Context: an optimization exercise on an open-source flow, tuned for small area. The choices shown serve that exercise and are no tape-out recipe.
In this exercise RTL edits were held to simulation tests only and were not proved equivalent to the original.
The series may have gaps, and a smaller design here may also do less where the tests do not look.
Power and IR drop assume default switching activity.

==> design.v <==
module outCPLD (
    input              pclk_50M,
    input        [1:8] outP,
    input       [1:28] out,
    output logic [1:8] eoutP,
    output logic [1:28] eout
);
  localparam logic [22:0] DONE  = 23'h14dd03;
  localparam logic [22:0] DMASK = 23'h3ffff9;
  logic [22:0] cnt1;
  logic [22:0] cnt2;
  logic [22:0] cnt3;
  logic [22:0] cnt4;
  logic [22:0] cnt5;
  logic [22:0] cnt6;
  logic [22:0] cnt7;
  logic [22:0] cnt8;
  always_ff @(posedge pclk_50M) begin
    cnt1 <= outP[1] ? {~cnt1[21:0], ~(cnt1[20] ^ cnt1[22])} : '1;
    cnt2 <= outP[2] ? {~cnt2[21:0], ~(cnt2[20] ^ cnt2[22])} : '1;
    cnt3 <= outP[3] ? {~cnt3[21:0], ~(cnt3[20] ^ cnt3[22])} : '1;
    cnt4 <= outP[4] ? {~cnt4[21:0], ~(cnt4[20] ^ cnt4[22])} : '1;
    cnt5 <= outP[5] ? {~cnt5[21:0], ~(cnt5[20] ^ cnt5[22])} : '1;
    cnt6 <= outP[6] ? {~cnt6[21:0], ~(cnt6[20] ^ cnt6[22])} : '1;
    cnt7 <= outP[7] ? {~cnt7[21:0], ~(cnt7[20] ^ cnt7[22])} : '1;
    cnt8 <= outP[8] ? {~cnt8[21:0], ~(cnt8[20] ^ cnt8[22])} : '1;
    eoutP[1] <= outP[1] & (eoutP[1] | ((cnt1 & DMASK) == (DONE & DMASK)));
    eoutP[2] <= outP[2] & (eoutP[2] | ((cnt2 & DMASK) == (DONE & DMASK)));
    eoutP[3] <= outP[3] & (eoutP[3] | ((cnt3 & DMASK) == (DONE & DMASK)));
    eoutP[4] <= outP[4] & (eoutP[4] | ((cnt4 & DMASK) == (DONE & DMASK)));
    eoutP[5] <= outP[5] & (eoutP[5] | ((cnt5 & DMASK) == (DONE & DMASK)));
    eoutP[6] <= outP[6] & (eoutP[6] | ((cnt6 & DMASK) == (DONE & DMASK)));
    eoutP[7] <= outP[7] & (eoutP[7] | ((cnt7 & DMASK) == (DONE & DMASK)));
    eoutP[8] <= outP[8] & (eoutP[8] | ((cnt8 & DMASK) == (DONE & DMASK)));
  end
  wire m_1_2 = ~outP[1];
  wire m_1_3 = m_1_2 & ~(outP[2] & out[1]);
  wire m_1_4 = m_1_3 & ~(outP[3] & out[2]);
  wire m_1_5 = m_1_4 & ~(outP[4] & out[4]);
  wire m_1_6 = m_1_5 & ~(outP[5] & out[7]);
  wire m_1_7 = m_1_6 & ~(outP[6] & out[11]);
  wire m_1_8 = m_1_7 & ~(outP[7] & out[16]);
  wire m_2_1 = ~outP[2];
  wire m_2_3 = m_2_1 & ~(outP[1] & out[1]);
  wire m_2_4 = m_2_3 & ~(outP[3] & out[3]);
  wire m_2_5 = m_2_4 & ~(outP[4] & out[5]);
  wire m_2_6 = m_2_5 & ~(outP[5] & out[8]);
  wire m_2_7 = m_2_6 & ~(outP[6] & out[12]);
  wire m_2_8 = m_2_7 & ~(outP[7] & out[17]);
  wire m_3_1 = ~outP[3];
  wire m_3_2 = m_3_1 & ~(outP[1] & out[2]);
  wire m_3_4 = m_3_2 & ~(outP[2] & out[3]);
  wire m_3_5 = m_3_4 & ~(outP[4] & out[6]);
  wire m_3_6 = m_3_5 & ~(outP[5] & out[9]);
  wire m_3_7 = m_3_6 & ~(outP[6] & out[13]);
  wire m_3_8 = m_3_7 & ~(outP[7] & out[18]);
  wire m_4_1 = ~outP[4];
  wire m_4_2 = m_4_1 & ~(outP[1] & out[4]);
  wire m_4_3 = m_4_2 & ~(outP[2] & out[5]);
  wire m_4_5 = m_4_3 & ~(outP[3] & out[6]);
  wire m_4_6 = m_4_5 & ~(outP[5] & out[10]);
  wire m_4_7 = m_4_6 & ~(outP[6] & out[14]);
  wire m_4_8 = m_4_7 & ~(outP[7] & out[19]);
  wire m_5_1 = ~outP[5];
  wire m_5_2 = m_5_1 & ~(outP[1] & out[7]);
  wire m_5_3 = m_5_2 & ~(outP[2] & out[8]);
  wire m_5_4 = m_5_3 & ~(outP[3] & out[9]);
  wire m_5_6 = m_5_4 & ~(outP[4] & out[10]);
  wire m_5_7 = m_5_6 & ~(outP[6] & out[15]);
  wire m_5_8 = m_5_7 & ~(outP[7] & out[20]);
  wire m_6_1 = ~outP[6];
  wire m_6_2 = m_6_1 & ~(outP[1] & out[11]);
  wire m_6_3 = m_6_2 & ~(outP[2] & out[12]);
  wire m_6_4 = m_6_3 & ~(outP[3] & out[13]);
  wire m_6_5 = m_6_4 & ~(outP[4] & out[14]);
  wire m_6_7 = m_6_5 & ~(outP[5] & out[15]);
  wire m_6_8 = m_6_7 & ~(outP[7] & out[21]);
  wire m_7_1 = ~outP[7];
  wire m_7_2 = m_7_1 & ~(outP[1] & out[16]);
  wire m_7_3 = m_7_2 & ~(outP[2] & out[17]);
  wire m_7_4 = m_7_3 & ~(outP[3] & out[18]);
  wire m_7_5 = m_7_4 & ~(outP[4] & out[19]);
  wire m_7_6 = m_7_5 & ~(outP[5] & out[20]);
  wire m_7_8 = m_7_6 & ~(outP[6] & out[21]);
  wire m_8_1 = ~outP[8];
  wire m_8_2 = m_8_1 & ~(outP[1] & out[22]);
  wire m_8_3 = m_8_2 & ~(outP[2] & out[23]);
  wire m_8_4 = m_8_3 & ~(outP[3] & out[24]);
  wire m_8_5 = m_8_4 & ~(outP[4] & out[25]);
  wire m_8_6 = m_8_5 & ~(outP[5] & out[26]);
  wire m_8_7 = m_8_6 & ~(outP[6] & out[27]);
  always_ff @(posedge pclk_50M) begin
    eout[1] <= (outP[2] & out[1] & m_1_2) | (outP[1] & out[1] & m_2_1);
    eout[2] <= (outP[3] & out[2] & m_1_3) | (outP[1] & out[2] & m_3_1);
    eout[3] <= (outP[3] & out[3] & m_2_3) | (outP[2] & out[3] & m_3_2);
    eout[4] <= (outP[4] & out[4] & m_1_4) | (outP[1] & out[4] & m_4_1);
    eout[5] <= (outP[4] & out[5] & m_2_4) | (outP[2] & out[5] & m_4_2);
    eout[6] <= (outP[4] & out[6] & m_3_4) | (outP[3] & out[6] & m_4_3);
    eout[7] <= (outP[5] & out[7] & m_1_5) | (outP[1] & out[7] & m_5_1);
    eout[8] <= (outP[5] & out[8] & m_2_5) | (outP[2] & out[8] & m_5_2);
    eout[9] <= (outP[5] & out[9] & m_3_5) | (outP[3] & out[9] & m_5_3);
    eout[10] <= (outP[5] & out[10] & m_4_5) | (outP[4] & out[10] & m_5_4);
    eout[11] <= (outP[6] & out[11] & m_1_6) | (outP[1] & out[11] & m_6_1);
    eout[12] <= (outP[6] & out[12] & m_2_6) | (outP[2] & out[12] & m_6_2);
    eout[13] <= (outP[6] & out[13] & m_3_6) | (outP[3] & out[13] & m_6_3);
    eout[14] <= (outP[6] & out[14] & m_4_6) | (outP[4] & out[14] & m_6_4);
    eout[15] <= (outP[6] & out[15] & m_5_6) | (outP[5] & out[15] & m_6_5);
    eout[16] <= (outP[7] & out[16] & m_1_7) | (outP[1] & out[16] & m_7_1);
    eout[17] <= (outP[7] & out[17] & m_2_7) | (outP[2] & out[17] & m_7_2);
    eout[18] <= (outP[7] & out[18] & m_3_7) | (outP[3] & out[18] & m_7_3);
    eout[19] <= (outP[7] & out[19] & m_4_7) | (outP[4] & out[19] & m_7_4);
    eout[20] <= (outP[7] & out[20] & m_5_7) | (outP[5] & out[20] & m_7_5);
    eout[21] <= (outP[7] & out[21] & m_6_7) | (outP[6] & out[21] & m_7_6);
    eout[22] <= (outP[8] & out[22] & m_1_8) | (outP[1] & out[22] & m_8_1);
    eout[23] <= (outP[8] & out[23] & m_2_8) | (outP[2] & out[23] & m_8_2);
    eout[24] <= (outP[8] & out[24] & m_3_8) | (outP[3] & out[24] & m_8_3);
    eout[25] <= (outP[8] & out[25] & m_4_8) | (outP[4] & out[25] & m_8_4);
    eout[26] <= (outP[8] & out[26] & m_5_8) | (outP[5] & out[26] & m_8_5);
    eout[27] <= (outP[8] & out[27] & m_6_8) | (outP[6] & out[27] & m_8_6);
    eout[28] <= (outP[8] & out[28] & m_7_8) | (outP[7] & out[28] & m_8_7);
  end
endmodule
==> flow/run.sh <==
#!/bin/bash
# Own layout flow: the standard ORFS flow (standard.sh) with three changes.
#  1. After the standard synthesis, the combinational gates between the
#     flip-flops are re-mapped by ABC with an area-oriented script
#     (flow/resyn.ys.in); the flip-flops keep their cells, instance names and
#     nets. Logs: resyn.log, orfs/results/.../resyn_stat.txt.
#  2. Port buffers inserted at global placement are sky130_fd_sc_hd__buf_1.
#  3. Clock tree synthesis uses no dummy loads.
set -euo pipefail
here=$(pwd)
res=$here/orfs/results/$FLOW_PLATFORM/outCPLD/base
lib=$FLOW_HOME/platforms/$FLOW_PLATFORM/lib/sky130_fd_sc_hd__tt_025C_1v80.lib

export BUFFER_PORTS_ARGS="-buffer_cell sky130_fd_sc_hd__buf_1"
export CTS_ARGS="-sink_clustering_enable -repair_clock_nets -sink_clustering_size 20 -sink_clustering_max_diameter 60 -buf_list {sky130_fd_sc_hd__clkbuf_2 sky130_fd_sc_hd__clkbuf_4 sky130_fd_sc_hd__clkbuf_8} -dont_use_dummy_load"

bash standard.sh synth > standard_synth.log 2>&1

# the dont-use list the standard synthesis gave ABC
dontuse=$(grep -o -- '-dont_use [^ ]*' $here/orfs/logs/$FLOW_PLATFORM/outCPLD/base/1_2_yosys.log | sort -u | tr '\n' ' ')
cp $res/1_2_yosys.v $res/1_2_yosys_standard.v
sed -e "s|@LIB@|$lib|g" -e "s|@IN@|$res/1_2_yosys_standard.v|g" -e "s|@OUT@|$res/1_2_yosys.v|g" \
    -e "s|@OUTDIR@|$res|g" -e "s|@TOP@|$FLOW_TOP|g" -e "s|@DONTUSE@|$dontuse|g" \
    -e "s|@ABC@|+\&get,-n;\&st;\&dch,-f;\&nf,-R,1000;\&put|g" \
    flow/resyn.ys.in > resyn.ys
yosys -s resyn.ys > resyn.log 2>&1
rm -f $res/1_synth.odb $res/1_synth.sdc

bash standard.sh finish > standard_finish.log 2>&1
==> flow/resyn.ys.in <==
# Re-map the combinational logic of the standard synthesis netlist for area.
# The flip-flops are kept as they are (same cells, instance names and nets);
# only the gates between them are re-mapped by ABC with another script.
read_liberty -ignore_miss_func @LIB@
read_verilog @IN@
hierarchy -top @TOP@
setattr -mod -set keep_hierarchy 1 sky130_fd_sc_hd__dfxtp_1
flatten
delete t:$scopeinfo
rename -hide w:*.*
opt_clean
abc -liberty @LIB@ @DONTUSE@ -script "@ABC@"
splitnets
opt_clean -purge
hilomap -singleton -hicell sky130_fd_sc_hd__conb_1 HI -locell sky130_fd_sc_hd__conb_1 LO
insbuf -buf sky130_fd_sc_hd__buf_1 A X
tee -o @OUTDIR@/resyn_stat.txt stat -liberty @LIB@
select @TOP@
write_verilog -noattr -noexpr -nohex -nodec -selected @OUT@
design -reset
read_liberty -lib -ignore_miss_func @LIB@
read_verilog @OUT@
hierarchy -top @TOP@
tee -o @OUTDIR@/resyn_check.txt check -assert -mapped
==> standard.sh <==
#!/bin/bash
# synth_recipe.tcl (not shown) runs the flow's synth.tcl, then flattens the netlist and writes it again
# the make line also repeats each setting of config.mk as NAME=value (left out here)
make -C /OpenROAD-flow-scripts/flow DESIGN_CONFIG=/design/flow/config.mk WORK_HOME=/design/flow/orfs CLKGATE_MAP_FILE= SYNTH_SCRIPT=/design/flow/synth_recipe.tcl "${@:-finish}"
==> config.mk <==
export PLATFORM = sky130hd
export DESIGN_NAME = outCPLD
export DESIGN_NICKNAME = outCPLD
export VERILOG_FILES = /design/flow/design.v
export SDC_FILE = /design/flow/constraint.sdc
export NUM_CORES = 4
export LEC_CHECK = 0
export CAP_MARGIN = 20
export CORE_MARGIN = 2
export CORE_UTILIZATION = 60
export CTS_BUF_LIST = sky130_fd_sc_hd__clkbuf_2 sky130_fd_sc_hd__clkbuf_4 sky130_fd_sc_hd__clkbuf_8
export CTS_CLUSTER_DIAMETER = 60
export CTS_CLUSTER_SIZE = 20
export SLEW_MARGIN = 20
==> constraint.sdc <==
create_clock -name core_clock -period 5.0 [get_ports {pclk_50M}]
set_input_delay 1.0000 -clock core_clock [delete_from_list [all_inputs] [get_ports {pclk_50M}]]
set_output_delay 1.0000 -clock core_clock [all_outputs]
set_load 0.01 [all_outputs]
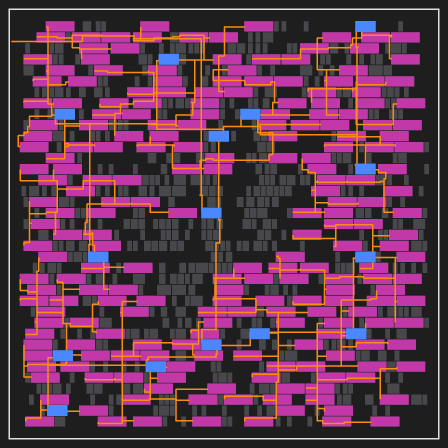
Run 1: clock distribution
[blue] cells driving clock nets | count: 15
[magenta] flip-flops | count: 220
[orange] clock wires | length: 1,920 um
routed clock nets	16
flops lie	widely spread

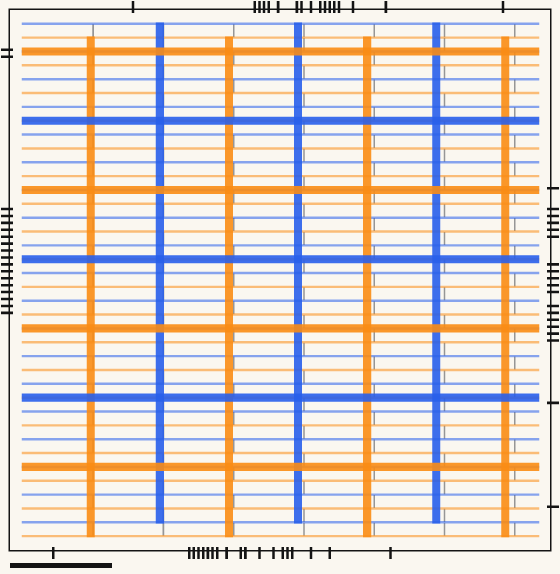
Run 1: supply network
Bar = 20 um. Pins as bars on the die edge. Tap cells in gray.
color	net
blue	VDD
orange	VSS
signal pins	73
met4 straps	7
tap cells	136

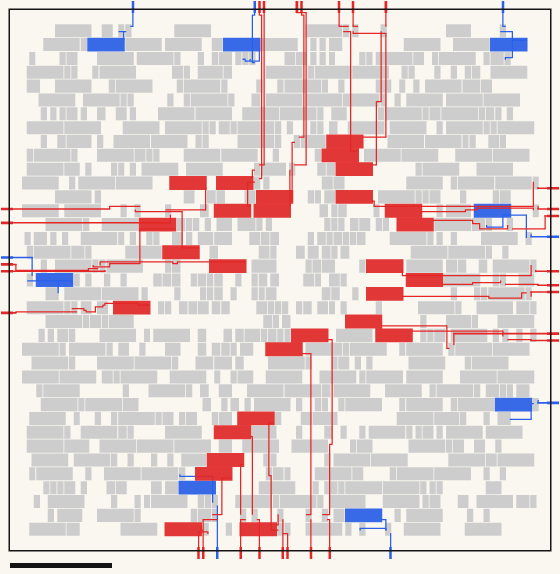
Run 1: nets reached from selected ports
Bar = 20 um.
color	port	bits	direction	end cells	buffers	wire
red	eout	28	output	28	28	882 um
blue	eoutP	8	output	8	8	119 um

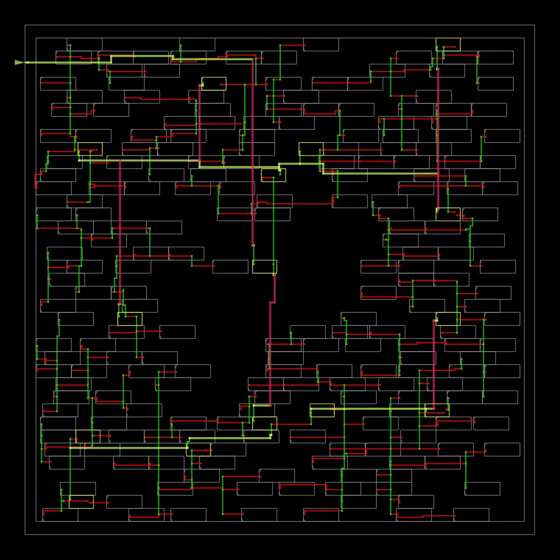
Run 1: the clock network
P_clk: 0.000750 W
sequential cells: 220
Num Clock Sinks: 220

==> impl_metrics.csv, run 1 <==
group,metric,value,unit
outcome,outcome,"complete, no violations",
place,post-place-ws,2.632,ns
place,dpl_cell_area,0.006751,mm2
timing,setup_viol,0,
finish,largest_reg_flops,28,
routing,drt-met1-wl,5426,um
routing,wl_per_cell,13.64,um
power,power_leader,"sequential cells",
setup_path,cp_top_family,"flip-flops",
place,dp_hpwl,8130,um
finish,diodes,0,
finish,nonClkBufAreaFrac,0.04747,
finish,synthToLayoutAreaGrowth,11.31,%
routing,met3_length,667,um
routing,vias_per_cell,5.200,
floorplanning,die_area,0.01125,mm2
finish,multi_input_cells,396,
power,power.internal,0.002209,W
power,p_total,0.002853,W
power,p_comb_frac,0.059,
timing,whs,0.3073,ns
setup_path,critPathLaunchType,"flop",
finish,fillerInstances,819,
setup_path,cp.depth,1,
timing,min_period,2.014,ns
global_route,grt_pass1_vias,4154,
finish,regMostFlops,"eout",
timing,hold_viol_final,0,
power,comb-power,0.000169,W
place,gp_congestion,0.8093,
routing,met2_wirelength,5267,um
setup_path,arrival,1.01,ns
clock_tree,tritoncts,"yes",
floorplanning,die_w,106.1,um
synthesis,synth_nets,653,
finish,final_layout_size_suffix_gt1_frac,0.03235,
finish,largest_class,"sequential cells",
clock_tree,clkSlewWorstSetupHoldPaths,0.11,ns
routing,drtPass1Iterations,5,
timing,setup_ws,2.986,ns
floorplanning,ios,73,
synthesis,syn_area_per_cell,10.15,um2
setup_path,reg2reg_depth,3,
finish,finalNetCount,750,
power,p_clk_frac,0.263,
routing,wirelength,11550,um
routing,routed.top_layer,"met4",
hold_path,hold_class,"flop to flop",
clock_tree,clockBufferDepth,3,
routing,dr_total_vias,4404,
finish,multi_input_area,0.001847,mm2
global_route,grt-ovfl-total,0,
global_route,grt_antenna_before_repair,0,
finish,clk_share,0.02967,
power,pwr-share-seq,0.678,
global_route,use_met3,0.04905,
setup_path,crit_path_start,"eout[12]",
timing,worst_slew_pin_slew,0.4494,ns
synthesis,syn_inst,616,
finish,fin_util,0.6801,
floorplanning,die_y,106.1,um
setup_path,r2r-start,"cnt1[5]",
finish,clkbuf_count,15,
global_route,grt.met1_usage,0.2975,
setup_path,max_stage_delay,0.36,ns
finish,final_common_cell,"nand2_1",
power,p_per_area,410.1,mW/mm2
setup_path,path_buf_inv,1,
floorplanning,fp-row-count,37,
routing,drt_iter0_drc,339,
setup_path,r2r_end,"eoutP[1]",
finish,stdcell_count,847,
floorplanning,n_tap_cell,136,
finish,multi_input_area_share,0.2654,
clock_tree,cts_hold_buffers,0,
power,peakVddDrop,0.0003419,V
clock_tree,clk_latency,0.47,ns
power,p_leak,2.930,nW
clock_tree,cts_root_buf,"clkbuf_8",
timing,skew,0.06574,ns
global_route,grt-busiest-layer,"met2",
clock_tree,ctsResizeCount,0,
setup_path,worstPathMaxFanout,1,
clock_tree,cts_htree_levels,1,
routing,drc,0,
finish,postLayoutCellArea,0.006958,mm2
setup_path,end_kind,"output pin",
hold_path,min_to,"cnt3[10]",
Run 1, cell density map:
Bar = 20 um. 11 x 11 tiles, from black (low) to pale yellow (high), 0 to 100% covered.
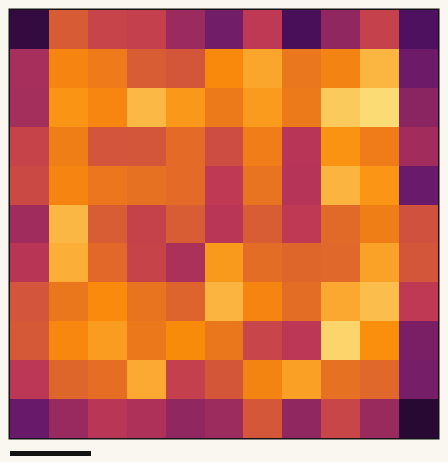

==> run 2: changes to the inputs <==
--- a/config.mk
+++ b/config.mk
@@ -8,7 +8,5 @@
 export CAP_MARGIN = 20
 export CORE_MARGIN = 2
 export CORE_UTILIZATION = 60
-export CTS_BUF_LIST = sky130_fd_sc_hd__clkbuf_2 sky130_fd_sc_hd__clkbuf_4 sky130_fd_sc_hd__clkbuf_8
-export CTS_CLUSTER_DIAMETER = 60
-export CTS_CLUSTER_SIZE = 20
+export GPL_TIMING_DRIVEN = 0
 export SLEW_MARGIN = 20
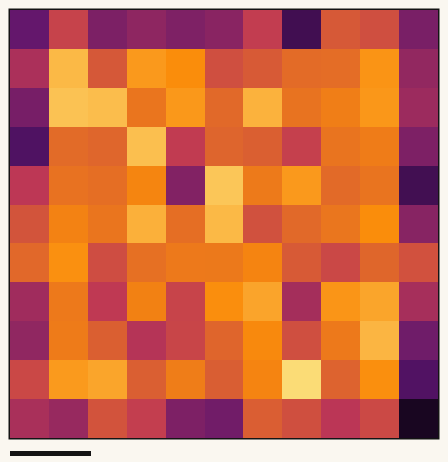
Run 2: cell density map
Bar = 20 um. 11 x 11 tiles, from black (low) to pale yellow (high), 0 to 100% covered.
mean over tiles	60%
fullest tile	92%
tiles over 75% full	21%

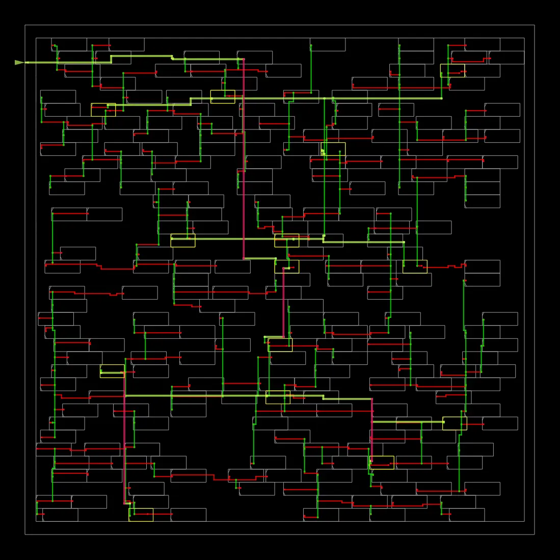
Run 2: the clock network
clkbuf count: 14
Clock Skew: 0.01894 ns

==> run 2 against run 1 <==
Compared with the run above: sequential power about the same; sequential cell count unchanged; sequential share of layout area increased by 0.59 points; combinational power about the same; fmax decreased by 6.0%; clock skew decreased by 0.047 ns; power decreased by 0.81%; critical path type is now primary input to flop; largest cell class unchanged; largest power group unchanged; highest routed layer unchanged.
==> impl_metrics.csv, run 2 <==
group,metric,value,unit
power,p_clk_frac,0.258,
finish,final_layout_size_suffix_gt1_frac,0.03134,
setup_path,crit_path_start,"outP[2]",
power,power.internal,0.002189,W
setup_path,worstPathMaxFanout,43,
clock_tree,clk_latency,0.47,ns
synthesis,synth_nets,653,
finish,fin_util,0.6738,
hold_path,hold_class,"flop to flop",
finish,final_common_cell,"nand2_1",
finish,nonClkBufAreaFrac,0.04065,
outcome,outcome,"complete, no violations",
finish,postLayoutCellArea,0.006894,mm2
routing,dr_total_vias,4379,
routing,drc,0,
finish,multi_input_cells,396,
timing,setup_ws,2.856,ns
place,post-place-ws,2.327,ns
synthesis,syn_area_per_cell,10.15,um2
power,power_leader,"sequential cells",
place,gp_congestion,0.7558,
floorplanning,n_tap_cell,136,
finish,seq_cell_count,220,
global_route,grt_antenna_before_repair,0,
setup_path,cp.depth,5,
finish,regMostFlops,"eout",
clock_tree,ctsResizeCount,0,
finish,num-nonclk-buffers,72,
setup_path,arrival,2.55,ns
timing,hold_viol_final,0,
routing,vias_per_cell,5.226,
power,p_per_area,410.5,mW/mm2
power,pwr-share-seq,0.683,
clock_tree,clkSlewWorstSetupHoldPaths,0.11,ns
power,p_total,0.002830,W
clock_tree,cts_root_buf,"clkbuf_8",
clock_tree,cts.sinks,220,
power,p_comb_frac,0.059,
finish,synthToLayoutAreaGrowth,10.29,%
routing,wirelength,11470,um
synthesis,syn_inst,616,
setup_path,max_stage_delay,0.45,ns
power,comb-power,0.000168,W
floorplanning,fp-row-count,37,
timing,min_period,2.144,ns
setup_path,cp_top_family,"compound AO/OA/AOI/OAI gates",
finish,largest_class,"sequential cells",
power,p_clk,0.000729,W
clock_tree,clockBufferDepth,3,
routing,met2_wirelength,5261,um
finish,fillerInstances,893,
global_route,grt-busiest-layer,"met2",
routing,met3_length,583,um
routing,drt_iter0_drc,205,
clock_tree,cts_hold_buffers,0,
timing,whs,0.3697,ns
routing,drtPass1Iterations,4,
finish,stdcell_count,838,
routing,routed.top_layer,"met4",
setup_path,r2r-start,"cnt1[5]",
setup_path,r2r_end,"eoutP[1]",
power,p_leak,2.906,nW
setup_path,end_kind,"flop",
place,dpl_cell_area,0.006701,mm2
global_route,use_met3,0.03863,
setup_path,path_buf_inv,1,
finish,largest_reg_flops,28,
routing,wl_per_cell,13.69,um
clock_tree,tritoncts,"yes",
floorplanning,die_area,0.01125,mm2
timing,setup_viol,0,
floorplanning,ios,73,
timing,worst_slew_pin_slew,0.7036,ns
finish,multi_input_area_share,0.2679,
power,peakVddDrop,0.0002842,V
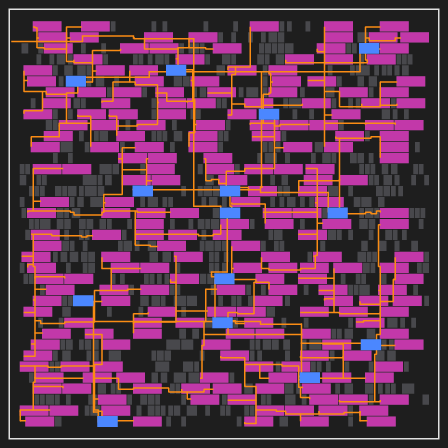
Run 2: clock distribution
[magenta] flip-flops | count: 220
[blue] cells driving clock nets | count: 14
[orange] clock wires | length: 1,900 um
flops lie	widely spread

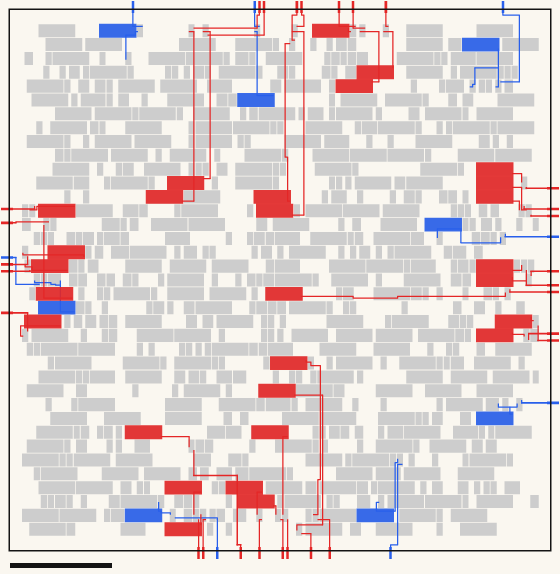
Run 2: nets reached from selected ports
Bar = 20 um.
color	port	bits	direction	end cells	buffers	wire
red	eout	28	output	28	28	600 um
blue	eoutP	8	output	8	8	189 um

==> run 3: changes to the inputs <==
--- a/config.mk
+++ b/config.mk
@@ -7,6 +7,7 @@
 export LEC_CHECK = 0
 export CAP_MARGIN = 20
 export CORE_MARGIN = 2
-export CORE_UTILIZATION = 60
+export CORE_UTILIZATION = 70
+export GPL_ROUTABILITY_DRIVEN = 0
 export GPL_TIMING_DRIVEN = 0
 export SLEW_MARGIN = 20
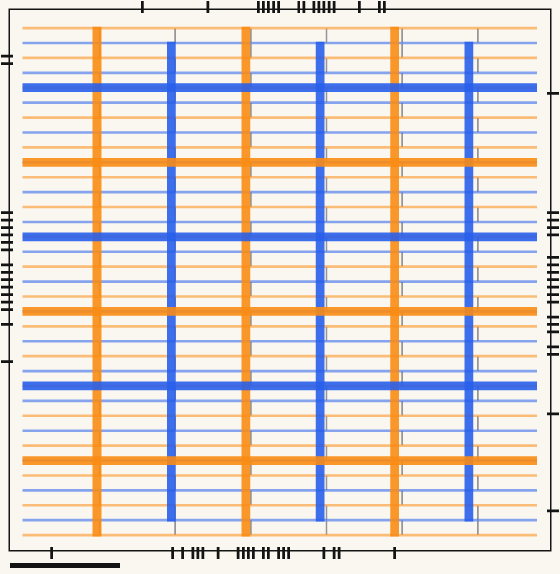
Run 3: supply network
Bar = 20 um. Pins as bars on the die edge. Tap cells in gray.
color	net
orange	VSS
blue	VDD
met1 rails	35
tap cells	108

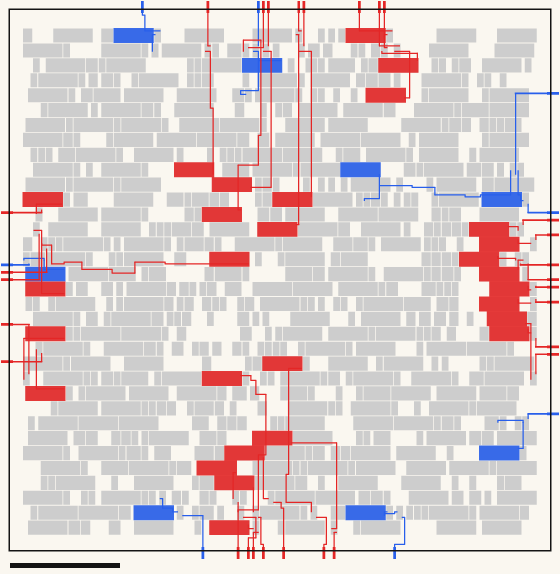
Run 3: nets reached from selected ports
Bar = 20 um.
color	port	bits	direction	end cells	buffers	wire
blue	eoutP	8	output	8	8	159 um
red	eout	28	output	28	28	609 um

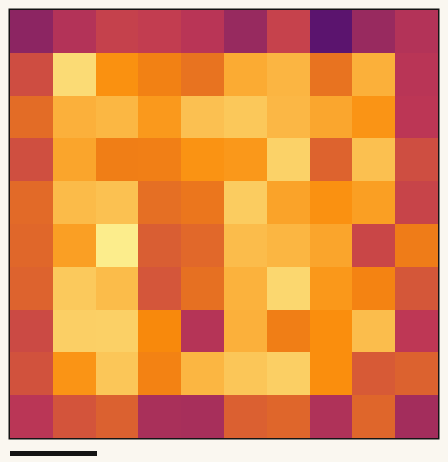
Run 3: cell density map
Bar = 20 um. 10 x 10 tiles, from black (low) to pale yellow (high), 0 to 100% covered.
mean over tiles	69%
tiles over 75% full	45%
fullest tile	96%

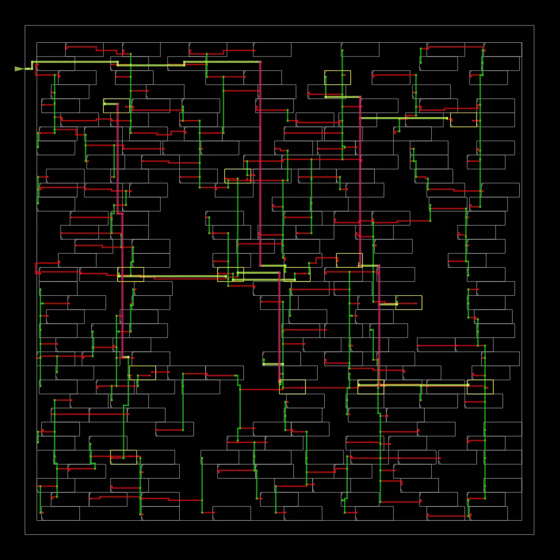
Run 3: the clock network
Clock Skew: 0.02576 ns
Worst-Skew Late Latency: 0.48 ns

==> run 3 against run 2 <==
Compared with the run above: sequential share of layout area up 0.33 points; combinational power hardly changed; hold slack better by 0.0071 ns; sequential cell count stayed put; core utilization up 12 points; worst setup slack gained 0.0089 ns; design area decreased by 0.51%; cell count shrank 3.3%; die area fell by 14%; power about the same; clock skew increased by 0.0068 ns.
==> impl_metrics.csv, run 3 <==
group,metric,value,unit
floorplanning,fp-row-count,34,
finish,multi_input_cells,396,
floorplanning,start_util,0.7203,
timing,whs,0.3768,ns
power,peakVddDrop,0.0002942,V
place,portBuffers,72,
power,p_comb_frac,0.059,
timing,setup_ws,2.865,ns
timing,setup_viol,0,
setup_path,crit_path_start,"outP[2]",
global_route,grt_first_pass_wirelength,19330,um
routing,drt-met1-wl,5259,um
routing,routed.top_layer,"met4",
finish,stdcell_count,810,
power,comb-power,0.000168,W
finish,fillerInstances,585,
finish,regArea,0.004404,mm2
setup_path,slowest_stage,"a221o_1",
power,p_total,0.002833,W
routing,drc,0,
synthesis,yosys_warnings,1,
setup_path,critPathLaunchType,"primary input",
routing,vias_per_cell,5.498,
routing,wirelength,11680,um
floorplanning,die_w,98.50,um
finish,clk_share,0.02809,
finish,postLayoutCellArea,0.006859,mm2
finish,final_layout_size_suffix_gt1_frac,0.03134,
finish,diodes,0,
setup_path,r2r_end,"eoutP[1]",
timing,min_period,2.135,ns
hold_path,hold_class,"flop to flop",
place,dpl.cell_count,796,
timing,hold_viol_final,0,
setup_path,cp.depth,5,
finish,clkbuf_count,14,
setup_path,path_class,"primary input to flop",
routing,drtPass1Iterations,5,
global_route,grt.met1_usage,0.3275,
outcome,outcome,"complete, no violations",
clock_tree,clockBufferDepth,3,
finish,nNonClkInverters,0,
clock_tree,tritoncts,"yes",
clock_tree,postCtsSetupBuffers,0,
finish,largest_reg_flops,28,
place,dp_hpwl,8083,um
setup_path,reg2reg_depth,3,
power,pg_seq,0.00194,W
power,p_per_area,413.0,mW/mm2
routing,wl_per_cell,14.42,um
synthesis,syn_inst,616,
hold_path,min_to,"cnt3[3]",
synthesis,syn-cell-area,0.006251,mm2
finish,final_common_cell,"nand2_1",
floorplanning,die_y,98.50,um
power,power.internal,0.002189,W
clock_tree,clkSlewWorstSetupHoldPaths,0.11,ns
setup_path,path_buf_inv,1,
clock_tree,cts.sinks,220,
finish,num-nonclk-buffers,72,
clock_tree,cts_htree_levels,1,
finish,multi_input_area_share,0.2692,
finish,fin_util,0.7904,
setup_path,cp_cell_sequence,"buf_2, a221o_1, a21oi_1, nand3_1, o22ai_1",
timing,setup_tns,0,ns
setup_path,end_kind,"flop",
finish,multi_input_area,0.001847,mm2
floorplanning,die_area,0.009702,mm2
synthesis,synth_nets,653,
finish,synthToLayoutAreaGrowth,9.728,%
setup_path,cp_top_family,"compound AO/OA/AOI/OAI gates",
global_route,use_met3,0.04326,
setup_path,r2r_slack,3.65,ns
finish,finalNetCount,741,
global_route,grt-ovfl-total,0,
finish,seq_cell_count,220,
setup_path,worstPathMaxFanout,43,
global_route,grt_pass1_vias,4206,
place,post-place-ws,2.425,ns
routing,met2_wirelength,5532,um
routing,dr_total_vias,4453,
power,p_leak,2.906,nW
setup_path,crit_end,"eout[27]",
setup_path,max_stage_delay,0.44,ns
clock_tree,ctsResizeCount,0,
clock_tree,cts_root_buf,"clkbuf_8",
clock_tree,cts_hold_buffers,0,
power,p_clk,0.000728,W
synthesis,syn_area_per_cell,10.15,um2
finish,largest_class,"sequential cells",
floorplanning,n_tap_cell,108,
finish,regMostFlops,"eout",
timing,worst_slew_pin_slew,0.6798,ns
power,pwr-share-seq,0.684,
global_route,grt_antenna_before_repair,0,
routing,drt_iter0_drc,266,
clock_tree,cts_buffers,14,
global_route,grt-busiest-layer,"met2",
power,swShare,0.2271,
finish,nonClkBufAreaFrac,0.04086,
floorplanning,ios,73,
flow_run,maxCapViolations,0,
place,dpl_cell_area,0.006666,mm2
setup_path,r2r-start,"cnt1[5]",
power,p_clk_frac,0.257,
floorplanning,fp.coreArea,0.008678,mm2
routing,met3_length,676,um
setup_path,arrival,2.52,ns
power,power_leader,"sequential cells",
Run 3, clock distribution:
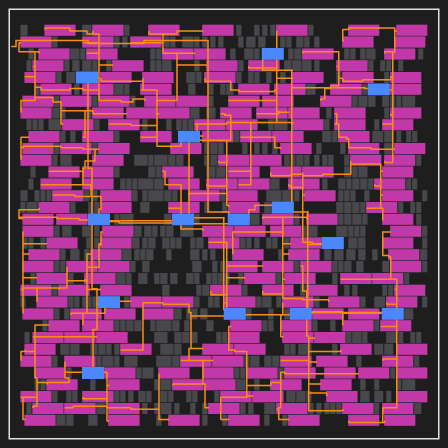

==> run 4: changes to the inputs <==
--- a/flow/run.sh
+++ b/flow/run.sh
@@ -21,7 +21,7 @@
 cp $res/1_2_yosys.v $res/1_2_yosys_standard.v
 sed -e "s|@LIB@|$lib|g" -e "s|@IN@|$res/1_2_yosys_standard.v|g" -e "s|@OUT@|$res/1_2_yosys.v|g" \
     -e "s|@OUTDIR@|$res|g" -e "s|@TOP@|$FLOW_TOP|g" -e "s|@DONTUSE@|$dontuse|g" \
-    -e "s|@ABC@|+\&get,-n;\&st;\&dch,-f;\&nf,-R,1000;\&put|g" \
+    -e "s|@ABC@|+\&get,-n;\&st;\&dch;\&nf;\&put|g" \
     flow/resyn.ys.in > resyn.ys
 yosys -s resyn.ys > resyn.log 2>&1
 rm -f $res/1_synth.odb $res/1_synth.sdc
==> flow/resyn.tcl (new file) <==
# Re-map the combinational logic of the standard synthesis netlist for area.
# Flip-flops are kept as they are (same cells, instance names and nets); only
# the gates between them are re-mapped by ABC with an area-oriented script.
yosys -import
set lib $::env(LIB_FILE)
read_liberty -ignore_miss_func $lib
read_verilog $::env(IN_NETLIST)
hierarchy -top $::env(FLOW_TOP)
foreach ff {dfxtp_1 dfxtp_2 dfxtp_4} {
  catch { setattr -mod -set keep_hierarchy 1 sky130_fd_sc_hd__$ff }
}
flatten
delete {t:$scopeinfo}
opt_clean
set du {}
foreach c $::env(DONT_USE) { lappend du -dont_use $c }
abc -liberty $lib {*}$du -script $::env(ABC_SCRIPT)
splitnets
opt_clean -purge
hilomap -singleton -hicell sky130_fd_sc_hd__conb_1 HI -locell sky130_fd_sc_hd__conb_1 LO
insbuf -buf sky130_fd_sc_hd__buf_1 A X
tee -o $::env(OUT_DIR)/resyn_stat.txt stat -top $::env(FLOW_TOP) -liberty $lib
yosys select -module $::env(FLOW_TOP)
yosys write_verilog -noattr -noexpr -nohex -nodec -selected $::env(OUT_NETLIST)
design -reset
read_liberty -lib -ignore_miss_func $lib
read_verilog $::env(OUT_NETLIST)
hierarchy -top $::env(FLOW_TOP)
tee -o $::env(OUT_DIR)/resyn_check.txt check -assert -mapped
--- a/config.mk
+++ b/config.mk
@@ -7,7 +7,8 @@
 export LEC_CHECK = 0
 export CAP_MARGIN = 20
 export CORE_MARGIN = 2
-export CORE_UTILIZATION = 70
-export GPL_ROUTABILITY_DRIVEN = 0
-export GPL_TIMING_DRIVEN = 0
+export CORE_UTILIZATION = 60
+export CTS_BUF_LIST = sky130_fd_sc_hd__clkbuf_2 sky130_fd_sc_hd__clkbuf_4 sky130_fd_sc_hd__clkbuf_8
+export CTS_CLUSTER_DIAMETER = 60
+export CTS_CLUSTER_SIZE = 20
 export SLEW_MARGIN = 20
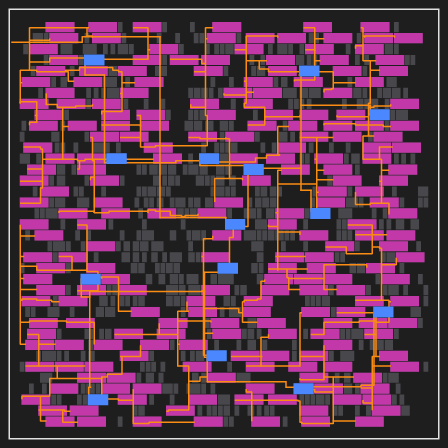
Run 4: clock distribution
[blue] cells driving clock nets | count: 14
[orange] clock wires | length: 1,980 um
[magenta] flip-flops | count: 220
flops lie	widely spread

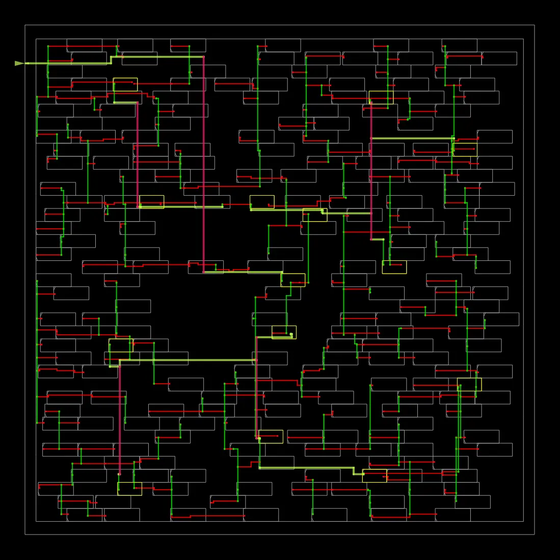
Run 4: the clock network
Clock Skew: 0.004939 ns
total CTS buffers: 14

==> run 4 against run 3 <==
Compared with the run above: still clean on timing, DRC and antenna; wire length increased by 0.15%; synthesized cell count down 1.5%; sequential power hardly changed; critical path type unchanged; highest routed layer unchanged.
==> impl_metrics.csv, run 4 <==
group,metric,value,unit
power,p_leak,2.895,nW
power,p_clk,0.000732,W
power,p_comb_frac,0.061,
finish,synthToLayoutAreaGrowth,10.95,%
synthesis,syn-cell-area,0.006275,mm2
power,power_leader,"sequential cells",
power,comb-power,0.000172,W
clock_tree,cts.sinks,220,
finish,multi_input_area_share,0.2682,
routing,drtPass1Iterations,6,
routing,met2_wirelength,5175,um
finish,clk_share,0.02768,
flow_run,maxCapViolations,0,
floorplanning,die_y,106.3,um
power,p_total,0.002837,W
setup_path,reg2reg_depth,3,
timing,min_period,2.192,ns
setup_path,crit_end,"eout[27]",
global_route,grt-ovfl-total,0,
clock_tree,clockBufferDepth,3,
place,dp_hpwl,8114,um
routing,dr_total_vias,4404,
finish,clkbuf_count,14,
setup_path,end_kind,"flop",
finish,seq_cell_count,220,
setup_path,cp_top_family,"compound AO/OA/AOI/OAI gates",
clock_tree,clkSlewWorstSetupHoldPaths,0.11,ns
finish,diodes,0,
routing,drc,0,
finish,largest_reg_flops,28,
setup_path,crit_path_start,"outP[1]",
finish,multi_input_cells,386,
routing,drt-met1-wl,5475,um
finish,postLayoutCellArea,0.006962,mm2
finish,fillerInstances,835,
setup_path,critPathLaunchType,"primary input",
power,power.internal,0.002194,W
setup_path,r2r_end,"eoutP[5]",
place,post-place-ws,2.336,ns
timing,hold_viol_final,0,
floorplanning,fp-row-count,37,
finish,final_common_cell,"nand2_1",
global_route,grt_first_pass_wirelength,19510,um
place,gp_congestion,0.8112,
outcome,outcome,"complete, no violations",
clock_tree,clk_latency,0.47,ns
synthesis,synth_nets,644,
floorplanning,ios,73,
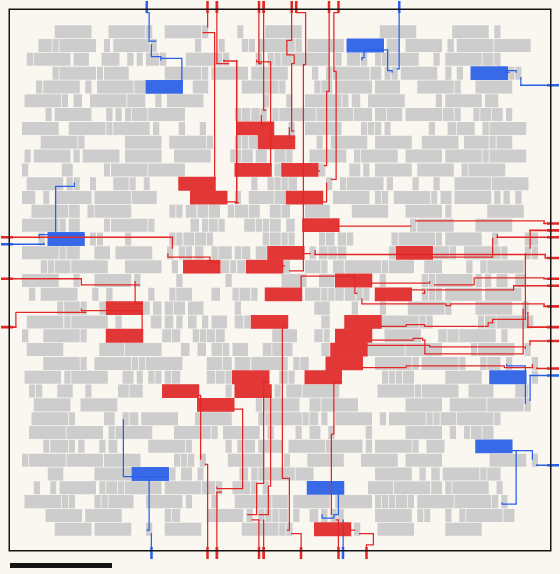
Run 4: nets reached from selected ports
Bar = 20 um.
color	port	bits	direction	end cells	buffers	wire
blue	eoutP	8	output	8	8	177 um
red	eout	28	output	28	28	1,040 um

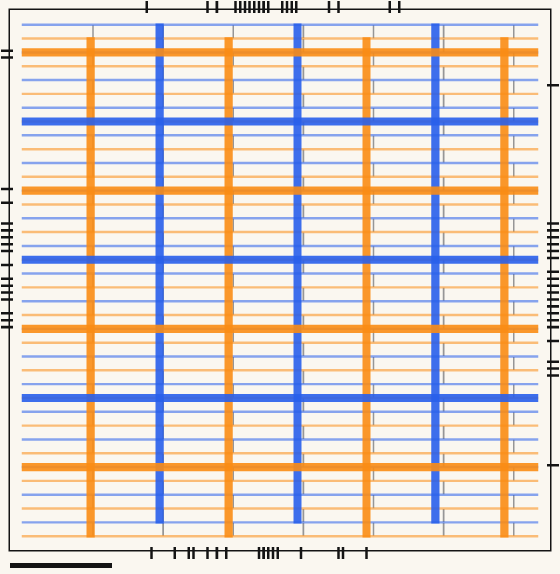
Run 4: supply network
Bar = 20 um. Pins as bars on the die edge. Tap cells in gray.
color	net
orange	VSS
blue	VDD
rows	37
tap cells	136
met1 rails	38
met5 straps	7
signal pins	73

Run 4, cell density map:
Bar = 20 um. 11 x 11 tiles, from black (low) to pale yellow (high), 0 to 100% covered.
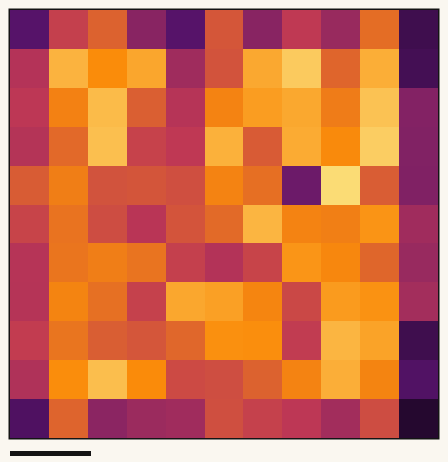

==> run 5: changes to the inputs <==
==> flow/run.sh (replaced) <==
#!/bin/bash
# Own layout flow: the standard ORFS flow with
#  - port buffers inserted by global placement made sky130_fd_sc_hd__buf_1,
#  - clock tree synthesis without dummy loads.
set -euo pipefail
export BUFFER_PORTS_ARGS="-buffer_cell sky130_fd_sc_hd__buf_1"
export CTS_ARGS="-sink_clustering_enable -repair_clock_nets -sink_clustering_size 20 -sink_clustering_max_diameter 60 -buf_list {sky130_fd_sc_hd__clkbuf_2 sky130_fd_sc_hd__clkbuf_4 sky130_fd_sc_hd__clkbuf_8} -dont_use_dummy_load"
bash standard.sh finish > standard_finish.log 2>&1
removed: flow/resyn.tcl
removed: flow/resyn.ys.in
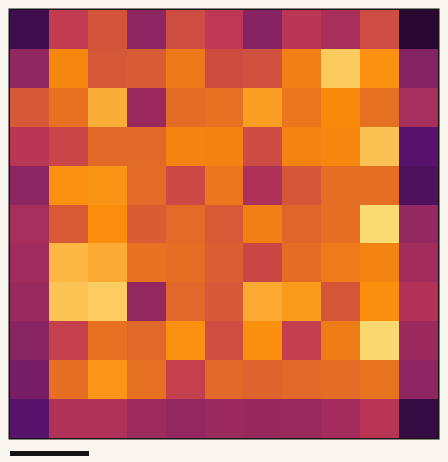
Run 5: cell density map
Bar = 20 um. 11 x 11 tiles, from black (low) to pale yellow (high), 0 to 100% covered.
mean over tiles	59%
tiles over 75% full	17%
fullest tile	92%

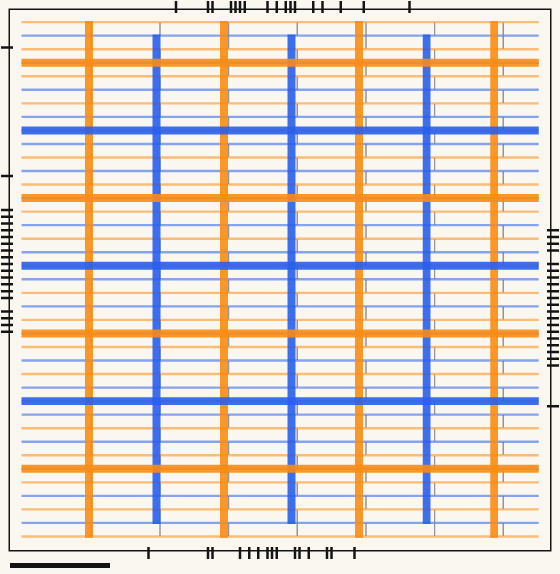
Run 5: supply network
Bar = 20 um. Pins as bars on the die edge. Tap cells in gray.
color	net
orange	VSS
blue	VDD
tap cells	140
met4 straps	7

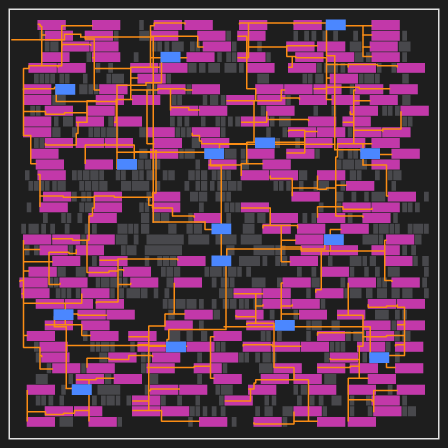
Run 5: clock distribution
[orange] clock wires | length: 2,050 um
[blue] cells driving clock nets | count: 15
[magenta] flip-flops | count: 220
routed clock nets	16

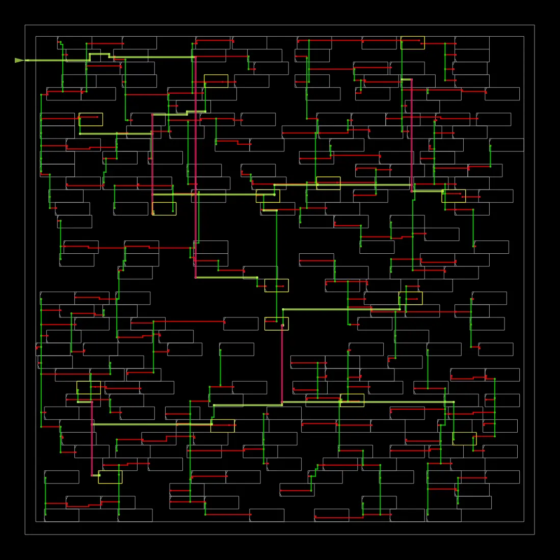
Run 5: the clock network
clkbuf count: 15
P_clk: 0.000761 W
total CTS buffers: 15

==> run 5 against run 4 <==
Compared with the run above: critical path type unchanged; wire length up 5.3%; largest power group unchanged; combinational power is 6% higher; design area up 1.8%; still clean.
==> impl_metrics.csv, run 5 <==
group,metric,value,unit
routing,drt-met1-wl,5685,um
global_route,grt_max_degree,46,
routing,wl_per_cell,14.64,um
power,p_leak,2.960,nW
flow_run,maxCapViolations,0,
place,portBuffers,72,
finish,synthToLayoutAreaGrowth,8.171,%
setup_path,end_kind,"flop",
timing,rsz0062_at_grt,"false",
floorplanning,start_util,0.6099,
power,p_comb_frac,0.064,
finish,multi_input_area_share,0.2764,
routing,drtPass1Iterations,4,
power,peakVddDrop,0.0003030,V
floorplanning,die_area,0.01178,mm2
hold_path,hold_class,"flop to flop",
clock_tree,tritoncts,"yes",
power,power_leader,"sequential cells",
synthesis,syn_inst,641,
setup_path,r2r-start,"cnt4[16]",
timing,hold_viol_final,0,
global_route,use_met3,0.04461,
hold_path,holdPathStages,1,
power,pg_seq,0.00193,W
hold_path,holdCritStartpoint,"cnt6[17]",
synthesis,synthAdderAreaFrac,0,
finish,fillerInstances,912,
floorplanning,fp-row-count,38,
place,dpl_cell_area,0.006883,mm2
outcome,outcome,"complete, no violations",
place,dp_hpwl,8811,um
power,p_per_area,405.9,mW/mm2
place,post-place-ws,2.411,ns
timing,setup_viol,0,
setup_path,crit_path_start,"outP[1]",
setup_path,critPathLaunchType,"primary input",
finish,finalNetCount,740,
global_route,grt-ovfl-total,0,
setup_path,max_stage_delay,0.57,ns
finish,multi_input_cells,381,
routing,met3_length,903,um
setup_path,r2r_end,"eoutP[4]",
global_route,grt_pass1_vias,4183,
finish,clk_share,0.02912,
finish,regMostFlops,"eout",
routing,drc,0,
power,p_clk_frac,0.265,
finish,diodes,0,
power,swShare,0.2310,
routing,wirelength,12320,um
floorplanning,n_tap_cell,140,
clock_tree,cts.sinks,220,
floorplanning,die_w,108.5,um
finish,final_layout_size_suffix_gt1_frac,0.04708,
finish,nonClkBufAreaFrac,0.04483,
finish,multi_input_area,0.001959,mm2
finish,nNonClkInverters,7,
finish,postLayoutCellArea,0.007089,mm2
finish,regArea,0.004404,mm2
setup_path,r2r_slack,3.64,ns
hold_path,min_to,"cnt6[18]",
routing,vias_per_cell,5.332,
setup_path,cp_top_family,"compound AO/OA/AOI/OAI gates",
setup_path,cp.required,5.41,ns
clock_tree,clockBufferDepth,3,
place,dpl.cell_count,826,
power,pwr-share-seq,0.672,
synthesis,synth_nets,678,
floorplanning,ios,73,
clock_tree,cts_root_buf,"clkbuf_8",
global_route,grt-busiest-layer,"met2",
timing,setup_tns,0,ns
power,p_total,0.002877,W
timing,relSlewSlack,0.3565,
place,gp_congestion,0.8172,
setup_path,cp_cell_sequence,"clkbuf_2, a221oi_2, nand4_1, o22ai_1",
synthesis,syn-cell-area,0.006554,mm2
setup_path,cp.depth,4,
global_route,grt.met1_usage,0.2955,
finish,seq_cell_count,220,
setup_path,slowest_stage,"a221oi_2",
finish,fin_util,0.6598,
floorplanning,die_y,108.5,um
finish,final_common_cell,"nand2_1",
clock_tree,cts_hold_buffers,0,
setup_path,arrival,2.50,ns
power,power.internal,0.002213,W
global_route,grt_antenna_before_repair,0,
routing,drt_iter0_drc,337,
global_route,use_met2,0.3353,
timing,whs,0.3277,ns
routing,met2_wirelength,5603,um
routing,dr_total_vias,4484,
setup_path,reg2reg_depth,3,
clock_tree,ctsResizeCount,0,
clock_tree,cts_htree_levels,1,
synthesis,syn_area_per_cell,10.22,um2
timing,worst_slew_pin_slew,0.9652,ns
setup_path,path_class,"primary input to flop",
setup_path,worstPathMaxFanout,45,
power,comb-power,0.000183,W
clock_tree,clk_latency,0.48,ns
timing,skew,0.04799,ns
clock_tree,clkSlewWorstSetupHoldPaths,0.11,ns
finish,stdcell_count,841,
global_route,grt_first_pass_wirelength,19800,um
timing,min_period,2.094,ns
finish,largest_reg_flops,28,
clock_tree,postCtsSetupBuffers,0,
Run 5, nets reached from selected ports:
Bar = 20 um.
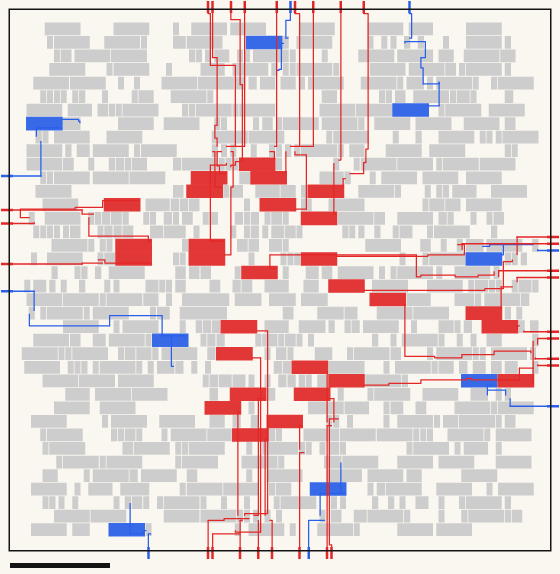

==> run 6: changes to the inputs <==
==> flow/run.sh (replaced) <==
#!/bin/bash
# Own layout flow: the standard ORFS flow (standard.sh) with these changes.
#  1. Synthesis: the standard synthesis runs first (standard_synth.log). Then
#     the RTL is synthesized again for area (flow/ownsynth.ys.in, ownsynth.log),
#     and flow/rename_ff.py gives its flip-flops the standard synthesis's
#     instance names (matched by register, i.e. Q net), checking that the
#     flip-flop sets match. If any of that fails, the standard netlist's
#     combinational gates are re-mapped instead (flow/resyn.ys.in, resyn.log).
#     The result replaces 1_2_yosys.v; the standard one is kept beside it.
#  2. Port buffers inserted at global placement are sky130_fd_sc_hd__buf_1.
#  3. Clock tree synthesis uses no dummy loads.
set -euo pipefail
here=$(pwd)
res=$here/orfs/results/$FLOW_PLATFORM/outCPLD/base
lib=$FLOW_HOME/platforms/$FLOW_PLATFORM/lib/sky130_fd_sc_hd__tt_025C_1v80.lib
abc='+\&get,-n;\&st;\&dch,-f;\&nf,-R,1000;\&put'

export BUFFER_PORTS_ARGS="-buffer_cell sky130_fd_sc_hd__buf_1"
export CTS_ARGS="-sink_clustering_enable -repair_clock_nets -sink_clustering_size 20 -sink_clustering_max_diameter 60 -buf_list {sky130_fd_sc_hd__clkbuf_2 sky130_fd_sc_hd__clkbuf_4 sky130_fd_sc_hd__clkbuf_8} -dont_use_dummy_load"

bash standard.sh synth > standard_synth.log 2>&1

# the dont-use list the standard synthesis gave ABC
dontuse=$(grep -o -- '-dont_use [^ ]*' $here/orfs/logs/$FLOW_PLATFORM/outCPLD/base/1_2_yosys.log | sort -u | tr '\n' ' ')
cp $res/1_2_yosys.v $res/1_2_yosys_standard.v

subst() {
  sed -e "s|@LIB@|$lib|g" -e "s|@DESIGN@|$FLOW_DESIGN|g" -e "s|@TOP@|$FLOW_TOP|g" \
      -e "s|@DONTUSE@|$dontuse|g" -e "s|@ABC@|$abc|g" -e "s|@OUTDIR@|$res|g" \
      -e "s|@IN@|$res/1_2_yosys_standard.v|g" -e "s|@OUT@|$2|g" "$1"
}

ok=0
subst flow/ownsynth.ys.in $res/1_2_yosys_own.v > ownsynth.ys
if yosys -s ownsynth.ys > ownsynth.log 2>&1 &&
   python3 flow/rename_ff.py $res/1_2_yosys_standard.v $res/1_2_yosys_own.v $res/1_2_yosys_own_renamed.v > rename_ff.log 2>&1; then
  cp $res/1_2_yosys_own_renamed.v $res/1_2_yosys.v
  ok=1
fi
if [[ $ok != 1 ]]; then
  subst flow/resyn.ys.in $res/1_2_yosys.v > resyn.ys
  yosys -s resyn.ys > resyn.log 2>&1
fi
rm -f $res/1_synth.odb $res/1_synth.sdc

bash standard.sh finish > standard_finish.log 2>&1
==> flow/ownsynth.ys.in (new file) <==
read_verilog -sv @DESIGN@
hierarchy -check -top @TOP@
synth -flatten -top @TOP@ -nofsm -noshare
rename -hide w:*$func$*
dfflibmap -liberty @LIB@ @DONTUSE@
opt
setundef -zero
abc -liberty @LIB@ @DONTUSE@ -script "@ABC@"
splitnets
opt_clean -purge
hilomap -singleton -hicell sky130_fd_sc_hd__conb_1 HI -locell sky130_fd_sc_hd__conb_1 LO
insbuf -buf sky130_fd_sc_hd__buf_1 A X
tee -o @OUTDIR@/ownsynth_stat.txt stat -liberty @LIB@
write_verilog -noattr -noexpr -nohex -nodec @OUT@
design -reset
read_liberty -lib -ignore_miss_func @LIB@
read_verilog @OUT@
hierarchy -top @TOP@
tee -o @OUTDIR@/ownsynth_check.txt check -assert -mapped
==> flow/rename_ff.py (new file) <==
#!/usr/bin/env python3
"""rename_ff.py STANDARD.v OWN.v OUT.v

Gives each flip-flop in OWN.v the instance name that the flip-flop driving the
same Q net has in STANDARD.v. Fails (exit 1) unless both netlists have the
same number of flip-flops, on the same Q nets, with the same cell types."""
import re
import sys

FF = re.compile(r"(sky130_fd_sc_hd__(?:dfxtp|dfxbp|dfrtp|dfstp|edfxtp|sdfxtp)_\d+)\s+(\\\S+\s|[A-Za-z_]\w*)\s*\((.*?)\);", re.S)
Q = re.compile(r"\.Q\(\s*(\\\S+\s|[^\s()]+)\s*\)")


def flops(text):
    out = {}
    for m in FF.finditer(text):
        q = Q.search(m.group(3))
        if not q:
            sys.exit(f"no Q pin on {m.group(2)}")
        net = q.group(1).strip().lstrip("\\")
        if net in out:
            sys.exit(f"two flip-flops drive {net}")
        out[net] = (m.group(1), m.group(2).strip(), m)
    return out


std_text = open(sys.argv[1]).read()
own_text = open(sys.argv[2]).read()
std = flops(std_text)
own = flops(own_text)
if set(std) != set(own):
    sys.exit(f"flip-flop Q nets differ: {sorted(set(std) ^ set(own))[:10]}")
for net, (cell, _, _) in own.items():
    if std[net][0] != cell:
        sys.exit(f"cell type differs on {net}: {cell} vs {std[net][0]}")
names = [v[1] for v in std.values()]
if len(set(names)) != len(names):
    sys.exit("duplicate flip-flop names in the standard netlist")

pieces = []
pos = 0
for m in sorted((v[2] for v in own.values()), key=lambda m: m.start()):
    net = Q.search(m.group(3)).group(1).strip().lstrip("\\")
    name = std[net][1]
    if name.startswith("\\"):
        name += " "
    pieces.append(own_text[pos:m.start(2)])
    pieces.append(name)
    pos = m.end(2)
pieces.append(own_text[pos:])
new = "".join(pieces)
# every instance name must be unique
inst = re.findall(r"^\s*sky130_fd_sc_hd__\w+\s+(\\\S+|[A-Za-z_]\w*)\s*\(", new, re.M)
if len(set(inst)) != len(inst):
    sys.exit("instance names are not unique after renaming")
open(sys.argv[3], "w").write(new)
print(f"renamed {len(own)} flip-flops")
==> flow/resyn.ys.in (new file) <==
# Re-map the combinational logic of the standard synthesis netlist for area.
# The flip-flops are kept as they are (same cells, instance names and nets);
# only the gates between them are re-mapped by ABC with another script.
read_liberty -ignore_miss_func @LIB@
read_verilog @IN@
hierarchy -top @TOP@
setattr -mod -set keep_hierarchy 1 sky130_fd_sc_hd__dfxtp_1
flatten
delete t:$scopeinfo
rename -hide w:*.*
opt_clean
abc -liberty @LIB@ @DONTUSE@ -script "@ABC@"
splitnets
opt_clean -purge
hilomap -singleton -hicell sky130_fd_sc_hd__conb_1 HI -locell sky130_fd_sc_hd__conb_1 LO
insbuf -buf sky130_fd_sc_hd__buf_1 A X
tee -o @OUTDIR@/resyn_stat.txt stat -liberty @LIB@
select @TOP@
write_verilog -noattr -noexpr -nohex -nodec -selected @OUT@
design -reset
read_liberty -lib -ignore_miss_func @LIB@
read_verilog @OUT@
hierarchy -top @TOP@
tee -o @OUTDIR@/resyn_check.txt check -assert -mapped
--- a/config.mk
+++ b/config.mk
@@ -8,7 +8,5 @@
 export CAP_MARGIN = 20
 export CORE_MARGIN = 2
 export CORE_UTILIZATION = 60
-export CTS_BUF_LIST = sky130_fd_sc_hd__clkbuf_2 sky130_fd_sc_hd__clkbuf_4 sky130_fd_sc_hd__clkbuf_8
-export CTS_CLUSTER_DIAMETER = 60
-export CTS_CLUSTER_SIZE = 20
+export GPL_TIMING_DRIVEN = 0
 export SLEW_MARGIN = 20
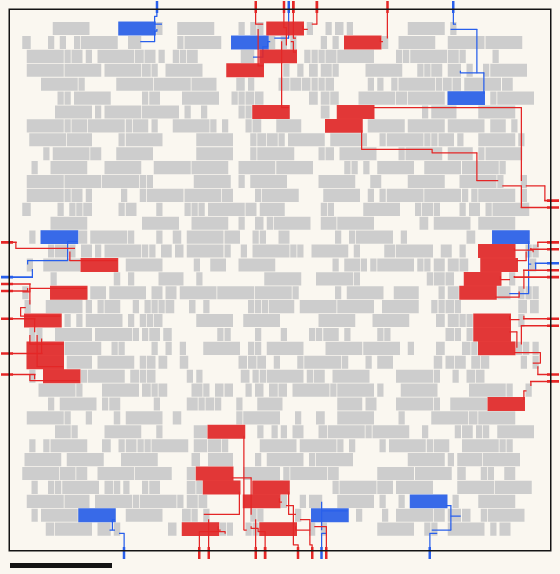
Run 6: nets reached from selected ports
Bar = 20 um.
color	port	bits	direction	end cells	buffers	wire
blue	eoutP	8	output	8	8	124 um
red	eout	28	output	28	28	445 um

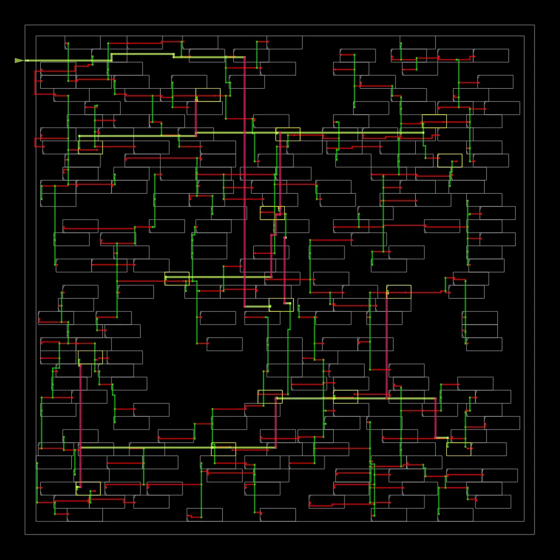
Run 6: the clock network
P_clk: 0.000751 W
Clock Skew: 0.05619 ns

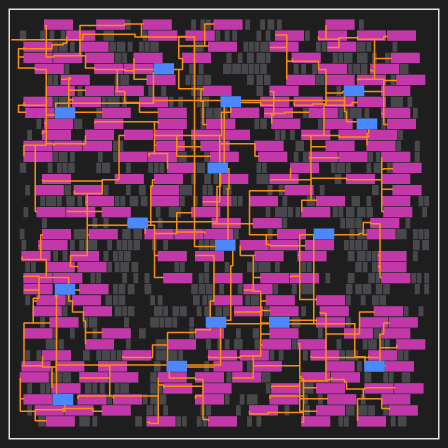
Run 6: clock distribution
[blue] cells driving clock nets | count: 15
[magenta] flip-flops | count: 220
[orange] clock wires | length: 1,980 um
flops lie	widely spread

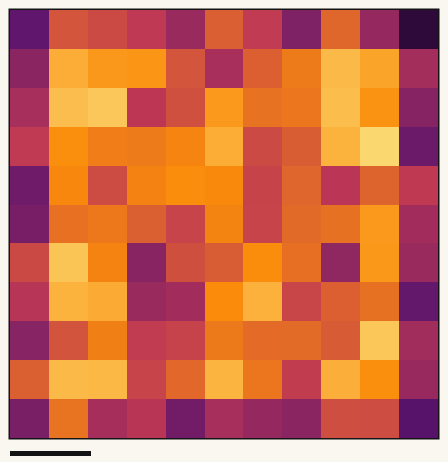
Run 6: cell density map
Bar = 20 um. 11 x 11 tiles, from black (low) to pale yellow (high), 0 to 100% covered.
mean over tiles	60%
tiles over 75% full	23%
fullest tile	91%

==> run 6 against run 5 <==
Compared with the run above: still clean on timing, DRC and antenna; wire length is 9.9% lower; core utilization increased by 1.3 points; die area is 5.2% lower; via count down 2.7%; cell count down 1.1%; global-route usage decreased by 0.59 points; sequential power about the same; largest power group unchanged; highest routed layer unchanged.
==> impl_metrics.csv, run 6 <==
group,metric,value,unit
setup_path,cp_top_family,"compound AO/OA/AOI/OAI gates",
hold_path,min_to,"cnt3[18]",
clock_tree,cts.sinks,220,
setup_path,r2r_end,"eoutP[6]",
hold_path,holdCritStartpoint,"cnt3[17]",
floorplanning,ios,73,
finish,regMostFlops,"eout",
setup_path,critPathLaunchType,"primary input",
floorplanning,die_area,0.01116,mm2
clock_tree,clockBufferDepth,3,
finish,finalNetCount,735,
finish,regArea,0.004404,mm2
place,dp_hpwl,7742,um
setup_path,end_kind,"flop",
timing,relSlewSlack,0.5718,
finish,clk_share,0.03012,
place,dpl.cell_count,817,
timing,setup_viol,0,
global_route,grt.met1_usage,0.2777,
routing,drt_iter0_drc,209,
clock_tree,tritoncts,"yes",
finish,multi_input_cells,389,
synthesis,yosys_warnings,1,
floorplanning,start_util,0.6085,
power,p_comb_frac,0.057,
place,post-place-ws,2.213,ns
routing,met2_wirelength,5117,um
synthesis,syn_inst,609,
finish,multi_input_area,0.001793,mm2
flow_run,maxCapViolations,0,
timing,setup_ws,2.655,ns
place,portBuffers,72,
power,p_leak,2.887,nW
routing,routed.top_layer,"met4",
clock_tree,clkSlewWorstSetupHoldPaths,0.10,ns
finish,fillerInstances,862,
outcome,outcome,"complete, no violations",
hold_path,hold_class,"flop to flop",
finish,final_layout_size_suffix_gt1_frac,0.03305,
hold_path,holdPathStages,1,
finish,synthToLayoutAreaGrowth,10.60,%
clock_tree,cts_htree_levels,1,
setup_path,cp_cell_sequence,"buf_2, a21oi_1, a21boi_0, nand2_1, a21oi_1, nand4_1, a21oi_1",
setup_path,slowest_stage,"a21boi_0",
routing,drtPass1Iterations,4,
power,power.internal,0.002205,W
routing,wirelength,11100,um
clock_tree,postCtsSetupBuffers,0,
floorplanning,fp-row-count,37,
floorplanning,die_w,105.6,um
floorplanning,die_y,105.6,um
setup_path,reg2reg_depth,4,
global_route,grt-busiest-layer,"met2",
routing,met3_length,652,um
finish,clkbuf_count,15,
finish,multi_input_area_share,0.2616,
timing,setup_tns,0,ns
global_route,grt_pass1_vias,4142,
place,dpl_cell_area,0.006648,mm2
global_route,grt-ovfl-total,0,
synthesis,synth_nets,646,
global_route,use_met3,0.04205,
floorplanning,n_tap_cell,136,
Run 6, supply network:
Bar = 20 um. Pins as bars on the die edge. Tap cells in gray.
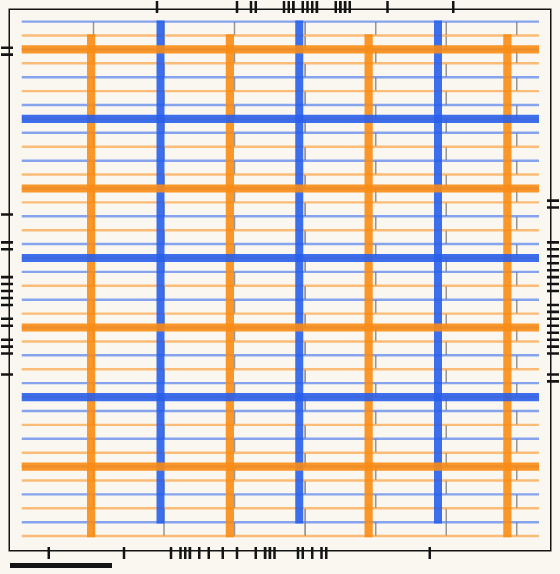

==> run 7: changes to the inputs <==
==> design.v (replaced) <==
module outCPLD (
    input              pclk_50M,
    input        [1:8] outP,
    input       [1:28] out,
    output logic [1:8] eoutP,
    output logic [1:28] eout
);
  localparam logic [22:0] DONE  = 23'h14dd03;
  localparam logic [22:0] DMASK = 23'h3ffff9;
  logic [22:0] cnt1;
  logic [22:0] cnt2;
  logic [22:0] cnt3;
  logic [22:0] cnt4;
  logic [22:0] cnt5;
  logic [22:0] cnt6;
  logic [22:0] cnt7;
  logic [22:0] cnt8;
  always_ff @(posedge pclk_50M) begin
    cnt1 <= outP[1] ? {~cnt1[21:0], ~(cnt1[20] ^ cnt1[22])} : '1;
    cnt2 <= outP[2] ? {~cnt2[21:0], ~(cnt2[20] ^ cnt2[22])} : '1;
    cnt3 <= outP[3] ? {~cnt3[21:0], ~(cnt3[20] ^ cnt3[22])} : '1;
    cnt4 <= outP[4] ? {~cnt4[21:0], ~(cnt4[20] ^ cnt4[22])} : '1;
    cnt5 <= outP[5] ? {~cnt5[21:0], ~(cnt5[20] ^ cnt5[22])} : '1;
    cnt6 <= outP[6] ? {~cnt6[21:0], ~(cnt6[20] ^ cnt6[22])} : '1;
    cnt7 <= outP[7] ? {~cnt7[21:0], ~(cnt7[20] ^ cnt7[22])} : '1;
    cnt8 <= outP[8] ? {~cnt8[21:0], ~(cnt8[20] ^ cnt8[22])} : '1;
    eoutP[1] <= outP[1] & (eoutP[1] | ((cnt1 & DMASK) == (DONE & DMASK)));
    eoutP[2] <= outP[2] & (eoutP[2] | ((cnt2 & DMASK) == (DONE & DMASK)));
    eoutP[3] <= outP[3] & (eoutP[3] | ((cnt3 & DMASK) == (DONE & DMASK)));
    eoutP[4] <= outP[4] & (eoutP[4] | ((cnt4 & DMASK) == (DONE & DMASK)));
    eoutP[5] <= outP[5] & (eoutP[5] | ((cnt5 & DMASK) == (DONE & DMASK)));
    eoutP[6] <= outP[6] & (eoutP[6] | ((cnt6 & DMASK) == (DONE & DMASK)));
    eoutP[7] <= outP[7] & (eoutP[7] | ((cnt7 & DMASK) == (DONE & DMASK)));
    eoutP[8] <= outP[8] & (eoutP[8] | ((cnt8 & DMASK) == (DONE & DMASK)));
  end
  wire m_1_2 = ~outP[1];
  wire w_1_2 = m_1_2 & outP[2] & out[1];
  wire m_1_3 = m_1_2 & ~w_1_2;
  wire w_1_3 = m_1_3 & outP[3] & out[2];
  wire m_1_4 = m_1_3 & ~w_1_3;
  wire w_1_4 = m_1_4 & outP[4] & out[4];
  wire m_1_5 = m_1_4 & ~w_1_4;
  wire w_1_5 = m_1_5 & outP[5] & out[7];
  wire m_1_6 = m_1_5 & ~w_1_5;
  wire w_1_6 = m_1_6 & outP[6] & out[11];
  wire m_1_7 = m_1_6 & ~w_1_6;
  wire w_1_7 = m_1_7 & outP[7] & out[16];
  wire m_1_8 = m_1_7 & ~w_1_7;
  wire w_1_8 = m_1_8 & outP[8] & out[22];
  wire m_2_1 = ~outP[2];
  wire w_2_1 = m_2_1 & outP[1] & out[1];
  wire m_2_3 = m_2_1 & ~w_2_1;
  wire w_2_3 = m_2_3 & outP[3] & out[3];
  wire m_2_4 = m_2_3 & ~w_2_3;
  wire w_2_4 = m_2_4 & outP[4] & out[5];
  wire m_2_5 = m_2_4 & ~w_2_4;
  wire w_2_5 = m_2_5 & outP[5] & out[8];
  wire m_2_6 = m_2_5 & ~w_2_5;
  wire w_2_6 = m_2_6 & outP[6] & out[12];
  wire m_2_7 = m_2_6 & ~w_2_6;
  wire w_2_7 = m_2_7 & outP[7] & out[17];
  wire m_2_8 = m_2_7 & ~w_2_7;
  wire w_2_8 = m_2_8 & outP[8] & out[23];
  wire m_3_1 = ~outP[3];
  wire w_3_1 = m_3_1 & outP[1] & out[2];
  wire m_3_2 = m_3_1 & ~w_3_1;
  wire w_3_2 = m_3_2 & outP[2] & out[3];
  wire m_3_4 = m_3_2 & ~w_3_2;
  wire w_3_4 = m_3_4 & outP[4] & out[6];
  wire m_3_5 = m_3_4 & ~w_3_4;
  wire w_3_5 = m_3_5 & outP[5] & out[9];
  wire m_3_6 = m_3_5 & ~w_3_5;
  wire w_3_6 = m_3_6 & outP[6] & out[13];
  wire m_3_7 = m_3_6 & ~w_3_6;
  wire w_3_7 = m_3_7 & outP[7] & out[18];
  wire m_3_8 = m_3_7 & ~w_3_7;
  wire w_3_8 = m_3_8 & outP[8] & out[24];
  wire m_4_1 = ~outP[4];
  wire w_4_1 = m_4_1 & outP[1] & out[4];
  wire m_4_2 = m_4_1 & ~w_4_1;
  wire w_4_2 = m_4_2 & outP[2] & out[5];
  wire m_4_3 = m_4_2 & ~w_4_2;
  wire w_4_3 = m_4_3 & outP[3] & out[6];
  wire m_4_5 = m_4_3 & ~w_4_3;
  wire w_4_5 = m_4_5 & outP[5] & out[10];
  wire m_4_6 = m_4_5 & ~w_4_5;
  wire w_4_6 = m_4_6 & outP[6] & out[14];
  wire m_4_7 = m_4_6 & ~w_4_6;
  wire w_4_7 = m_4_7 & outP[7] & out[19];
  wire m_4_8 = m_4_7 & ~w_4_7;
  wire w_4_8 = m_4_8 & outP[8] & out[25];
  wire m_5_1 = ~outP[5];
  wire w_5_1 = m_5_1 & outP[1] & out[7];
  wire m_5_2 = m_5_1 & ~w_5_1;
  wire w_5_2 = m_5_2 & outP[2] & out[8];
  wire m_5_3 = m_5_2 & ~w_5_2;
  wire w_5_3 = m_5_3 & outP[3] & out[9];
  wire m_5_4 = m_5_3 & ~w_5_3;
  wire w_5_4 = m_5_4 & outP[4] & out[10];
  wire m_5_6 = m_5_4 & ~w_5_4;
  wire w_5_6 = m_5_6 & outP[6] & out[15];
  wire m_5_7 = m_5_6 & ~w_5_6;
  wire w_5_7 = m_5_7 & outP[7] & out[20];
  wire m_5_8 = m_5_7 & ~w_5_7;
  wire w_5_8 = m_5_8 & outP[8] & out[26];
  wire m_6_1 = ~outP[6];
  wire w_6_1 = m_6_1 & outP[1] & out[11];
  wire m_6_2 = m_6_1 & ~w_6_1;
  wire w_6_2 = m_6_2 & outP[2] & out[12];
  wire m_6_3 = m_6_2 & ~w_6_2;
  wire w_6_3 = m_6_3 & outP[3] & out[13];
  wire m_6_4 = m_6_3 & ~w_6_3;
  wire w_6_4 = m_6_4 & outP[4] & out[14];
  wire m_6_5 = m_6_4 & ~w_6_4;
  wire w_6_5 = m_6_5 & outP[5] & out[15];
  wire m_6_7 = m_6_5 & ~w_6_5;
  wire w_6_7 = m_6_7 & outP[7] & out[21];
  wire m_6_8 = m_6_7 & ~w_6_7;
  wire w_6_8 = m_6_8 & outP[8] & out[27];
  wire m_7_1 = ~outP[7];
  wire w_7_1 = m_7_1 & outP[1] & out[16];
  wire m_7_2 = m_7_1 & ~w_7_1;
  wire w_7_2 = m_7_2 & outP[2] & out[17];
  wire m_7_3 = m_7_2 & ~w_7_2;
  wire w_7_3 = m_7_3 & outP[3] & out[18];
  wire m_7_4 = m_7_3 & ~w_7_3;
  wire w_7_4 = m_7_4 & outP[4] & out[19];
  wire m_7_5 = m_7_4 & ~w_7_4;
  wire w_7_5 = m_7_5 & outP[5] & out[20];
  wire m_7_6 = m_7_5 & ~w_7_5;
  wire w_7_6 = m_7_6 & outP[6] & out[21];
  wire m_7_8 = m_7_6 & ~w_7_6;
  wire w_7_8 = m_7_8 & outP[8] & out[28];
  wire m_8_1 = ~outP[8];
  wire w_8_1 = m_8_1 & outP[1] & out[22];
  wire m_8_2 = m_8_1 & ~w_8_1;
  wire w_8_2 = m_8_2 & outP[2] & out[23];
  wire m_8_3 = m_8_2 & ~w_8_2;
  wire w_8_3 = m_8_3 & outP[3] & out[24];
  wire m_8_4 = m_8_3 & ~w_8_3;
  wire w_8_4 = m_8_4 & outP[4] & out[25];
  wire m_8_5 = m_8_4 & ~w_8_4;
  wire w_8_5 = m_8_5 & outP[5] & out[26];
  wire m_8_6 = m_8_5 & ~w_8_5;
  wire w_8_6 = m_8_6 & outP[6] & out[27];
  wire m_8_7 = m_8_6 & ~w_8_6;
  wire w_8_7 = m_8_7 & outP[7] & out[28];
  always_ff @(posedge pclk_50M) begin
    eout[1] <= w_1_2 | w_2_1;
    eout[2] <= w_1_3 | w_3_1;
    eout[3] <= w_2_3 | w_3_2;
    eout[4] <= w_1_4 | w_4_1;
    eout[5] <= w_2_4 | w_4_2;
    eout[6] <= w_3_4 | w_4_3;
    eout[7] <= w_1_5 | w_5_1;
    eout[8] <= w_2_5 | w_5_2;
    eout[9] <= w_3_5 | w_5_3;
    eout[10] <= w_4_5 | w_5_4;
    eout[11] <= w_1_6 | w_6_1;
    eout[12] <= w_2_6 | w_6_2;
    eout[13] <= w_3_6 | w_6_3;
    eout[14] <= w_4_6 | w_6_4;
    eout[15] <= w_5_6 | w_6_5;
    eout[16] <= w_1_7 | w_7_1;
    eout[17] <= w_2_7 | w_7_2;
    eout[18] <= w_3_7 | w_7_3;
    eout[19] <= w_4_7 | w_7_4;
    eout[20] <= w_5_7 | w_7_5;
    eout[21] <= w_6_7 | w_7_6;
    eout[22] <= w_1_8 | w_8_1;
    eout[23] <= w_2_8 | w_8_2;
    eout[24] <= w_3_8 | w_8_3;
    eout[25] <= w_4_8 | w_8_4;
    eout[26] <= w_5_8 | w_8_5;
    eout[27] <= w_6_8 | w_8_6;
    eout[28] <= w_7_8 | w_8_7;
  end
endmodule
--- a/flow/run.sh
+++ b/flow/run.sh
@@ -13,7 +13,7 @@
 here=$(pwd)
 res=$here/orfs/results/$FLOW_PLATFORM/outCPLD/base
 lib=$FLOW_HOME/platforms/$FLOW_PLATFORM/lib/sky130_fd_sc_hd__tt_025C_1v80.lib
-abc='+\&get,-n;\&st;\&dch,-f;\&nf,-R,1000;\&put'
+abc='+\&get,-n;\&st;\&dch,-f;\&nf,-R,1000;\&put;\&get,-n;\&st;\&dch,-f;\&nf,-R,1000;\&put'
 
 export BUFFER_PORTS_ARGS="-buffer_cell sky130_fd_sc_hd__buf_1"
 export CTS_ARGS="-sink_clustering_enable -repair_clock_nets -sink_clustering_size 20 -sink_clustering_max_diameter 60 -buf_list {sky130_fd_sc_hd__clkbuf_2 sky130_fd_sc_hd__clkbuf_4 sky130_fd_sc_hd__clkbuf_8} -dont_use_dummy_load"
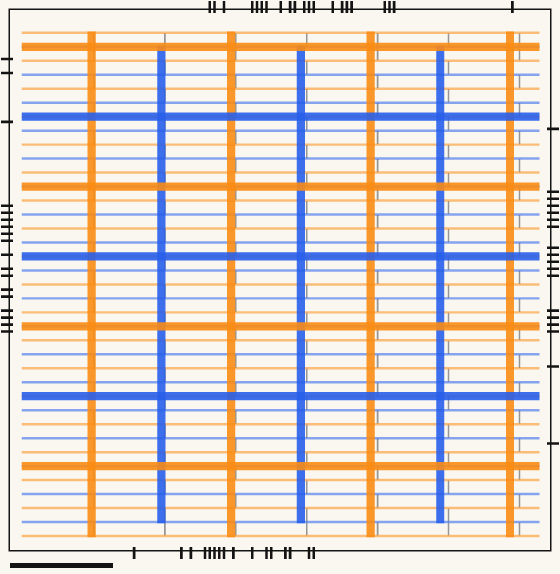
Run 7: supply network
Bar = 20 um. Pins as bars on the die edge. Tap cells in gray.
color	net
blue	VDD
orange	VSS
met1 rails	37
met5 straps	7
rows	36
tap cells	133
met4 straps	7

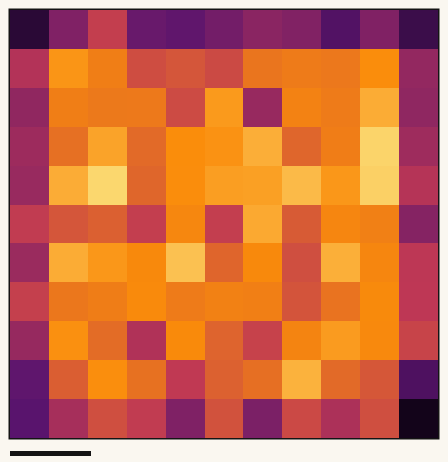
Run 7: cell density map
Bar = 20 um. 11 x 11 tiles, from black (low) to pale yellow (high), 0 to 100% covered.
fullest tile	91%
densest ninth of the die	center
tiles over 75% full	22%
mean over tiles	60%

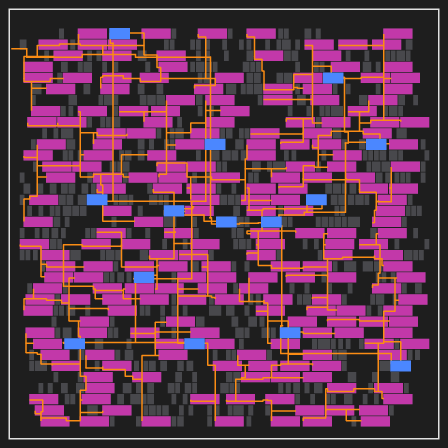
Run 7: clock distribution
[magenta] flip-flops | count: 220
[blue] cells driving clock nets | count: 14
[orange] clock wires | length: 1,920 um
flops lie	widely spread
routed clock nets	15

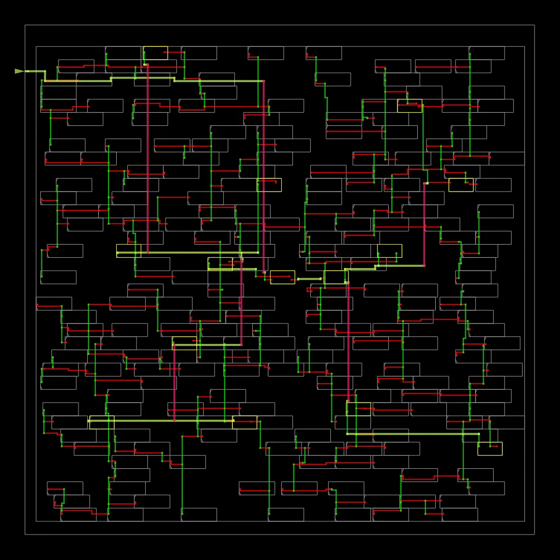
Run 7: the clock network
total CTS buffers: 14
Clock Skew: 0.03078 ns
P_clk: 0.000732 W
clkbuf count: 14

==> run 7 against run 6 <==
Compared with the run above: power fell by 0.62%; cell count is 2.0% lower; highest routed layer unchanged; non-clock buffer count is the same; design area decreased by 1.2%; still clean; largest cell class unchanged; wire length down 0.49%; sequential cell count unchanged.
==> impl_metrics.csv, run 7 <==
group,metric,value,unit
outcome,outcome,"complete, no violations",
floorplanning,die_y,105.1,um
setup_path,end_kind,"flop",
routing,wl_per_cell,13.55,um
global_route,grt_antenna_before_repair,0,
clock_tree,clkSlewWorstSetupHoldPaths,0.11,ns
timing,hold_viol_final,0,
setup_path,path_class,"primary input to flop",
finish,nonClkBufAreaFrac,0.04140,
timing,setup_ws,2.301,ns
finish,regMostFlops,"eout",
floorplanning,start_util,0.6214,
routing,routed.top_layer,"met4",
setup_path,cp_top_family,"simple AND/OR/NAND/NOR gates",
clock_tree,cts_htree_levels,1,
hold_path,holdPathStages,1,
clock_tree,tritoncts,"yes",
power,power_leader,"sequential cells",
setup_path,reg2reg_depth,4,
routing,drtPass1Iterations,5,
finish,final_layout_size_suffix_gt1_frac,0.03226,
finish,largest_reg_flops,28,
setup_path,max_stage_delay,0.32,ns
place,dpl.cell_count,801,
finish,final_common_cell,"nand2_1",
clock_tree,clk_latency,0.48,ns
clock_tree,ctsResizeCount,0,
synthesis,synth_nets,633,
timing,worst_slew_pin_slew,0.6725,ns
clock_tree,clockBufferDepth,3,
routing,drc,0,
place,dpl_cell_area,0.006576,mm2
power,p_leak,2.880,nW
finish,regArea,0.004404,mm2
power,swShare,0.2269,
finish,postLayoutCellArea,0.006769,mm2
finish,clk_share,0.02847,
routing,drt-met1-wl,5208,um
power,comb-power,0.000161,W
power,peakVddDrop,0.0003031,V
clock_tree,cts_hold_buffers,0,
routing,drt_iter0_drc,185,
synthesis,yosys_warnings,1,
routing,vias_per_cell,5.177,
timing,rsz0062_at_grt,"false",
setup_path,critPathLaunchType,"primary input",
timing,setup_tns,0,ns
floorplanning,die_w,105.1,um
power,p_clk_frac,0.259,
floorplanning,ios,73,
hold_path,hold_class,"flop to flop",
global_route,grt_first_pass_wirelength,18830,um
place,dp_hpwl,7810,um
global_route,grt-busiest-layer,"met2",
floorplanning,n_tap_cell,133,
power,p_total,0.002830,W
timing,min_period,2.699,ns
finish,synthToLayoutAreaGrowth,10.43,%
finish,largest_class,"sequential cells",
power,p_per_area,418.1,mW/mm2
setup_path,r2r_slack,3.75,ns
hold_path,min_to,"cnt8[3]",
routing,met2_wirelength,5168,um
timing,setup_viol,0,
setup_path,r2r_end,"eoutP[6]",
setup_path,r2r-start,"cnt6[9]",
place,portBuffers,72,
finish,stdcell_count,815,
power,pg_seq,0.00194,W
clock_tree,cts_root_buf,"clkbuf_8",
global_route,grt-ovfl-total,0,
routing,wirelength,11040,um
hold_path,holdCritStartpoint,"cnt8[2]",
finish,num-nonclk-buffers,72,
routing,dr_total_vias,4219,
setup_path,worstPathMaxFanout,33,
floorplanning,fp-row-count,36,
finish,multi_input_area_share,0.2549,
global_route,grt_pass1_vias,4047,
setup_path,arrival,3.10,ns
finish,fillerInstances,805,
finish,fin_util,0.6862,
floorplanning,fp.coreArea,0.009864,mm2
place,gp_congestion,0.7390,
finish,finalNetCount,721,
Run 7, nets reached from selected ports:
Bar = 20 um.
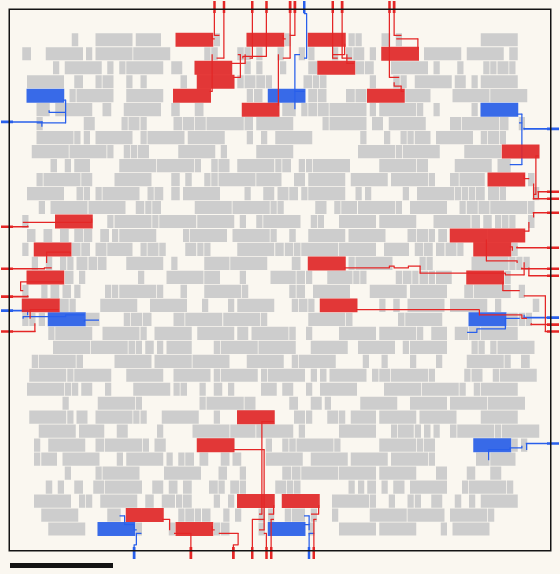

==> run 8: changes to the inputs <==
--- a/flow/run.sh
+++ b/flow/run.sh
@@ -16,7 +16,7 @@
 abc='+\&get,-n;\&st;\&dch,-f;\&nf,-R,1000;\&put;\&get,-n;\&st;\&dch,-f;\&nf,-R,1000;\&put'
 
 export BUFFER_PORTS_ARGS="-buffer_cell sky130_fd_sc_hd__buf_1"
-export CTS_ARGS="-sink_clustering_enable -repair_clock_nets -sink_clustering_size 20 -sink_clustering_max_diameter 60 -buf_list {sky130_fd_sc_hd__clkbuf_2 sky130_fd_sc_hd__clkbuf_4 sky130_fd_sc_hd__clkbuf_8} -dont_use_dummy_load"
+export CTS_ARGS="-sink_clustering_enable -repair_clock_nets -sink_clustering_size 22 -sink_clustering_max_diameter 50 -buf_list {sky130_fd_sc_hd__clkbuf_2 sky130_fd_sc_hd__clkbuf_4 sky130_fd_sc_hd__clkbuf_8} -dont_use_dummy_load"
 
 bash standard.sh synth > standard_synth.log 2>&1
 
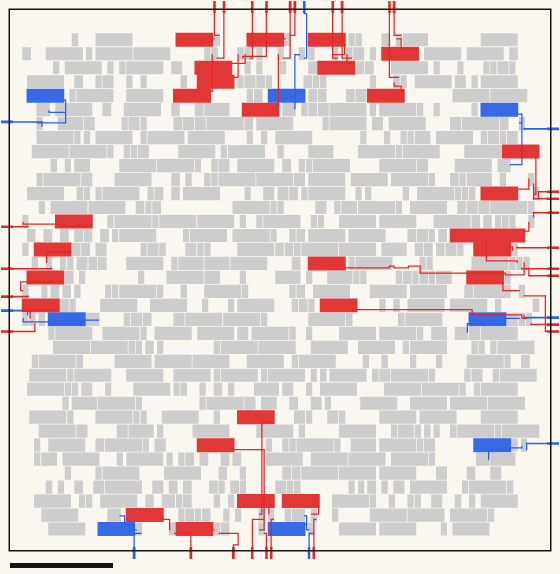
Run 8: nets reached from selected ports
Bar = 20 um.
color	port	bits	direction	end cells	buffers	wire
blue	eoutP	8	output	8	8	132 um
red	eout	28	output	28	28	442 um

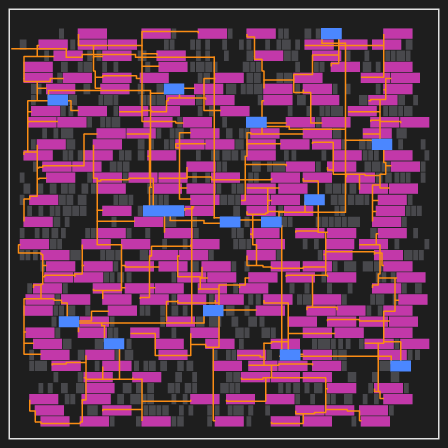
Run 8: clock distribution
[blue] cells driving clock nets | count: 15
[magenta] flip-flops | count: 220
[orange] clock wires | length: 1,910 um
flops lie	widely spread

==> run 8 against run 7 <==
Compared with the run above: count of clock-buffer cells in the layout rose by 1; cell count up 0.12%; clock skew fell by 0.0011 ns; clock power increased by 2%; critical path type unchanged; power up 0.64%; worst setup slack got worse by 0.016 ns.
==> impl_metrics.csv, run 8 <==
group,metric,value,unit
floorplanning,fp-row-count,36,
setup_path,critPathLaunchType,"primary input",
floorplanning,ios,73,
routing,drt_iter0_drc,151,
place,dp_hpwl,7810,um
finish,multi_input_area,0.001725,mm2
synthesis,syn_inst,596,
routing,routed.top_layer,"met4",
synthesis,synth_nets,633,
global_route,grt.met1_usage,0.2864,
place,portBuffers,72,
finish,largest_reg_flops,28,
clock_tree,cts_root_buf,"clkbuf_8",
clock_tree,cts_htree_levels,1,
power,pg_seq,0.00194,W
timing,hold_viol_final,0,
clock_tree,clkSlewWorstSetupHoldPaths,0.12,ns
global_route,grt_first_pass_wirelength,18850,um
routing,met3_length,502,um
setup_path,end_kind,"flop",
timing,worst_slew_pin_slew,0.6924,ns
power,p_leak,2.887,nW
global_route,grt-busiest-layer,"met2",
synthesis,syn-cell-area,0.006130,mm2
finish,synthToLayoutAreaGrowth,10.66,%
global_route,grt_antenna_before_repair,0,
floorplanning,n_tap_cell,133,
setup_path,reg2reg_depth,4,
floorplanning,die_area,0.01104,mm2
setup_path,arrival,3.13,ns
finish,final_layout_size_suffix_gt1_frac,0.03367,
power,p_per_area,419.9,mW/mm2
setup_path,path_class,"primary input to flop",
finish,stdcell_count,816,
finish,multi_input_area_share,0.2544,
floorplanning,die_w,105.1,um
power,p_comb_frac,0.057,
hold_path,holdPathStages,1,
clock_tree,cts.sinks,220,
finish,regArea,0.004404,mm2
floorplanning,fp.coreArea,0.009864,mm2
place,dpl_cell_area,0.006576,mm2
setup_path,max_stage_delay,0.32,ns
clock_tree,postCtsSetupBuffers,0,
timing,rsz0062_at_grt,"false",
power,comb-power,0.000162,W
setup_path,r2r_slack,3.75,ns
clock_tree,cts_hold_buffers,0,
power,p_total,0.002848,W
power,power.internal,0.002205,W
finish,nNonClkInverters,0,
finish,finalNetCount,722,
timing,whs,0.3567,ns
routing,drc,0,
timing,skew,0.02964,ns
setup_path,worstPathMaxFanout,33,
routing,wirelength,11130,um
routing,wl_per_cell,13.64,um
routing,drtPass1Iterations,5,
outcome,outcome,"complete, no violations",
global_route,grt-ovfl-total,0,
clock_tree,tritoncts,"yes",
finish,nonClkBufAreaFrac,0.04132,
clock_tree,clockBufferDepth,3,
timing,setup_ws,2.285,ns
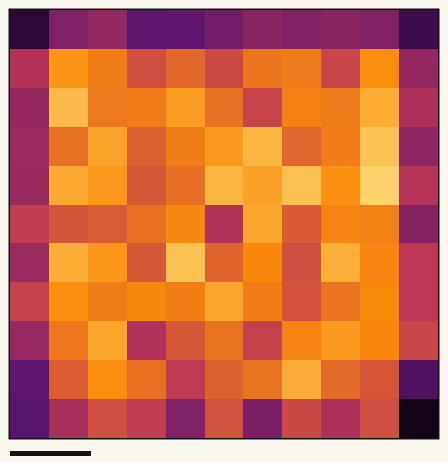
Run 8: cell density map
Bar = 20 um. 11 x 11 tiles, from black (low) to pale yellow (high), 0 to 100% covered.
mean over tiles	60%
tiles over 75% full	22%
densest ninth of the die	center
fullest tile	91%

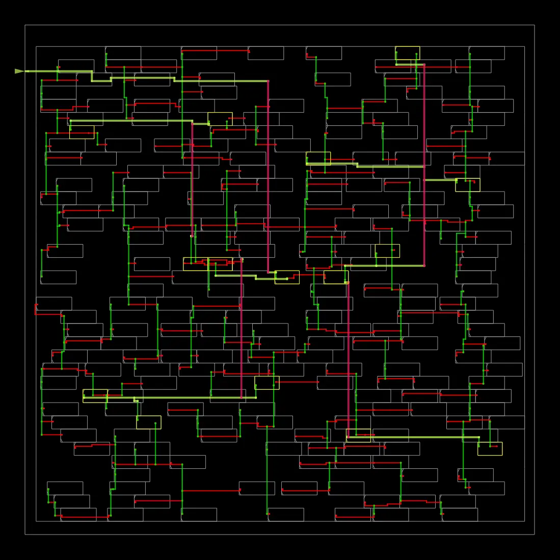
Run 8: the clock network
clkbuf count: 15
total CTS buffers: 15

==> run 9: changes to the inputs <==
--- a/flow/run.sh
+++ b/flow/run.sh
@@ -16,7 +16,7 @@
 abc='+\&get,-n;\&st;\&dch,-f;\&nf,-R,1000;\&put;\&get,-n;\&st;\&dch,-f;\&nf,-R,1000;\&put'
 
 export BUFFER_PORTS_ARGS="-buffer_cell sky130_fd_sc_hd__buf_1"
-export CTS_ARGS="-sink_clustering_enable -repair_clock_nets -sink_clustering_size 22 -sink_clustering_max_diameter 50 -buf_list {sky130_fd_sc_hd__clkbuf_2 sky130_fd_sc_hd__clkbuf_4 sky130_fd_sc_hd__clkbuf_8} -dont_use_dummy_load"
+export CTS_ARGS="-sink_clustering_enable -repair_clock_nets -sink_clustering_size 20 -sink_clustering_max_diameter 60 -buf_list {sky130_fd_sc_hd__clkbuf_8} -root_buf sky130_fd_sc_hd__clkbuf_4 -tree_buf sky130_fd_sc_hd__clkbuf_4 -dont_use_dummy_load"
 
 bash standard.sh synth > standard_synth.log 2>&1
 
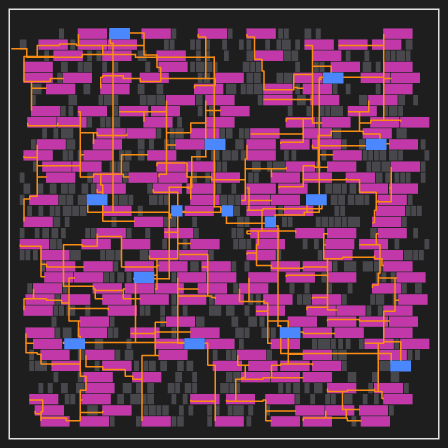
Run 9: clock distribution
[blue] cells driving clock nets | count: 14
[magenta] flip-flops | count: 220
[orange] clock wires | length: 1,910 um
routed clock nets	15

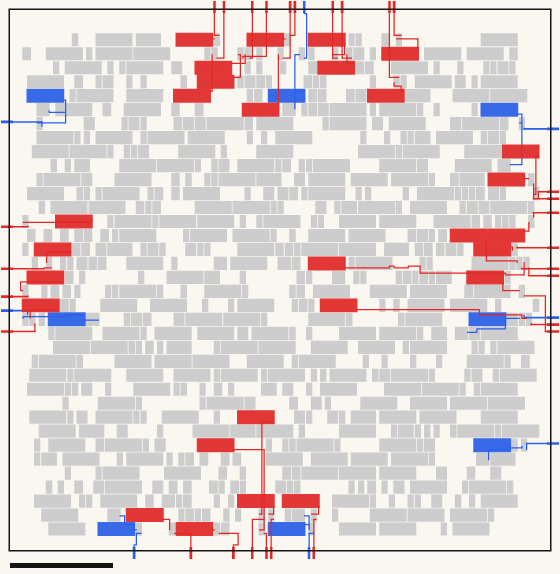
Run 9: nets reached from selected ports
Bar = 20 um.
color	port	bits	direction	end cells	buffers	wire
blue	eoutP	8	output	8	8	132 um
red	eout	28	output	28	28	440 um

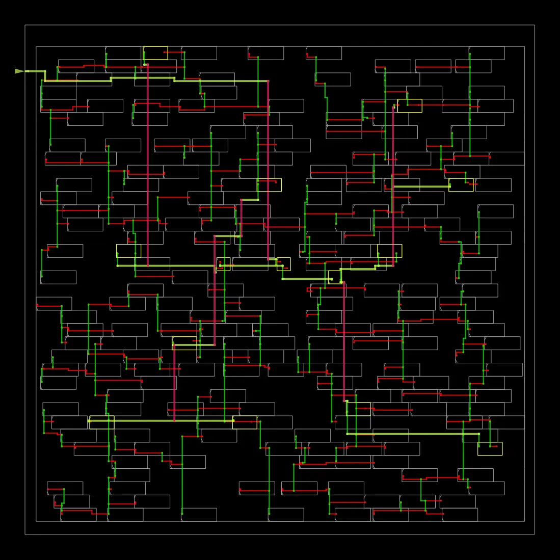
Run 9: the clock network
total CTS buffers: 14
P_clk: 0.000700 W

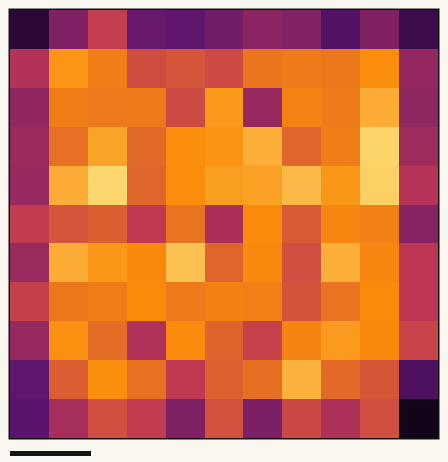
Run 9: cell density map
Bar = 20 um. 11 x 11 tiles, from black (low) to pale yellow (high), 0 to 100% covered.
mean over tiles	60%
tiles over 75% full	21%
fullest tile	91%

==> run 9 against run 8 <==
Compared with the run above: core utilization down 0.33 points; area after synthesis unchanged; critical endpoint unchanged; critical path type unchanged; sequential power about the same; largest power group unchanged.
==> impl_metrics.csv, run 9 <==
group,metric,value,unit
outcome,outcome,"complete, no violations",
global_route,grt-ovfl-total,0,
setup_path,worstPathMaxFanout,33,
finish,multi_input_cells,376,
finish,multi_input_area,0.001725,mm2
finish,regArea,0.004404,mm2
finish,nNonClkInverters,0,
setup_path,crit_path_start,"outP[1]",
finish,largest_reg_flops,28,
global_route,grt_max_degree,39,
timing,relSlewSlack,0.5333,
timing,worst_slew_pin_slew,0.6938,ns
timing,whs,0.3684,ns
finish,diodes,0,
hold_path,holdPathStages,1,
floorplanning,die_y,105.1,um
setup_path,slowest_stage,"a21oi_1",
finish,num-nonclk-buffers,72,
floorplanning,die_w,105.1,um
routing,dr_total_vias,4224,
clock_tree,cts.sinks,220,
global_route,grt_pass1_vias,4051,
routing,wirelength,11040,um
floorplanning,fp.coreArea,0.009864,mm2
clock_tree,cts_root_buf,"clkbuf_4",
hold_path,hold_class,"flop to flop",
finish,clk_share,0.02576,
floorplanning,fp-row-count,36,
timing,setup_tns,0,ns
clock_tree,clockBufferDepth,3,
floorplanning,n_tap_cell,133,
power,p_clk_frac,0.250,
finish,postLayoutCellArea,0.006750,mm2
finish,fillerInstances,809,
setup_path,path_class,"primary input to flop",
global_route,grt_antenna_before_repair,0,
place,dp_hpwl,7810,um
setup_path,reg2reg_depth,4,
routing,met3_length,452,um
global_route,grt_first_pass_wirelength,18830,um
==> run 10: changes to the inputs <==
--- a/flow/run.sh
+++ b/flow/run.sh
@@ -16,7 +16,7 @@
 abc='+\&get,-n;\&st;\&dch,-f;\&nf,-R,1000;\&put;\&get,-n;\&st;\&dch,-f;\&nf,-R,1000;\&put'
 
 export BUFFER_PORTS_ARGS="-buffer_cell sky130_fd_sc_hd__buf_1"
-export CTS_ARGS="-sink_clustering_enable -repair_clock_nets -sink_clustering_size 20 -sink_clustering_max_diameter 60 -buf_list {sky130_fd_sc_hd__clkbuf_8} -root_buf sky130_fd_sc_hd__clkbuf_4 -tree_buf sky130_fd_sc_hd__clkbuf_4 -dont_use_dummy_load"
+export CTS_ARGS="-sink_clustering_enable -repair_clock_nets -sink_clustering_size 21 -sink_clustering_max_diameter 80 -buf_list {sky130_fd_sc_hd__clkbuf_8} -root_buf sky130_fd_sc_hd__clkbuf_2 -tree_buf sky130_fd_sc_hd__clkbuf_2 -dont_use_dummy_load"
 
 bash standard.sh synth > standard_synth.log 2>&1
 
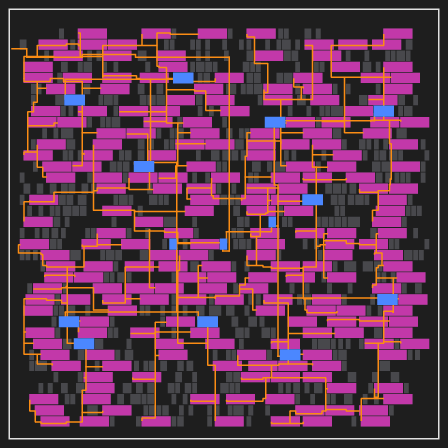
Run 10: clock distribution
[orange] clock wires | length: 1,870 um
[magenta] flip-flops | count: 220
[blue] cells driving clock nets | count: 14
routed clock nets	15
flops lie	widely spread

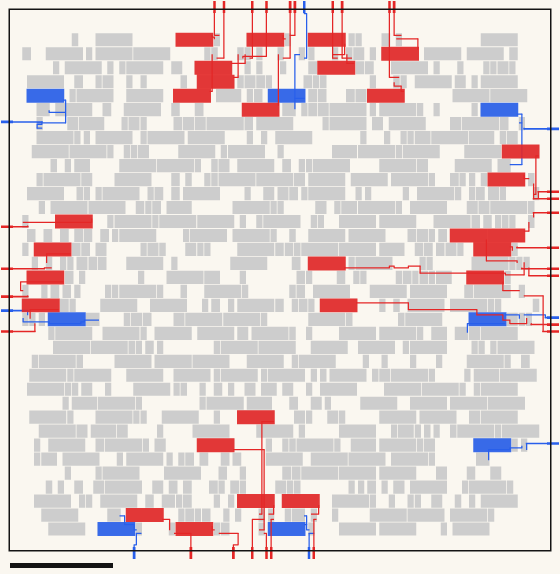
Run 10: nets reached from selected ports
Bar = 20 um.
color	port	bits	direction	end cells	buffers	wire
red	eout	28	output	28	28	442 um
blue	eoutP	8	output	8	8	134 um

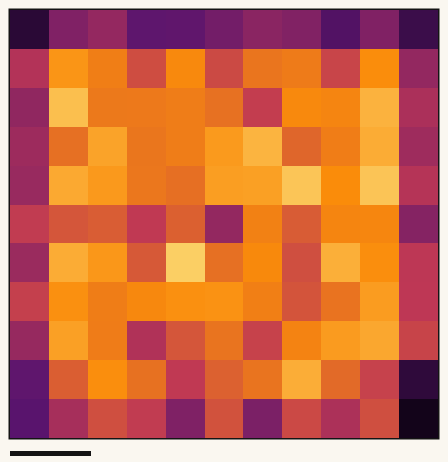
Run 10: cell density map
Bar = 20 um. 11 x 11 tiles, from black (low) to pale yellow (high), 0 to 100% covered.
tiles over 75% full	23%
fullest tile	90%
mean over tiles	60%

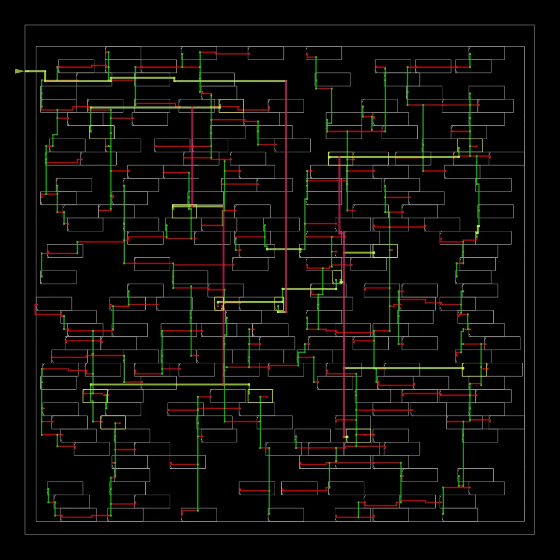
Run 10: the clock network
clkbuf count: 14
Worst-Skew Late Latency: 0.62 ns
Clock Skew: 0.05181 ns
P_clk: 0.000677 W

==> run 10 against run 9 <==
Compared with the run above: design area shrank 0.11%; still clean; first-iteration DRC count shrank 6.0%; largest cell class unchanged; combinational power is essentially flat.
==> impl_metrics.csv, run 10 <==
group,metric,value,unit
outcome,outcome,"complete, no violations",
floorplanning,ios,73,
routing,met3_length,477,um
global_route,grt_max_degree,39,
place,dpl.cell_count,801,
floorplanning,start_util,0.6214,
power,p_leak,2.871,nW
routing,drt_iter0_drc,156,
hold_path,hold_class,"flop to flop",
hold_path,holdPathStages,1,
finish,multi_input_area,0.001725,mm2
routing,dr_total_vias,4232,
routing,vias_per_cell,5.193,
clock_tree,ctsResizeCount,0,
hold_path,min_to,"cnt1[20]",
finish,seq_share,0.6532,
setup_path,r2r_end,"eoutP[6]",
synthesis,synth_nets,633,
timing,hold_viol_final,0,
floorplanning,die_y,105.1,um
clock_tree,clockBufferDepth,3,
finish,multi_input_area_share,0.2559,
power,p_clk_frac,0.244,
finish,stdcell_count,815,
floorplanning,fp-row-count,36,
setup_path,r2r-start,"cnt6[9]",
routing,drt-met1-wl,5124,um
setup_path,end_kind,"flop",
setup_path,r2r_slack,3.77,ns
power,p_comb_frac,0.058,
setup_path,slowest_stage,"a21oi_1",
synthesis,syn_area_per_cell,10.28,um2
global_route,grt.met1_usage,0.2804,
power,p_total,0.002775,W
finish,fin_util,0.6835,
finish,nonClkBufAreaFrac,0.04157,
global_route,grt-busiest-layer,"met2",
power,comb-power,0.000161,W
finish,finalNetCount,721,
floorplanning,n_tap_cell,133,
power,peakVddDrop,0.0002841,V
finish,seq_cell_count,220,
floorplanning,fp.coreArea,0.009864,mm2
timing,setup_tns,0,ns
routing,drtPass1Iterations,4,
floorplanning,die_w,105.1,um
routing,met2_wirelength,5170,um
synthesis,syn_inst,596,
place,portBuffers,72,
clock_tree,tritoncts,"yes",
power,pwr-share-seq,0.698,
setup_path,crit_path_start,"outP[7]",
finish,final_common_cell,"nand2_1",
routing,drc,0,
hold_path,holdCritStartpoint,"cnt1[19]",
setup_path,path_class,"primary input to flop",
floorplanning,die_area,0.01104,mm2
setup_path,cp_top_family,"simple AND/OR/NAND/NOR gates",
flow_run,maxCapViolations,0,
place,post-place-ws,1.842,ns
setup_path,worstPathMaxFanout,33,
timing,min_period,2.568,ns
power,p_per_area,411.5,mW/mm2
clock_tree,clkSlewWorstSetupHoldPaths,0.11,ns
timing,setup_ws,2.432,ns
global_route,grt_antenna_before_repair,0,
setup_path,cp.depth,12,
finish,regMostFlops,"eout",
setup_path,path_buf_inv,1,
timing,setup_viol,0,
finish,diodes,0,
power,power.internal,0.002145,W
clock_tree,cts.sinks,220,
place,gp_congestion,0.7390,
global_route,grt_first_pass_wirelength,18690,um
timing,whs,0.3361,ns
global_route,grt_pass1_vias,4051,
finish,num-nonclk-buffers,72,
place,dpl_cell_area,0.006576,mm2
finish,final_layout_size_suffix_gt1_frac,0.03226,
power,power_leader,"sequential cells",
routing,routed.top_layer,"met4",
global_route,grt-ovfl-total,0,
finish,clk_share,0.02468,
finish,postLayoutCellArea,0.006743,mm2
clock_tree,cts_hold_buffers,0,
setup_path,reg2reg_depth,4,
clock_tree,cts_htree_levels,1,
finish,largest_reg_flops,28,
finish,fillerInstances,809,
routing,wirelength,10970,um
finish,multi_input_cells,376,
global_route,use_met2,0.3423,
synthesis,syn-cell-area,0.006130,mm2
timing,rsz0062_at_grt,"false",
finish,largest_class,"sequential cells",
timing,worst_slew_pin_slew,0.6782,ns
finish,synthToLayoutAreaGrowth,10.00,%
synthesis,yosys_warnings,1,
place,dp_hpwl,7810,um
setup_path,crit_end,"eout[28]",
setup_path,max_stage_delay,0.31,ns
clock_tree,postCtsSetupBuffers,0,
finish,regArea,0.004404,mm2
routing,wl_per_cell,13.46,um
setup_path,critPathLaunchType,"primary input",
setup_path,cp.required,5.51,ns
setup_path,cp_cell_sequence,"buf_2, a21oi_1, nand3_1, and2_0, nand3_1, nand2_1, a21oi_1, nand3_1, and2_0, nand3_1, nand4_1, nand2_1",
timing,relSlewSlack,0.5438,
==> run 11: changes to the inputs <==
--- a/flow/run.sh
+++ b/flow/run.sh
@@ -16,7 +16,7 @@
 abc='+\&get,-n;\&st;\&dch,-f;\&nf,-R,1000;\&put;\&get,-n;\&st;\&dch,-f;\&nf,-R,1000;\&put'
 
 export BUFFER_PORTS_ARGS="-buffer_cell sky130_fd_sc_hd__buf_1"
-export CTS_ARGS="-sink_clustering_enable -repair_clock_nets -sink_clustering_size 21 -sink_clustering_max_diameter 80 -buf_list {sky130_fd_sc_hd__clkbuf_8} -root_buf sky130_fd_sc_hd__clkbuf_2 -tree_buf sky130_fd_sc_hd__clkbuf_2 -dont_use_dummy_load"
+export CTS_ARGS="-sink_clustering_enable -repair_clock_nets -sink_clustering_size 20 -sink_clustering_max_diameter 60 -buf_list {sky130_fd_sc_hd__clkbuf_8} -root_buf sky130_fd_sc_hd__clkbuf_2 -tree_buf sky130_fd_sc_hd__clkbuf_2 -dont_use_dummy_load"
 
 bash standard.sh synth > standard_synth.log 2>&1
 
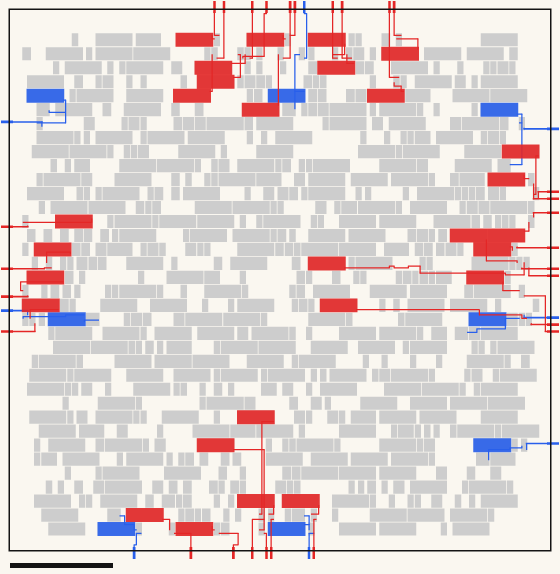
Run 11: nets reached from selected ports
Bar = 20 um.
color	port	bits	direction	end cells	buffers	wire
blue	eoutP	8	output	8	8	132 um
red	eout	28	output	28	28	440 um

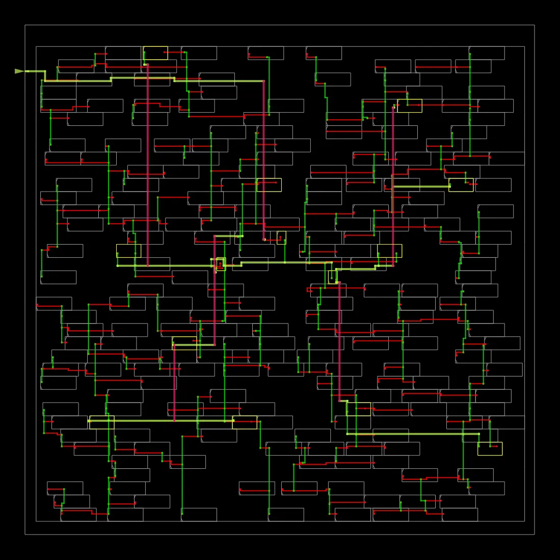
Run 11: the clock network
Worst-Skew Late Latency: 0.64 ns
Clock Skew: 0.06521 ns
P_clk: 0.000687 W

==> run 11 against run 10 <==
Compared with the run above: clock power increased by 1%; fmax decreased by 0.12%; area after synthesis unchanged; still clean on timing, DRC and antenna.
==> impl_metrics.csv, run 11 <==
group,metric,value,unit
outcome,outcome,"complete, no violations",
power,pwr-share-seq,0.695,
global_route,grt-busiest-layer,"met2",
clock_tree,clockBufferDepth,3,
finish,clkbuf_count,14,
clock_tree,cts_root_buf,"clkbuf_2",
setup_path,critPathLaunchType,"primary input",
routing,dr_total_vias,4212,
finish,clk_share,0.02468,
timing,setup_ws,2.429,ns
finish,final_layout_size_suffix_gt1_frac,0.03226,
clock_tree,cts.sinks,220,
clock_tree,cts_buffers,14,
synthesis,syn_area_per_cell,10.28,um2
timing,setup_viol,0,
setup_path,reg2reg_depth,4,
floorplanning,die_y,105.1,um
clock_tree,clkSlewWorstSetupHoldPaths,0.11,ns
power,p_clk_frac,0.247,
place,dp_hpwl,7810,um
clock_tree,ctsResizeCount,0,
routing,drt_iter0_drc,172,
routing,routed.top_layer,"met4",
finish,postLayoutCellArea,0.006743,mm2
setup_path,cp_top_family,"simple AND/OR/NAND/NOR gates",
timing,hold_viol_final,0,
place,gp_congestion,0.7390,
synthesis,synth_nets,633,
global_route,grt.met1_usage,0.2886,
power,pg_seq,0.00194,W
power,p_leak,2.871,nW
timing,min_period,2.571,ns
routing,drtPass1Iterations,4,
synthesis,yosys_warnings,1,
setup_path,cp.depth,12,
power,comb-power,0.000161,W
clock_tree,cts_htree_levels,1,
floorplanning,die_area,0.01104,mm2
setup_path,worstPathMaxFanout,33,
finish,fin_util,0.6835,
finish,stdcell_count,815,
timing,worst_slew_pin_slew,0.6938,ns
timing,whs,0.3426,ns
finish,seq_share,0.6532,
floorplanning,fp-row-count,36,
global_route,use_met2,0.3391,
finish,regMostFlops,"eout",
floorplanning,die_w,105.1,um
power,p_total,0.002785,W
floorplanning,fp.coreArea,0.009864,mm2
routing,met2_wirelength,5173,um
finish,multi_input_area_share,0.2559,
power,p_comb_frac,0.058,
timing,relSlewSlack,0.5333,
power,power_leader,"sequential cells",
clock_tree,postCtsSetupBuffers,0,
finish,final_common_cell,"nand2_1",
floorplanning,start_util,0.6214,
clock_tree,tritoncts,"yes",
routing,wirelength,11070,um
routing,drc,0,
timing,setup_tns,0,ns
finish,finalNetCount,721,
finish,regArea,0.004404,mm2
finish,largest_reg_flops,28,
floorplanning,n_tap_cell,133,
finish,largest_class,"sequential cells",
hold_path,holdCritStartpoint,"cnt7[19]",
hold_path,hold_class,"flop to flop",
routing,wl_per_cell,13.58,um
global_route,grt_max_degree,39,
setup_path,arrival,3.10,ns
finish,multi_input_area,0.001725,mm2
synthesis,syn_inst,596,
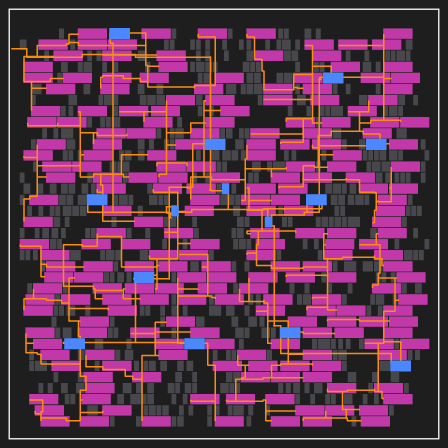
Run 11: clock distribution
[orange] clock wires | length: 1,940 um
[magenta] flip-flops | count: 220
[blue] cells driving clock nets | count: 14
flops lie	widely spread

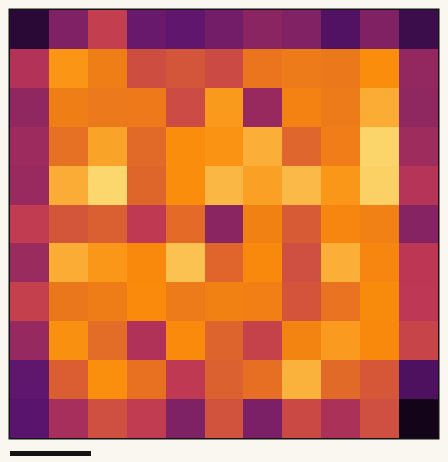
Run 11: cell density map
Bar = 20 um. 11 x 11 tiles, from black (low) to pale yellow (high), 0 to 100% covered.
tiles over 75% full	21%
fullest tile	91%
mean over tiles	60%

==> run 12: changes to the inputs <==
--- a/config.mk
+++ b/config.mk
@@ -5,8 +5,8 @@
 export SDC_FILE = /design/flow/constraint.sdc
 export NUM_CORES = 4
 export LEC_CHECK = 0
-export CAP_MARGIN = 20
+export CAP_MARGIN = 0
 export CORE_MARGIN = 2
 export CORE_UTILIZATION = 60
 export GPL_TIMING_DRIVEN = 0
-export SLEW_MARGIN = 20
+export SLEW_MARGIN = 0
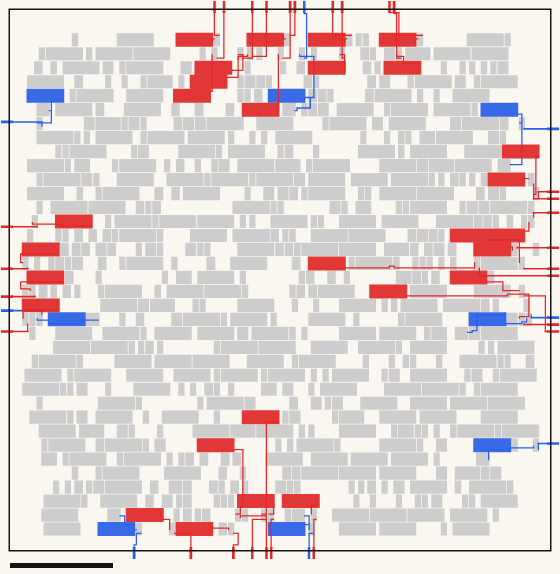
Run 12: nets reached from selected ports
Bar = 20 um.
color	port	bits	direction	end cells	buffers	wire
red	eout	28	output	28	28	438 um
blue	eoutP	8	output	8	8	136 um

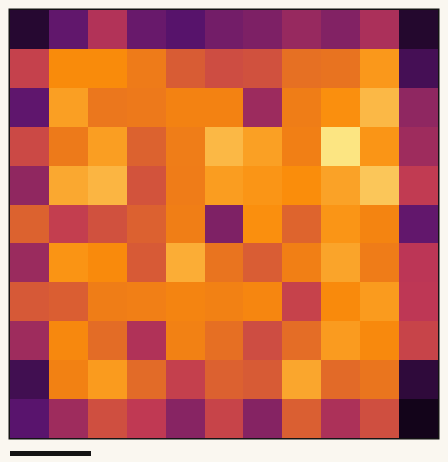
Run 12: cell density map
Bar = 20 um. 11 x 11 tiles, from black (low) to pale yellow (high), 0 to 100% covered.
tiles over 75% full	21%
mean over tiles	60%
fullest tile	94%

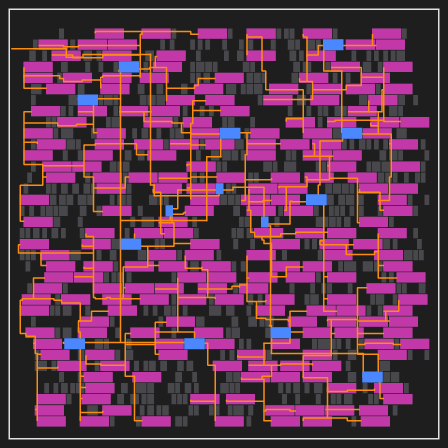
Run 12: clock distribution
[magenta] flip-flops | count: 220
[blue] cells driving clock nets | count: 14
[orange] clock wires | length: 1,940 um
routed clock nets	15

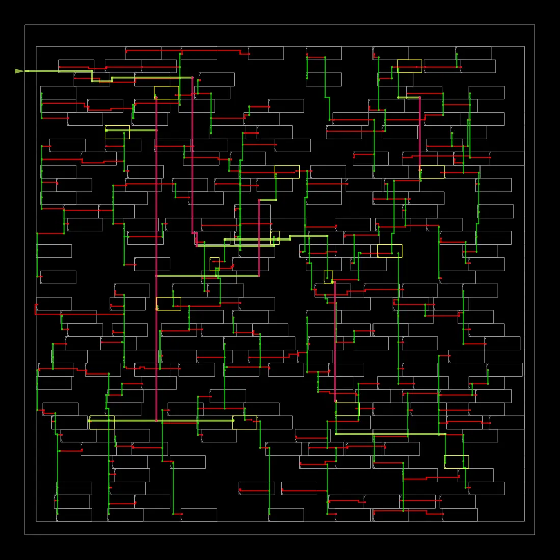
Run 12: the clock network
Worst-Skew Late Latency: 0.63 ns
P_clk: 0.000686 W
Clock Skew: 0.05150 ns

==> run 12 against run 11 <==
Compared with the run above: sequential share of layout area hardly changed; core utilization hardly changed; critical endpoint unchanged; hold slack better by 0.020 ns; largest cell class unchanged; power hardly changed; non-clock buffer count stayed put; area after synthesis stayed put; still clean on timing, DRC and antenna; critical path depth stayed put; clock skew is 0.014 ns lower.
==> impl_metrics.csv, run 12 <==
group,metric,value,unit
hold_path,holdPathStages,1,
routing,routed.top_layer,"met4",
finish,final_layout_size_suffix_gt1_frac,0.02786,
finish,clkbuf_count,14,
finish,largest_class,"sequential cells",
place,dpl.cell_count,801,
power,p_leak,2.863,nW
finish,fillerInstances,809,
timing,hold_viol_final,0,
global_route,grt-ovfl-total,0,
finish,multi_input_area_share,0.2560,
outcome,outcome,"complete, no violations",
global_route,grt_max_degree,39,
power,power.internal,0.002146,W
hold_path,hold_class,"flop to flop",
power,p_clk_frac,0.246,
setup_path,critPathLaunchType,"primary input",
setup_path,worstPathMaxFanout,33,
power,pg_seq,0.00194,W
floorplanning,die_area,0.01104,mm2
finish,seq_share,0.6535,
finish,stdcell_count,815,
routing,wirelength,11030,um
timing,rsz0062_at_grt,"false",
clock_tree,clkSlewWorstSetupHoldPaths,0.12,ns
synthesis,syn-cell-area,0.006130,mm2
setup_path,r2r_slack,3.77,ns
finish,diodes,0,
finish,nNonClkInverters,0,
clock_tree,clockBufferDepth,3,
global_route,grt.met1_usage,0.2842,
setup_path,arrival,3.67,ns
setup_path,cp.required,5.49,ns
place,portBuffers,72,
floorplanning,fp.coreArea,0.009864,mm2
flow_run,maxCapViolations,0,
power,peakVddDrop,0.0002833,V
routing,drtPass1Iterations,4,
synthesis,yosys_warnings,1,
finish,clk_share,0.02469,
clock_tree,tritoncts,"yes",
finish,finalNetCount,721,
synthesis,syn_inst,596,
timing,relSlewSlack,0.1193,
clock_tree,cts.sinks,220,
routing,drc,0,
routing,vias_per_cell,5.175,
routing,drt-met1-wl,5298,um
global_route,grt-busiest-layer,"met2",
hold_path,min_to,"cnt7[6]",
timing,setup_ws,1.819,ns
floorplanning,die_y,105.1,um
clock_tree,cts_buffers,14,
routing,met2_wirelength,5124,um
synthesis,synth_nets,633,
routing,wl_per_cell,13.53,um
finish,multi_input_area,0.001725,mm2
floorplanning,start_util,0.6214,
timing,whs,0.3621,ns
setup_path,max_stage_delay,0.94,ns
global_route,grt_antenna_before_repair,0,
finish,synthToLayoutAreaGrowth,9.941,%
floorplanning,n_tap_cell,133,
setup_path,cp_top_family,"simple AND/OR/NAND/NOR gates",
finish,num-nonclk-buffers,72,
setup_path,reg2reg_depth,4,
global_route,grt_pass1_vias,3936,
setup_path,crit_path_start,"outP[1]",
setup_path,cp_cell_sequence,"buf_1, a21oi_1, nand3_1, and2_0, nand3_1, nand2_1, a21oi_1, nand3_1, and2_0, nand3_1, nand4_1, nand2_1",
place,dp_hpwl,7847,um
finish,regArea,0.004404,mm2
global_route,use_met3,0.03431,
power,p_per_area,413.1,mW/mm2
place,post-place-ws,1.082,ns
clock_tree,cts_root_buf,"clkbuf_2",
setup_path,cp.depth,12,
timing,setup_tns,0,ns
routing,dr_total_vias,4218,
routing,drt_iter0_drc,145,
==> run 13: changes to the inputs <==
--- a/flow/run.sh
+++ b/flow/run.sh
@@ -16,7 +16,7 @@
 abc='+\&get,-n;\&st;\&dch,-f;\&nf,-R,1000;\&put;\&get,-n;\&st;\&dch,-f;\&nf,-R,1000;\&put'
 
 export BUFFER_PORTS_ARGS="-buffer_cell sky130_fd_sc_hd__buf_1"
-export CTS_ARGS="-sink_clustering_enable -repair_clock_nets -sink_clustering_size 20 -sink_clustering_max_diameter 60 -buf_list {sky130_fd_sc_hd__clkbuf_8} -root_buf sky130_fd_sc_hd__clkbuf_2 -tree_buf sky130_fd_sc_hd__clkbuf_2 -dont_use_dummy_load"
+export CTS_ARGS="-sink_clustering_enable -repair_clock_nets -sink_clustering_size 22 -sink_clustering_max_diameter 70 -buf_list {sky130_fd_sc_hd__clkbuf_8} -root_buf sky130_fd_sc_hd__clkbuf_2 -tree_buf sky130_fd_sc_hd__clkbuf_2 -dont_use_dummy_load"
 
 bash standard.sh synth > standard_synth.log 2>&1
 
--- a/config.mk
+++ b/config.mk
@@ -5,8 +5,8 @@
 export SDC_FILE = /design/flow/constraint.sdc
 export NUM_CORES = 4
 export LEC_CHECK = 0
-export CAP_MARGIN = 0
+export CAP_MARGIN = 20
 export CORE_MARGIN = 2
 export CORE_UTILIZATION = 60
 export GPL_TIMING_DRIVEN = 0
-export SLEW_MARGIN = 0
+export SLEW_MARGIN = 20
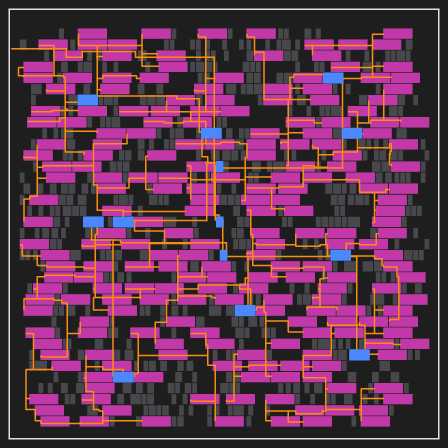
Run 13: clock distribution
[blue] cells driving clock nets | count: 13
[orange] clock wires | length: 1,910 um
[magenta] flip-flops | count: 220
routed clock nets	14
flops lie	widely spread

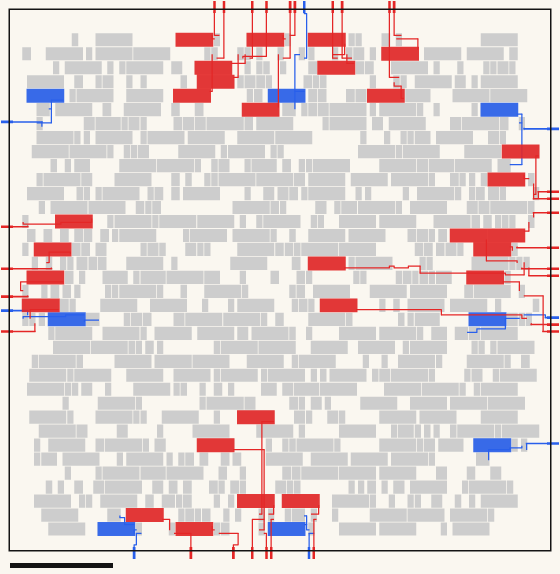
Run 13: nets reached from selected ports
Bar = 20 um.
color	port	bits	direction	end cells	buffers	wire
blue	eoutP	8	output	8	8	127 um
red	eout	28	output	28	28	442 um

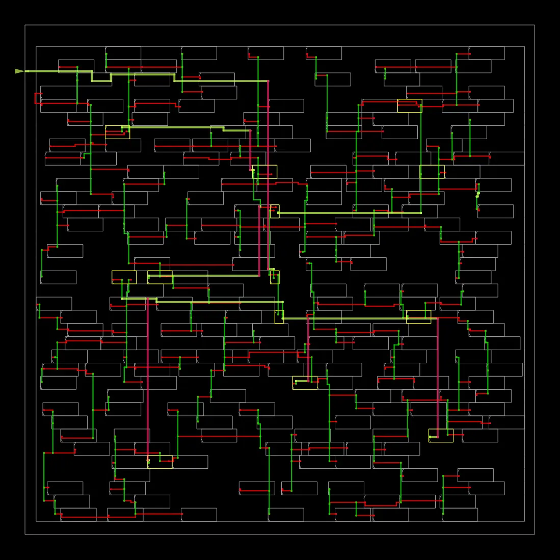
Run 13: the clock network
P_clk: 0.000665 W
Worst-Skew Late Latency: 0.60 ns
clkbuf count: 13

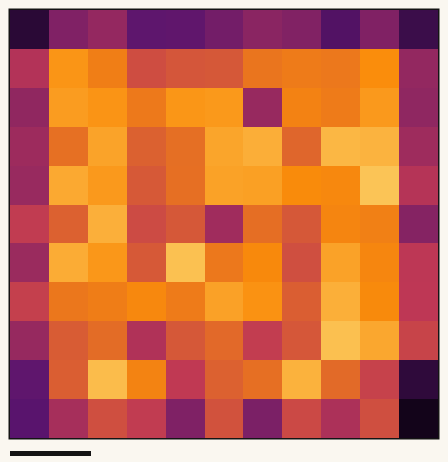
Run 13: cell density map
Bar = 20 um. 11 x 11 tiles, from black (low) to pale yellow (high), 0 to 100% covered.
tiles over 75% full	24%
mean over tiles	59%
fullest tile	87%

==> run 13 against run 12 <==
Compared with the run above: still clean on timing, DRC and antenna; worst setup slack improved by 0.61 ns; global-route usage increased by 0.31 points; register-to-register slack got worse by 0.02 ns; sequential power about the same; wire length increased by 0.15%; hold slack improved by 0.013 ns; largest power group unchanged; highest routed layer unchanged.
==> impl_metrics.csv, run 13 <==
group,metric,value,unit
global_route,grt_max_degree,39,
setup_path,crit_end,"eout[28]",
global_route,use_met3,0.03431,
outcome,outcome,"complete, no violations",
finish,multi_input_area,0.001725,mm2
clock_tree,clkSlewWorstSetupHoldPaths,0.12,ns
timing,min_period,2.574,ns
floorplanning,die_area,0.01104,mm2
floorplanning,die_y,105.1,um
power,p_total,0.002764,W
global_route,grt_first_pass_wirelength,18730,um
routing,routed.top_layer,"met4",
synthesis,syn_inst,596,
setup_path,cp_cell_sequence,"buf_2, a21oi_1, nand3_1, and2_0, nand3_1, nand2_1, a21oi_1, nand3_1, and2_0, nand3_1, nand4_1, nand2_1",
finish,diodes,0,
setup_path,path_class,"primary input to flop",
global_route,grt.met1_usage,0.2880,
finish,multi_input_area_share,0.2564,
finish,largest_class,"sequential cells",
routing,drtPass1Iterations,4,
place,post-place-ws,1.842,ns
clock_tree,ctsResizeCount,0,
finish,nonClkBufAreaFrac,0.04165,
setup_path,r2r_slack,3.75,ns
power,swShare,0.2299,
setup_path,r2r-start,"cnt6[9]",
clock_tree,cts_root_buf,"clkbuf_2",
place,gp_congestion,0.7390,
synthesis,synth_nets,633,
power,p_comb_frac,0.059,
setup_path,worstPathMaxFanout,33,
setup_path,cp.depth,12,
clock_tree,cts_buffers,13,
power,power_leader,"sequential cells",
finish,stdcell_count,814,
timing,rsz0062_at_grt,"false",
routing,wl_per_cell,13.57,um
timing,worst_slew_pin_slew,0.6852,ns
routing,wirelength,11050,um
timing,skew,0.01736,ns
place,portBuffers,72,
finish,fin_util,0.6821,
floorplanning,n_tap_cell,133,
clock_tree,clockBufferDepth,3,
hold_path,holdCritStartpoint,"cnt8[2]",
hold_path,min_to,"cnt8[3]",
synthesis,syn-cell-area,0.006130,mm2
routing,drt_iter0_drc,177,
setup_path,end_kind,"flop",
setup_path,cp_top_family,"simple AND/OR/NAND/NOR gates",
clock_tree,cts_htree_levels,1,
place,dp_hpwl,7810,um
finish,synthToLayoutAreaGrowth,9.777,%
place,dpl_cell_area,0.006576,mm2
finish,seq_share,0.6545,
setup_path,arrival,3.11,ns
routing,vias_per_cell,5.167,
power,p_per_area,410.7,mW/mm2
routing,met3_length,457,um
floorplanning,start_util,0.6214,
setup_path,reg2reg_depth,4,
floorplanning,fp.coreArea,0.009864,mm2
global_route,grt-ovfl-total,0,
timing,hold_viol_final,0,
hold_path,holdPathStages,1,
global_route,grt-busiest-layer,"met2",
synthesis,syn_area_per_cell,10.28,um2

port drivers added, routing unchanged:
How much do the figures lean on ideal ports? The routed layouts below were timed once more, with nothing changed but the port constraints.
Step 1 (the two cells are an assumption about what drives the block):
set clk [get_ports {pclk_50M}]
set_driving_cell -lib_cell sky130_fd_sc_hd__clkbuf_16 $clk
set_driving_cell -lib_cell sky130_fd_sc_hd__buf_2 [delete_from_list [all_inputs] $clk]
Step 2 times the ports against the registers' clock, not the clock port: input delays grow and output delays shrink by t, the midpoint of the rising clock arrivals with the driver on.
Slacks: ideal / step 1 / step 2; pairs: ideal / step 1.
run	t, ns	setup slack, ns	worst register clock-pin slew, ns	worst slew at a driven data input, ns	cell pins on the clock port's net
run 1	0.479	2.986 / 2.951 / 2.622	0.11 / 0.11	0.06	1
run 2	0.498	2.856 / 2.871 / 2.372	0.11 / 0.11	0.06	1
run 3	0.498	2.865 / 2.878 / 2.380	0.12 / 0.12	0.05	1
run 4	0.500	2.808 / 2.822 / 2.322	0.11 / 0.11	0.05	1
run 5	0.491	2.906 / 2.915 / 2.431	0.12 / 0.12	0.06	1
run 6	0.488	2.655 / 2.676 / 2.188	0.11 / 0.11	0.05	1
run 7	0.502	2.301 / 2.316 / 1.815	0.11 / 0.11	0.05	1
run 8	0.499	2.285 / 2.300 / 1.801	0.12 / 0.12	0.05	1
run 9	0.570	2.373 / 2.386 / 1.816	0.11 / 0.11	0.05	1
run 10	0.627	2.432 / 2.446 / 1.819	0.12 / 0.12	0.05	1
run 11	0.644	2.429 / 2.442 / 1.798	0.11 / 0.11	0.05	1
run 12	0.633	1.819 / 1.820 / 1.187	0.12 / 0.12	0.05	1
run 13	0.626	2.426 / 2.439 / 1.813	0.12 / 0.12	0.05	1
After both steps every run listed still meets setup and hold. For run 12, which loses most, drivers alone change the setup slack by +0.001 ns; drivers and shift together by -0.632 ns.
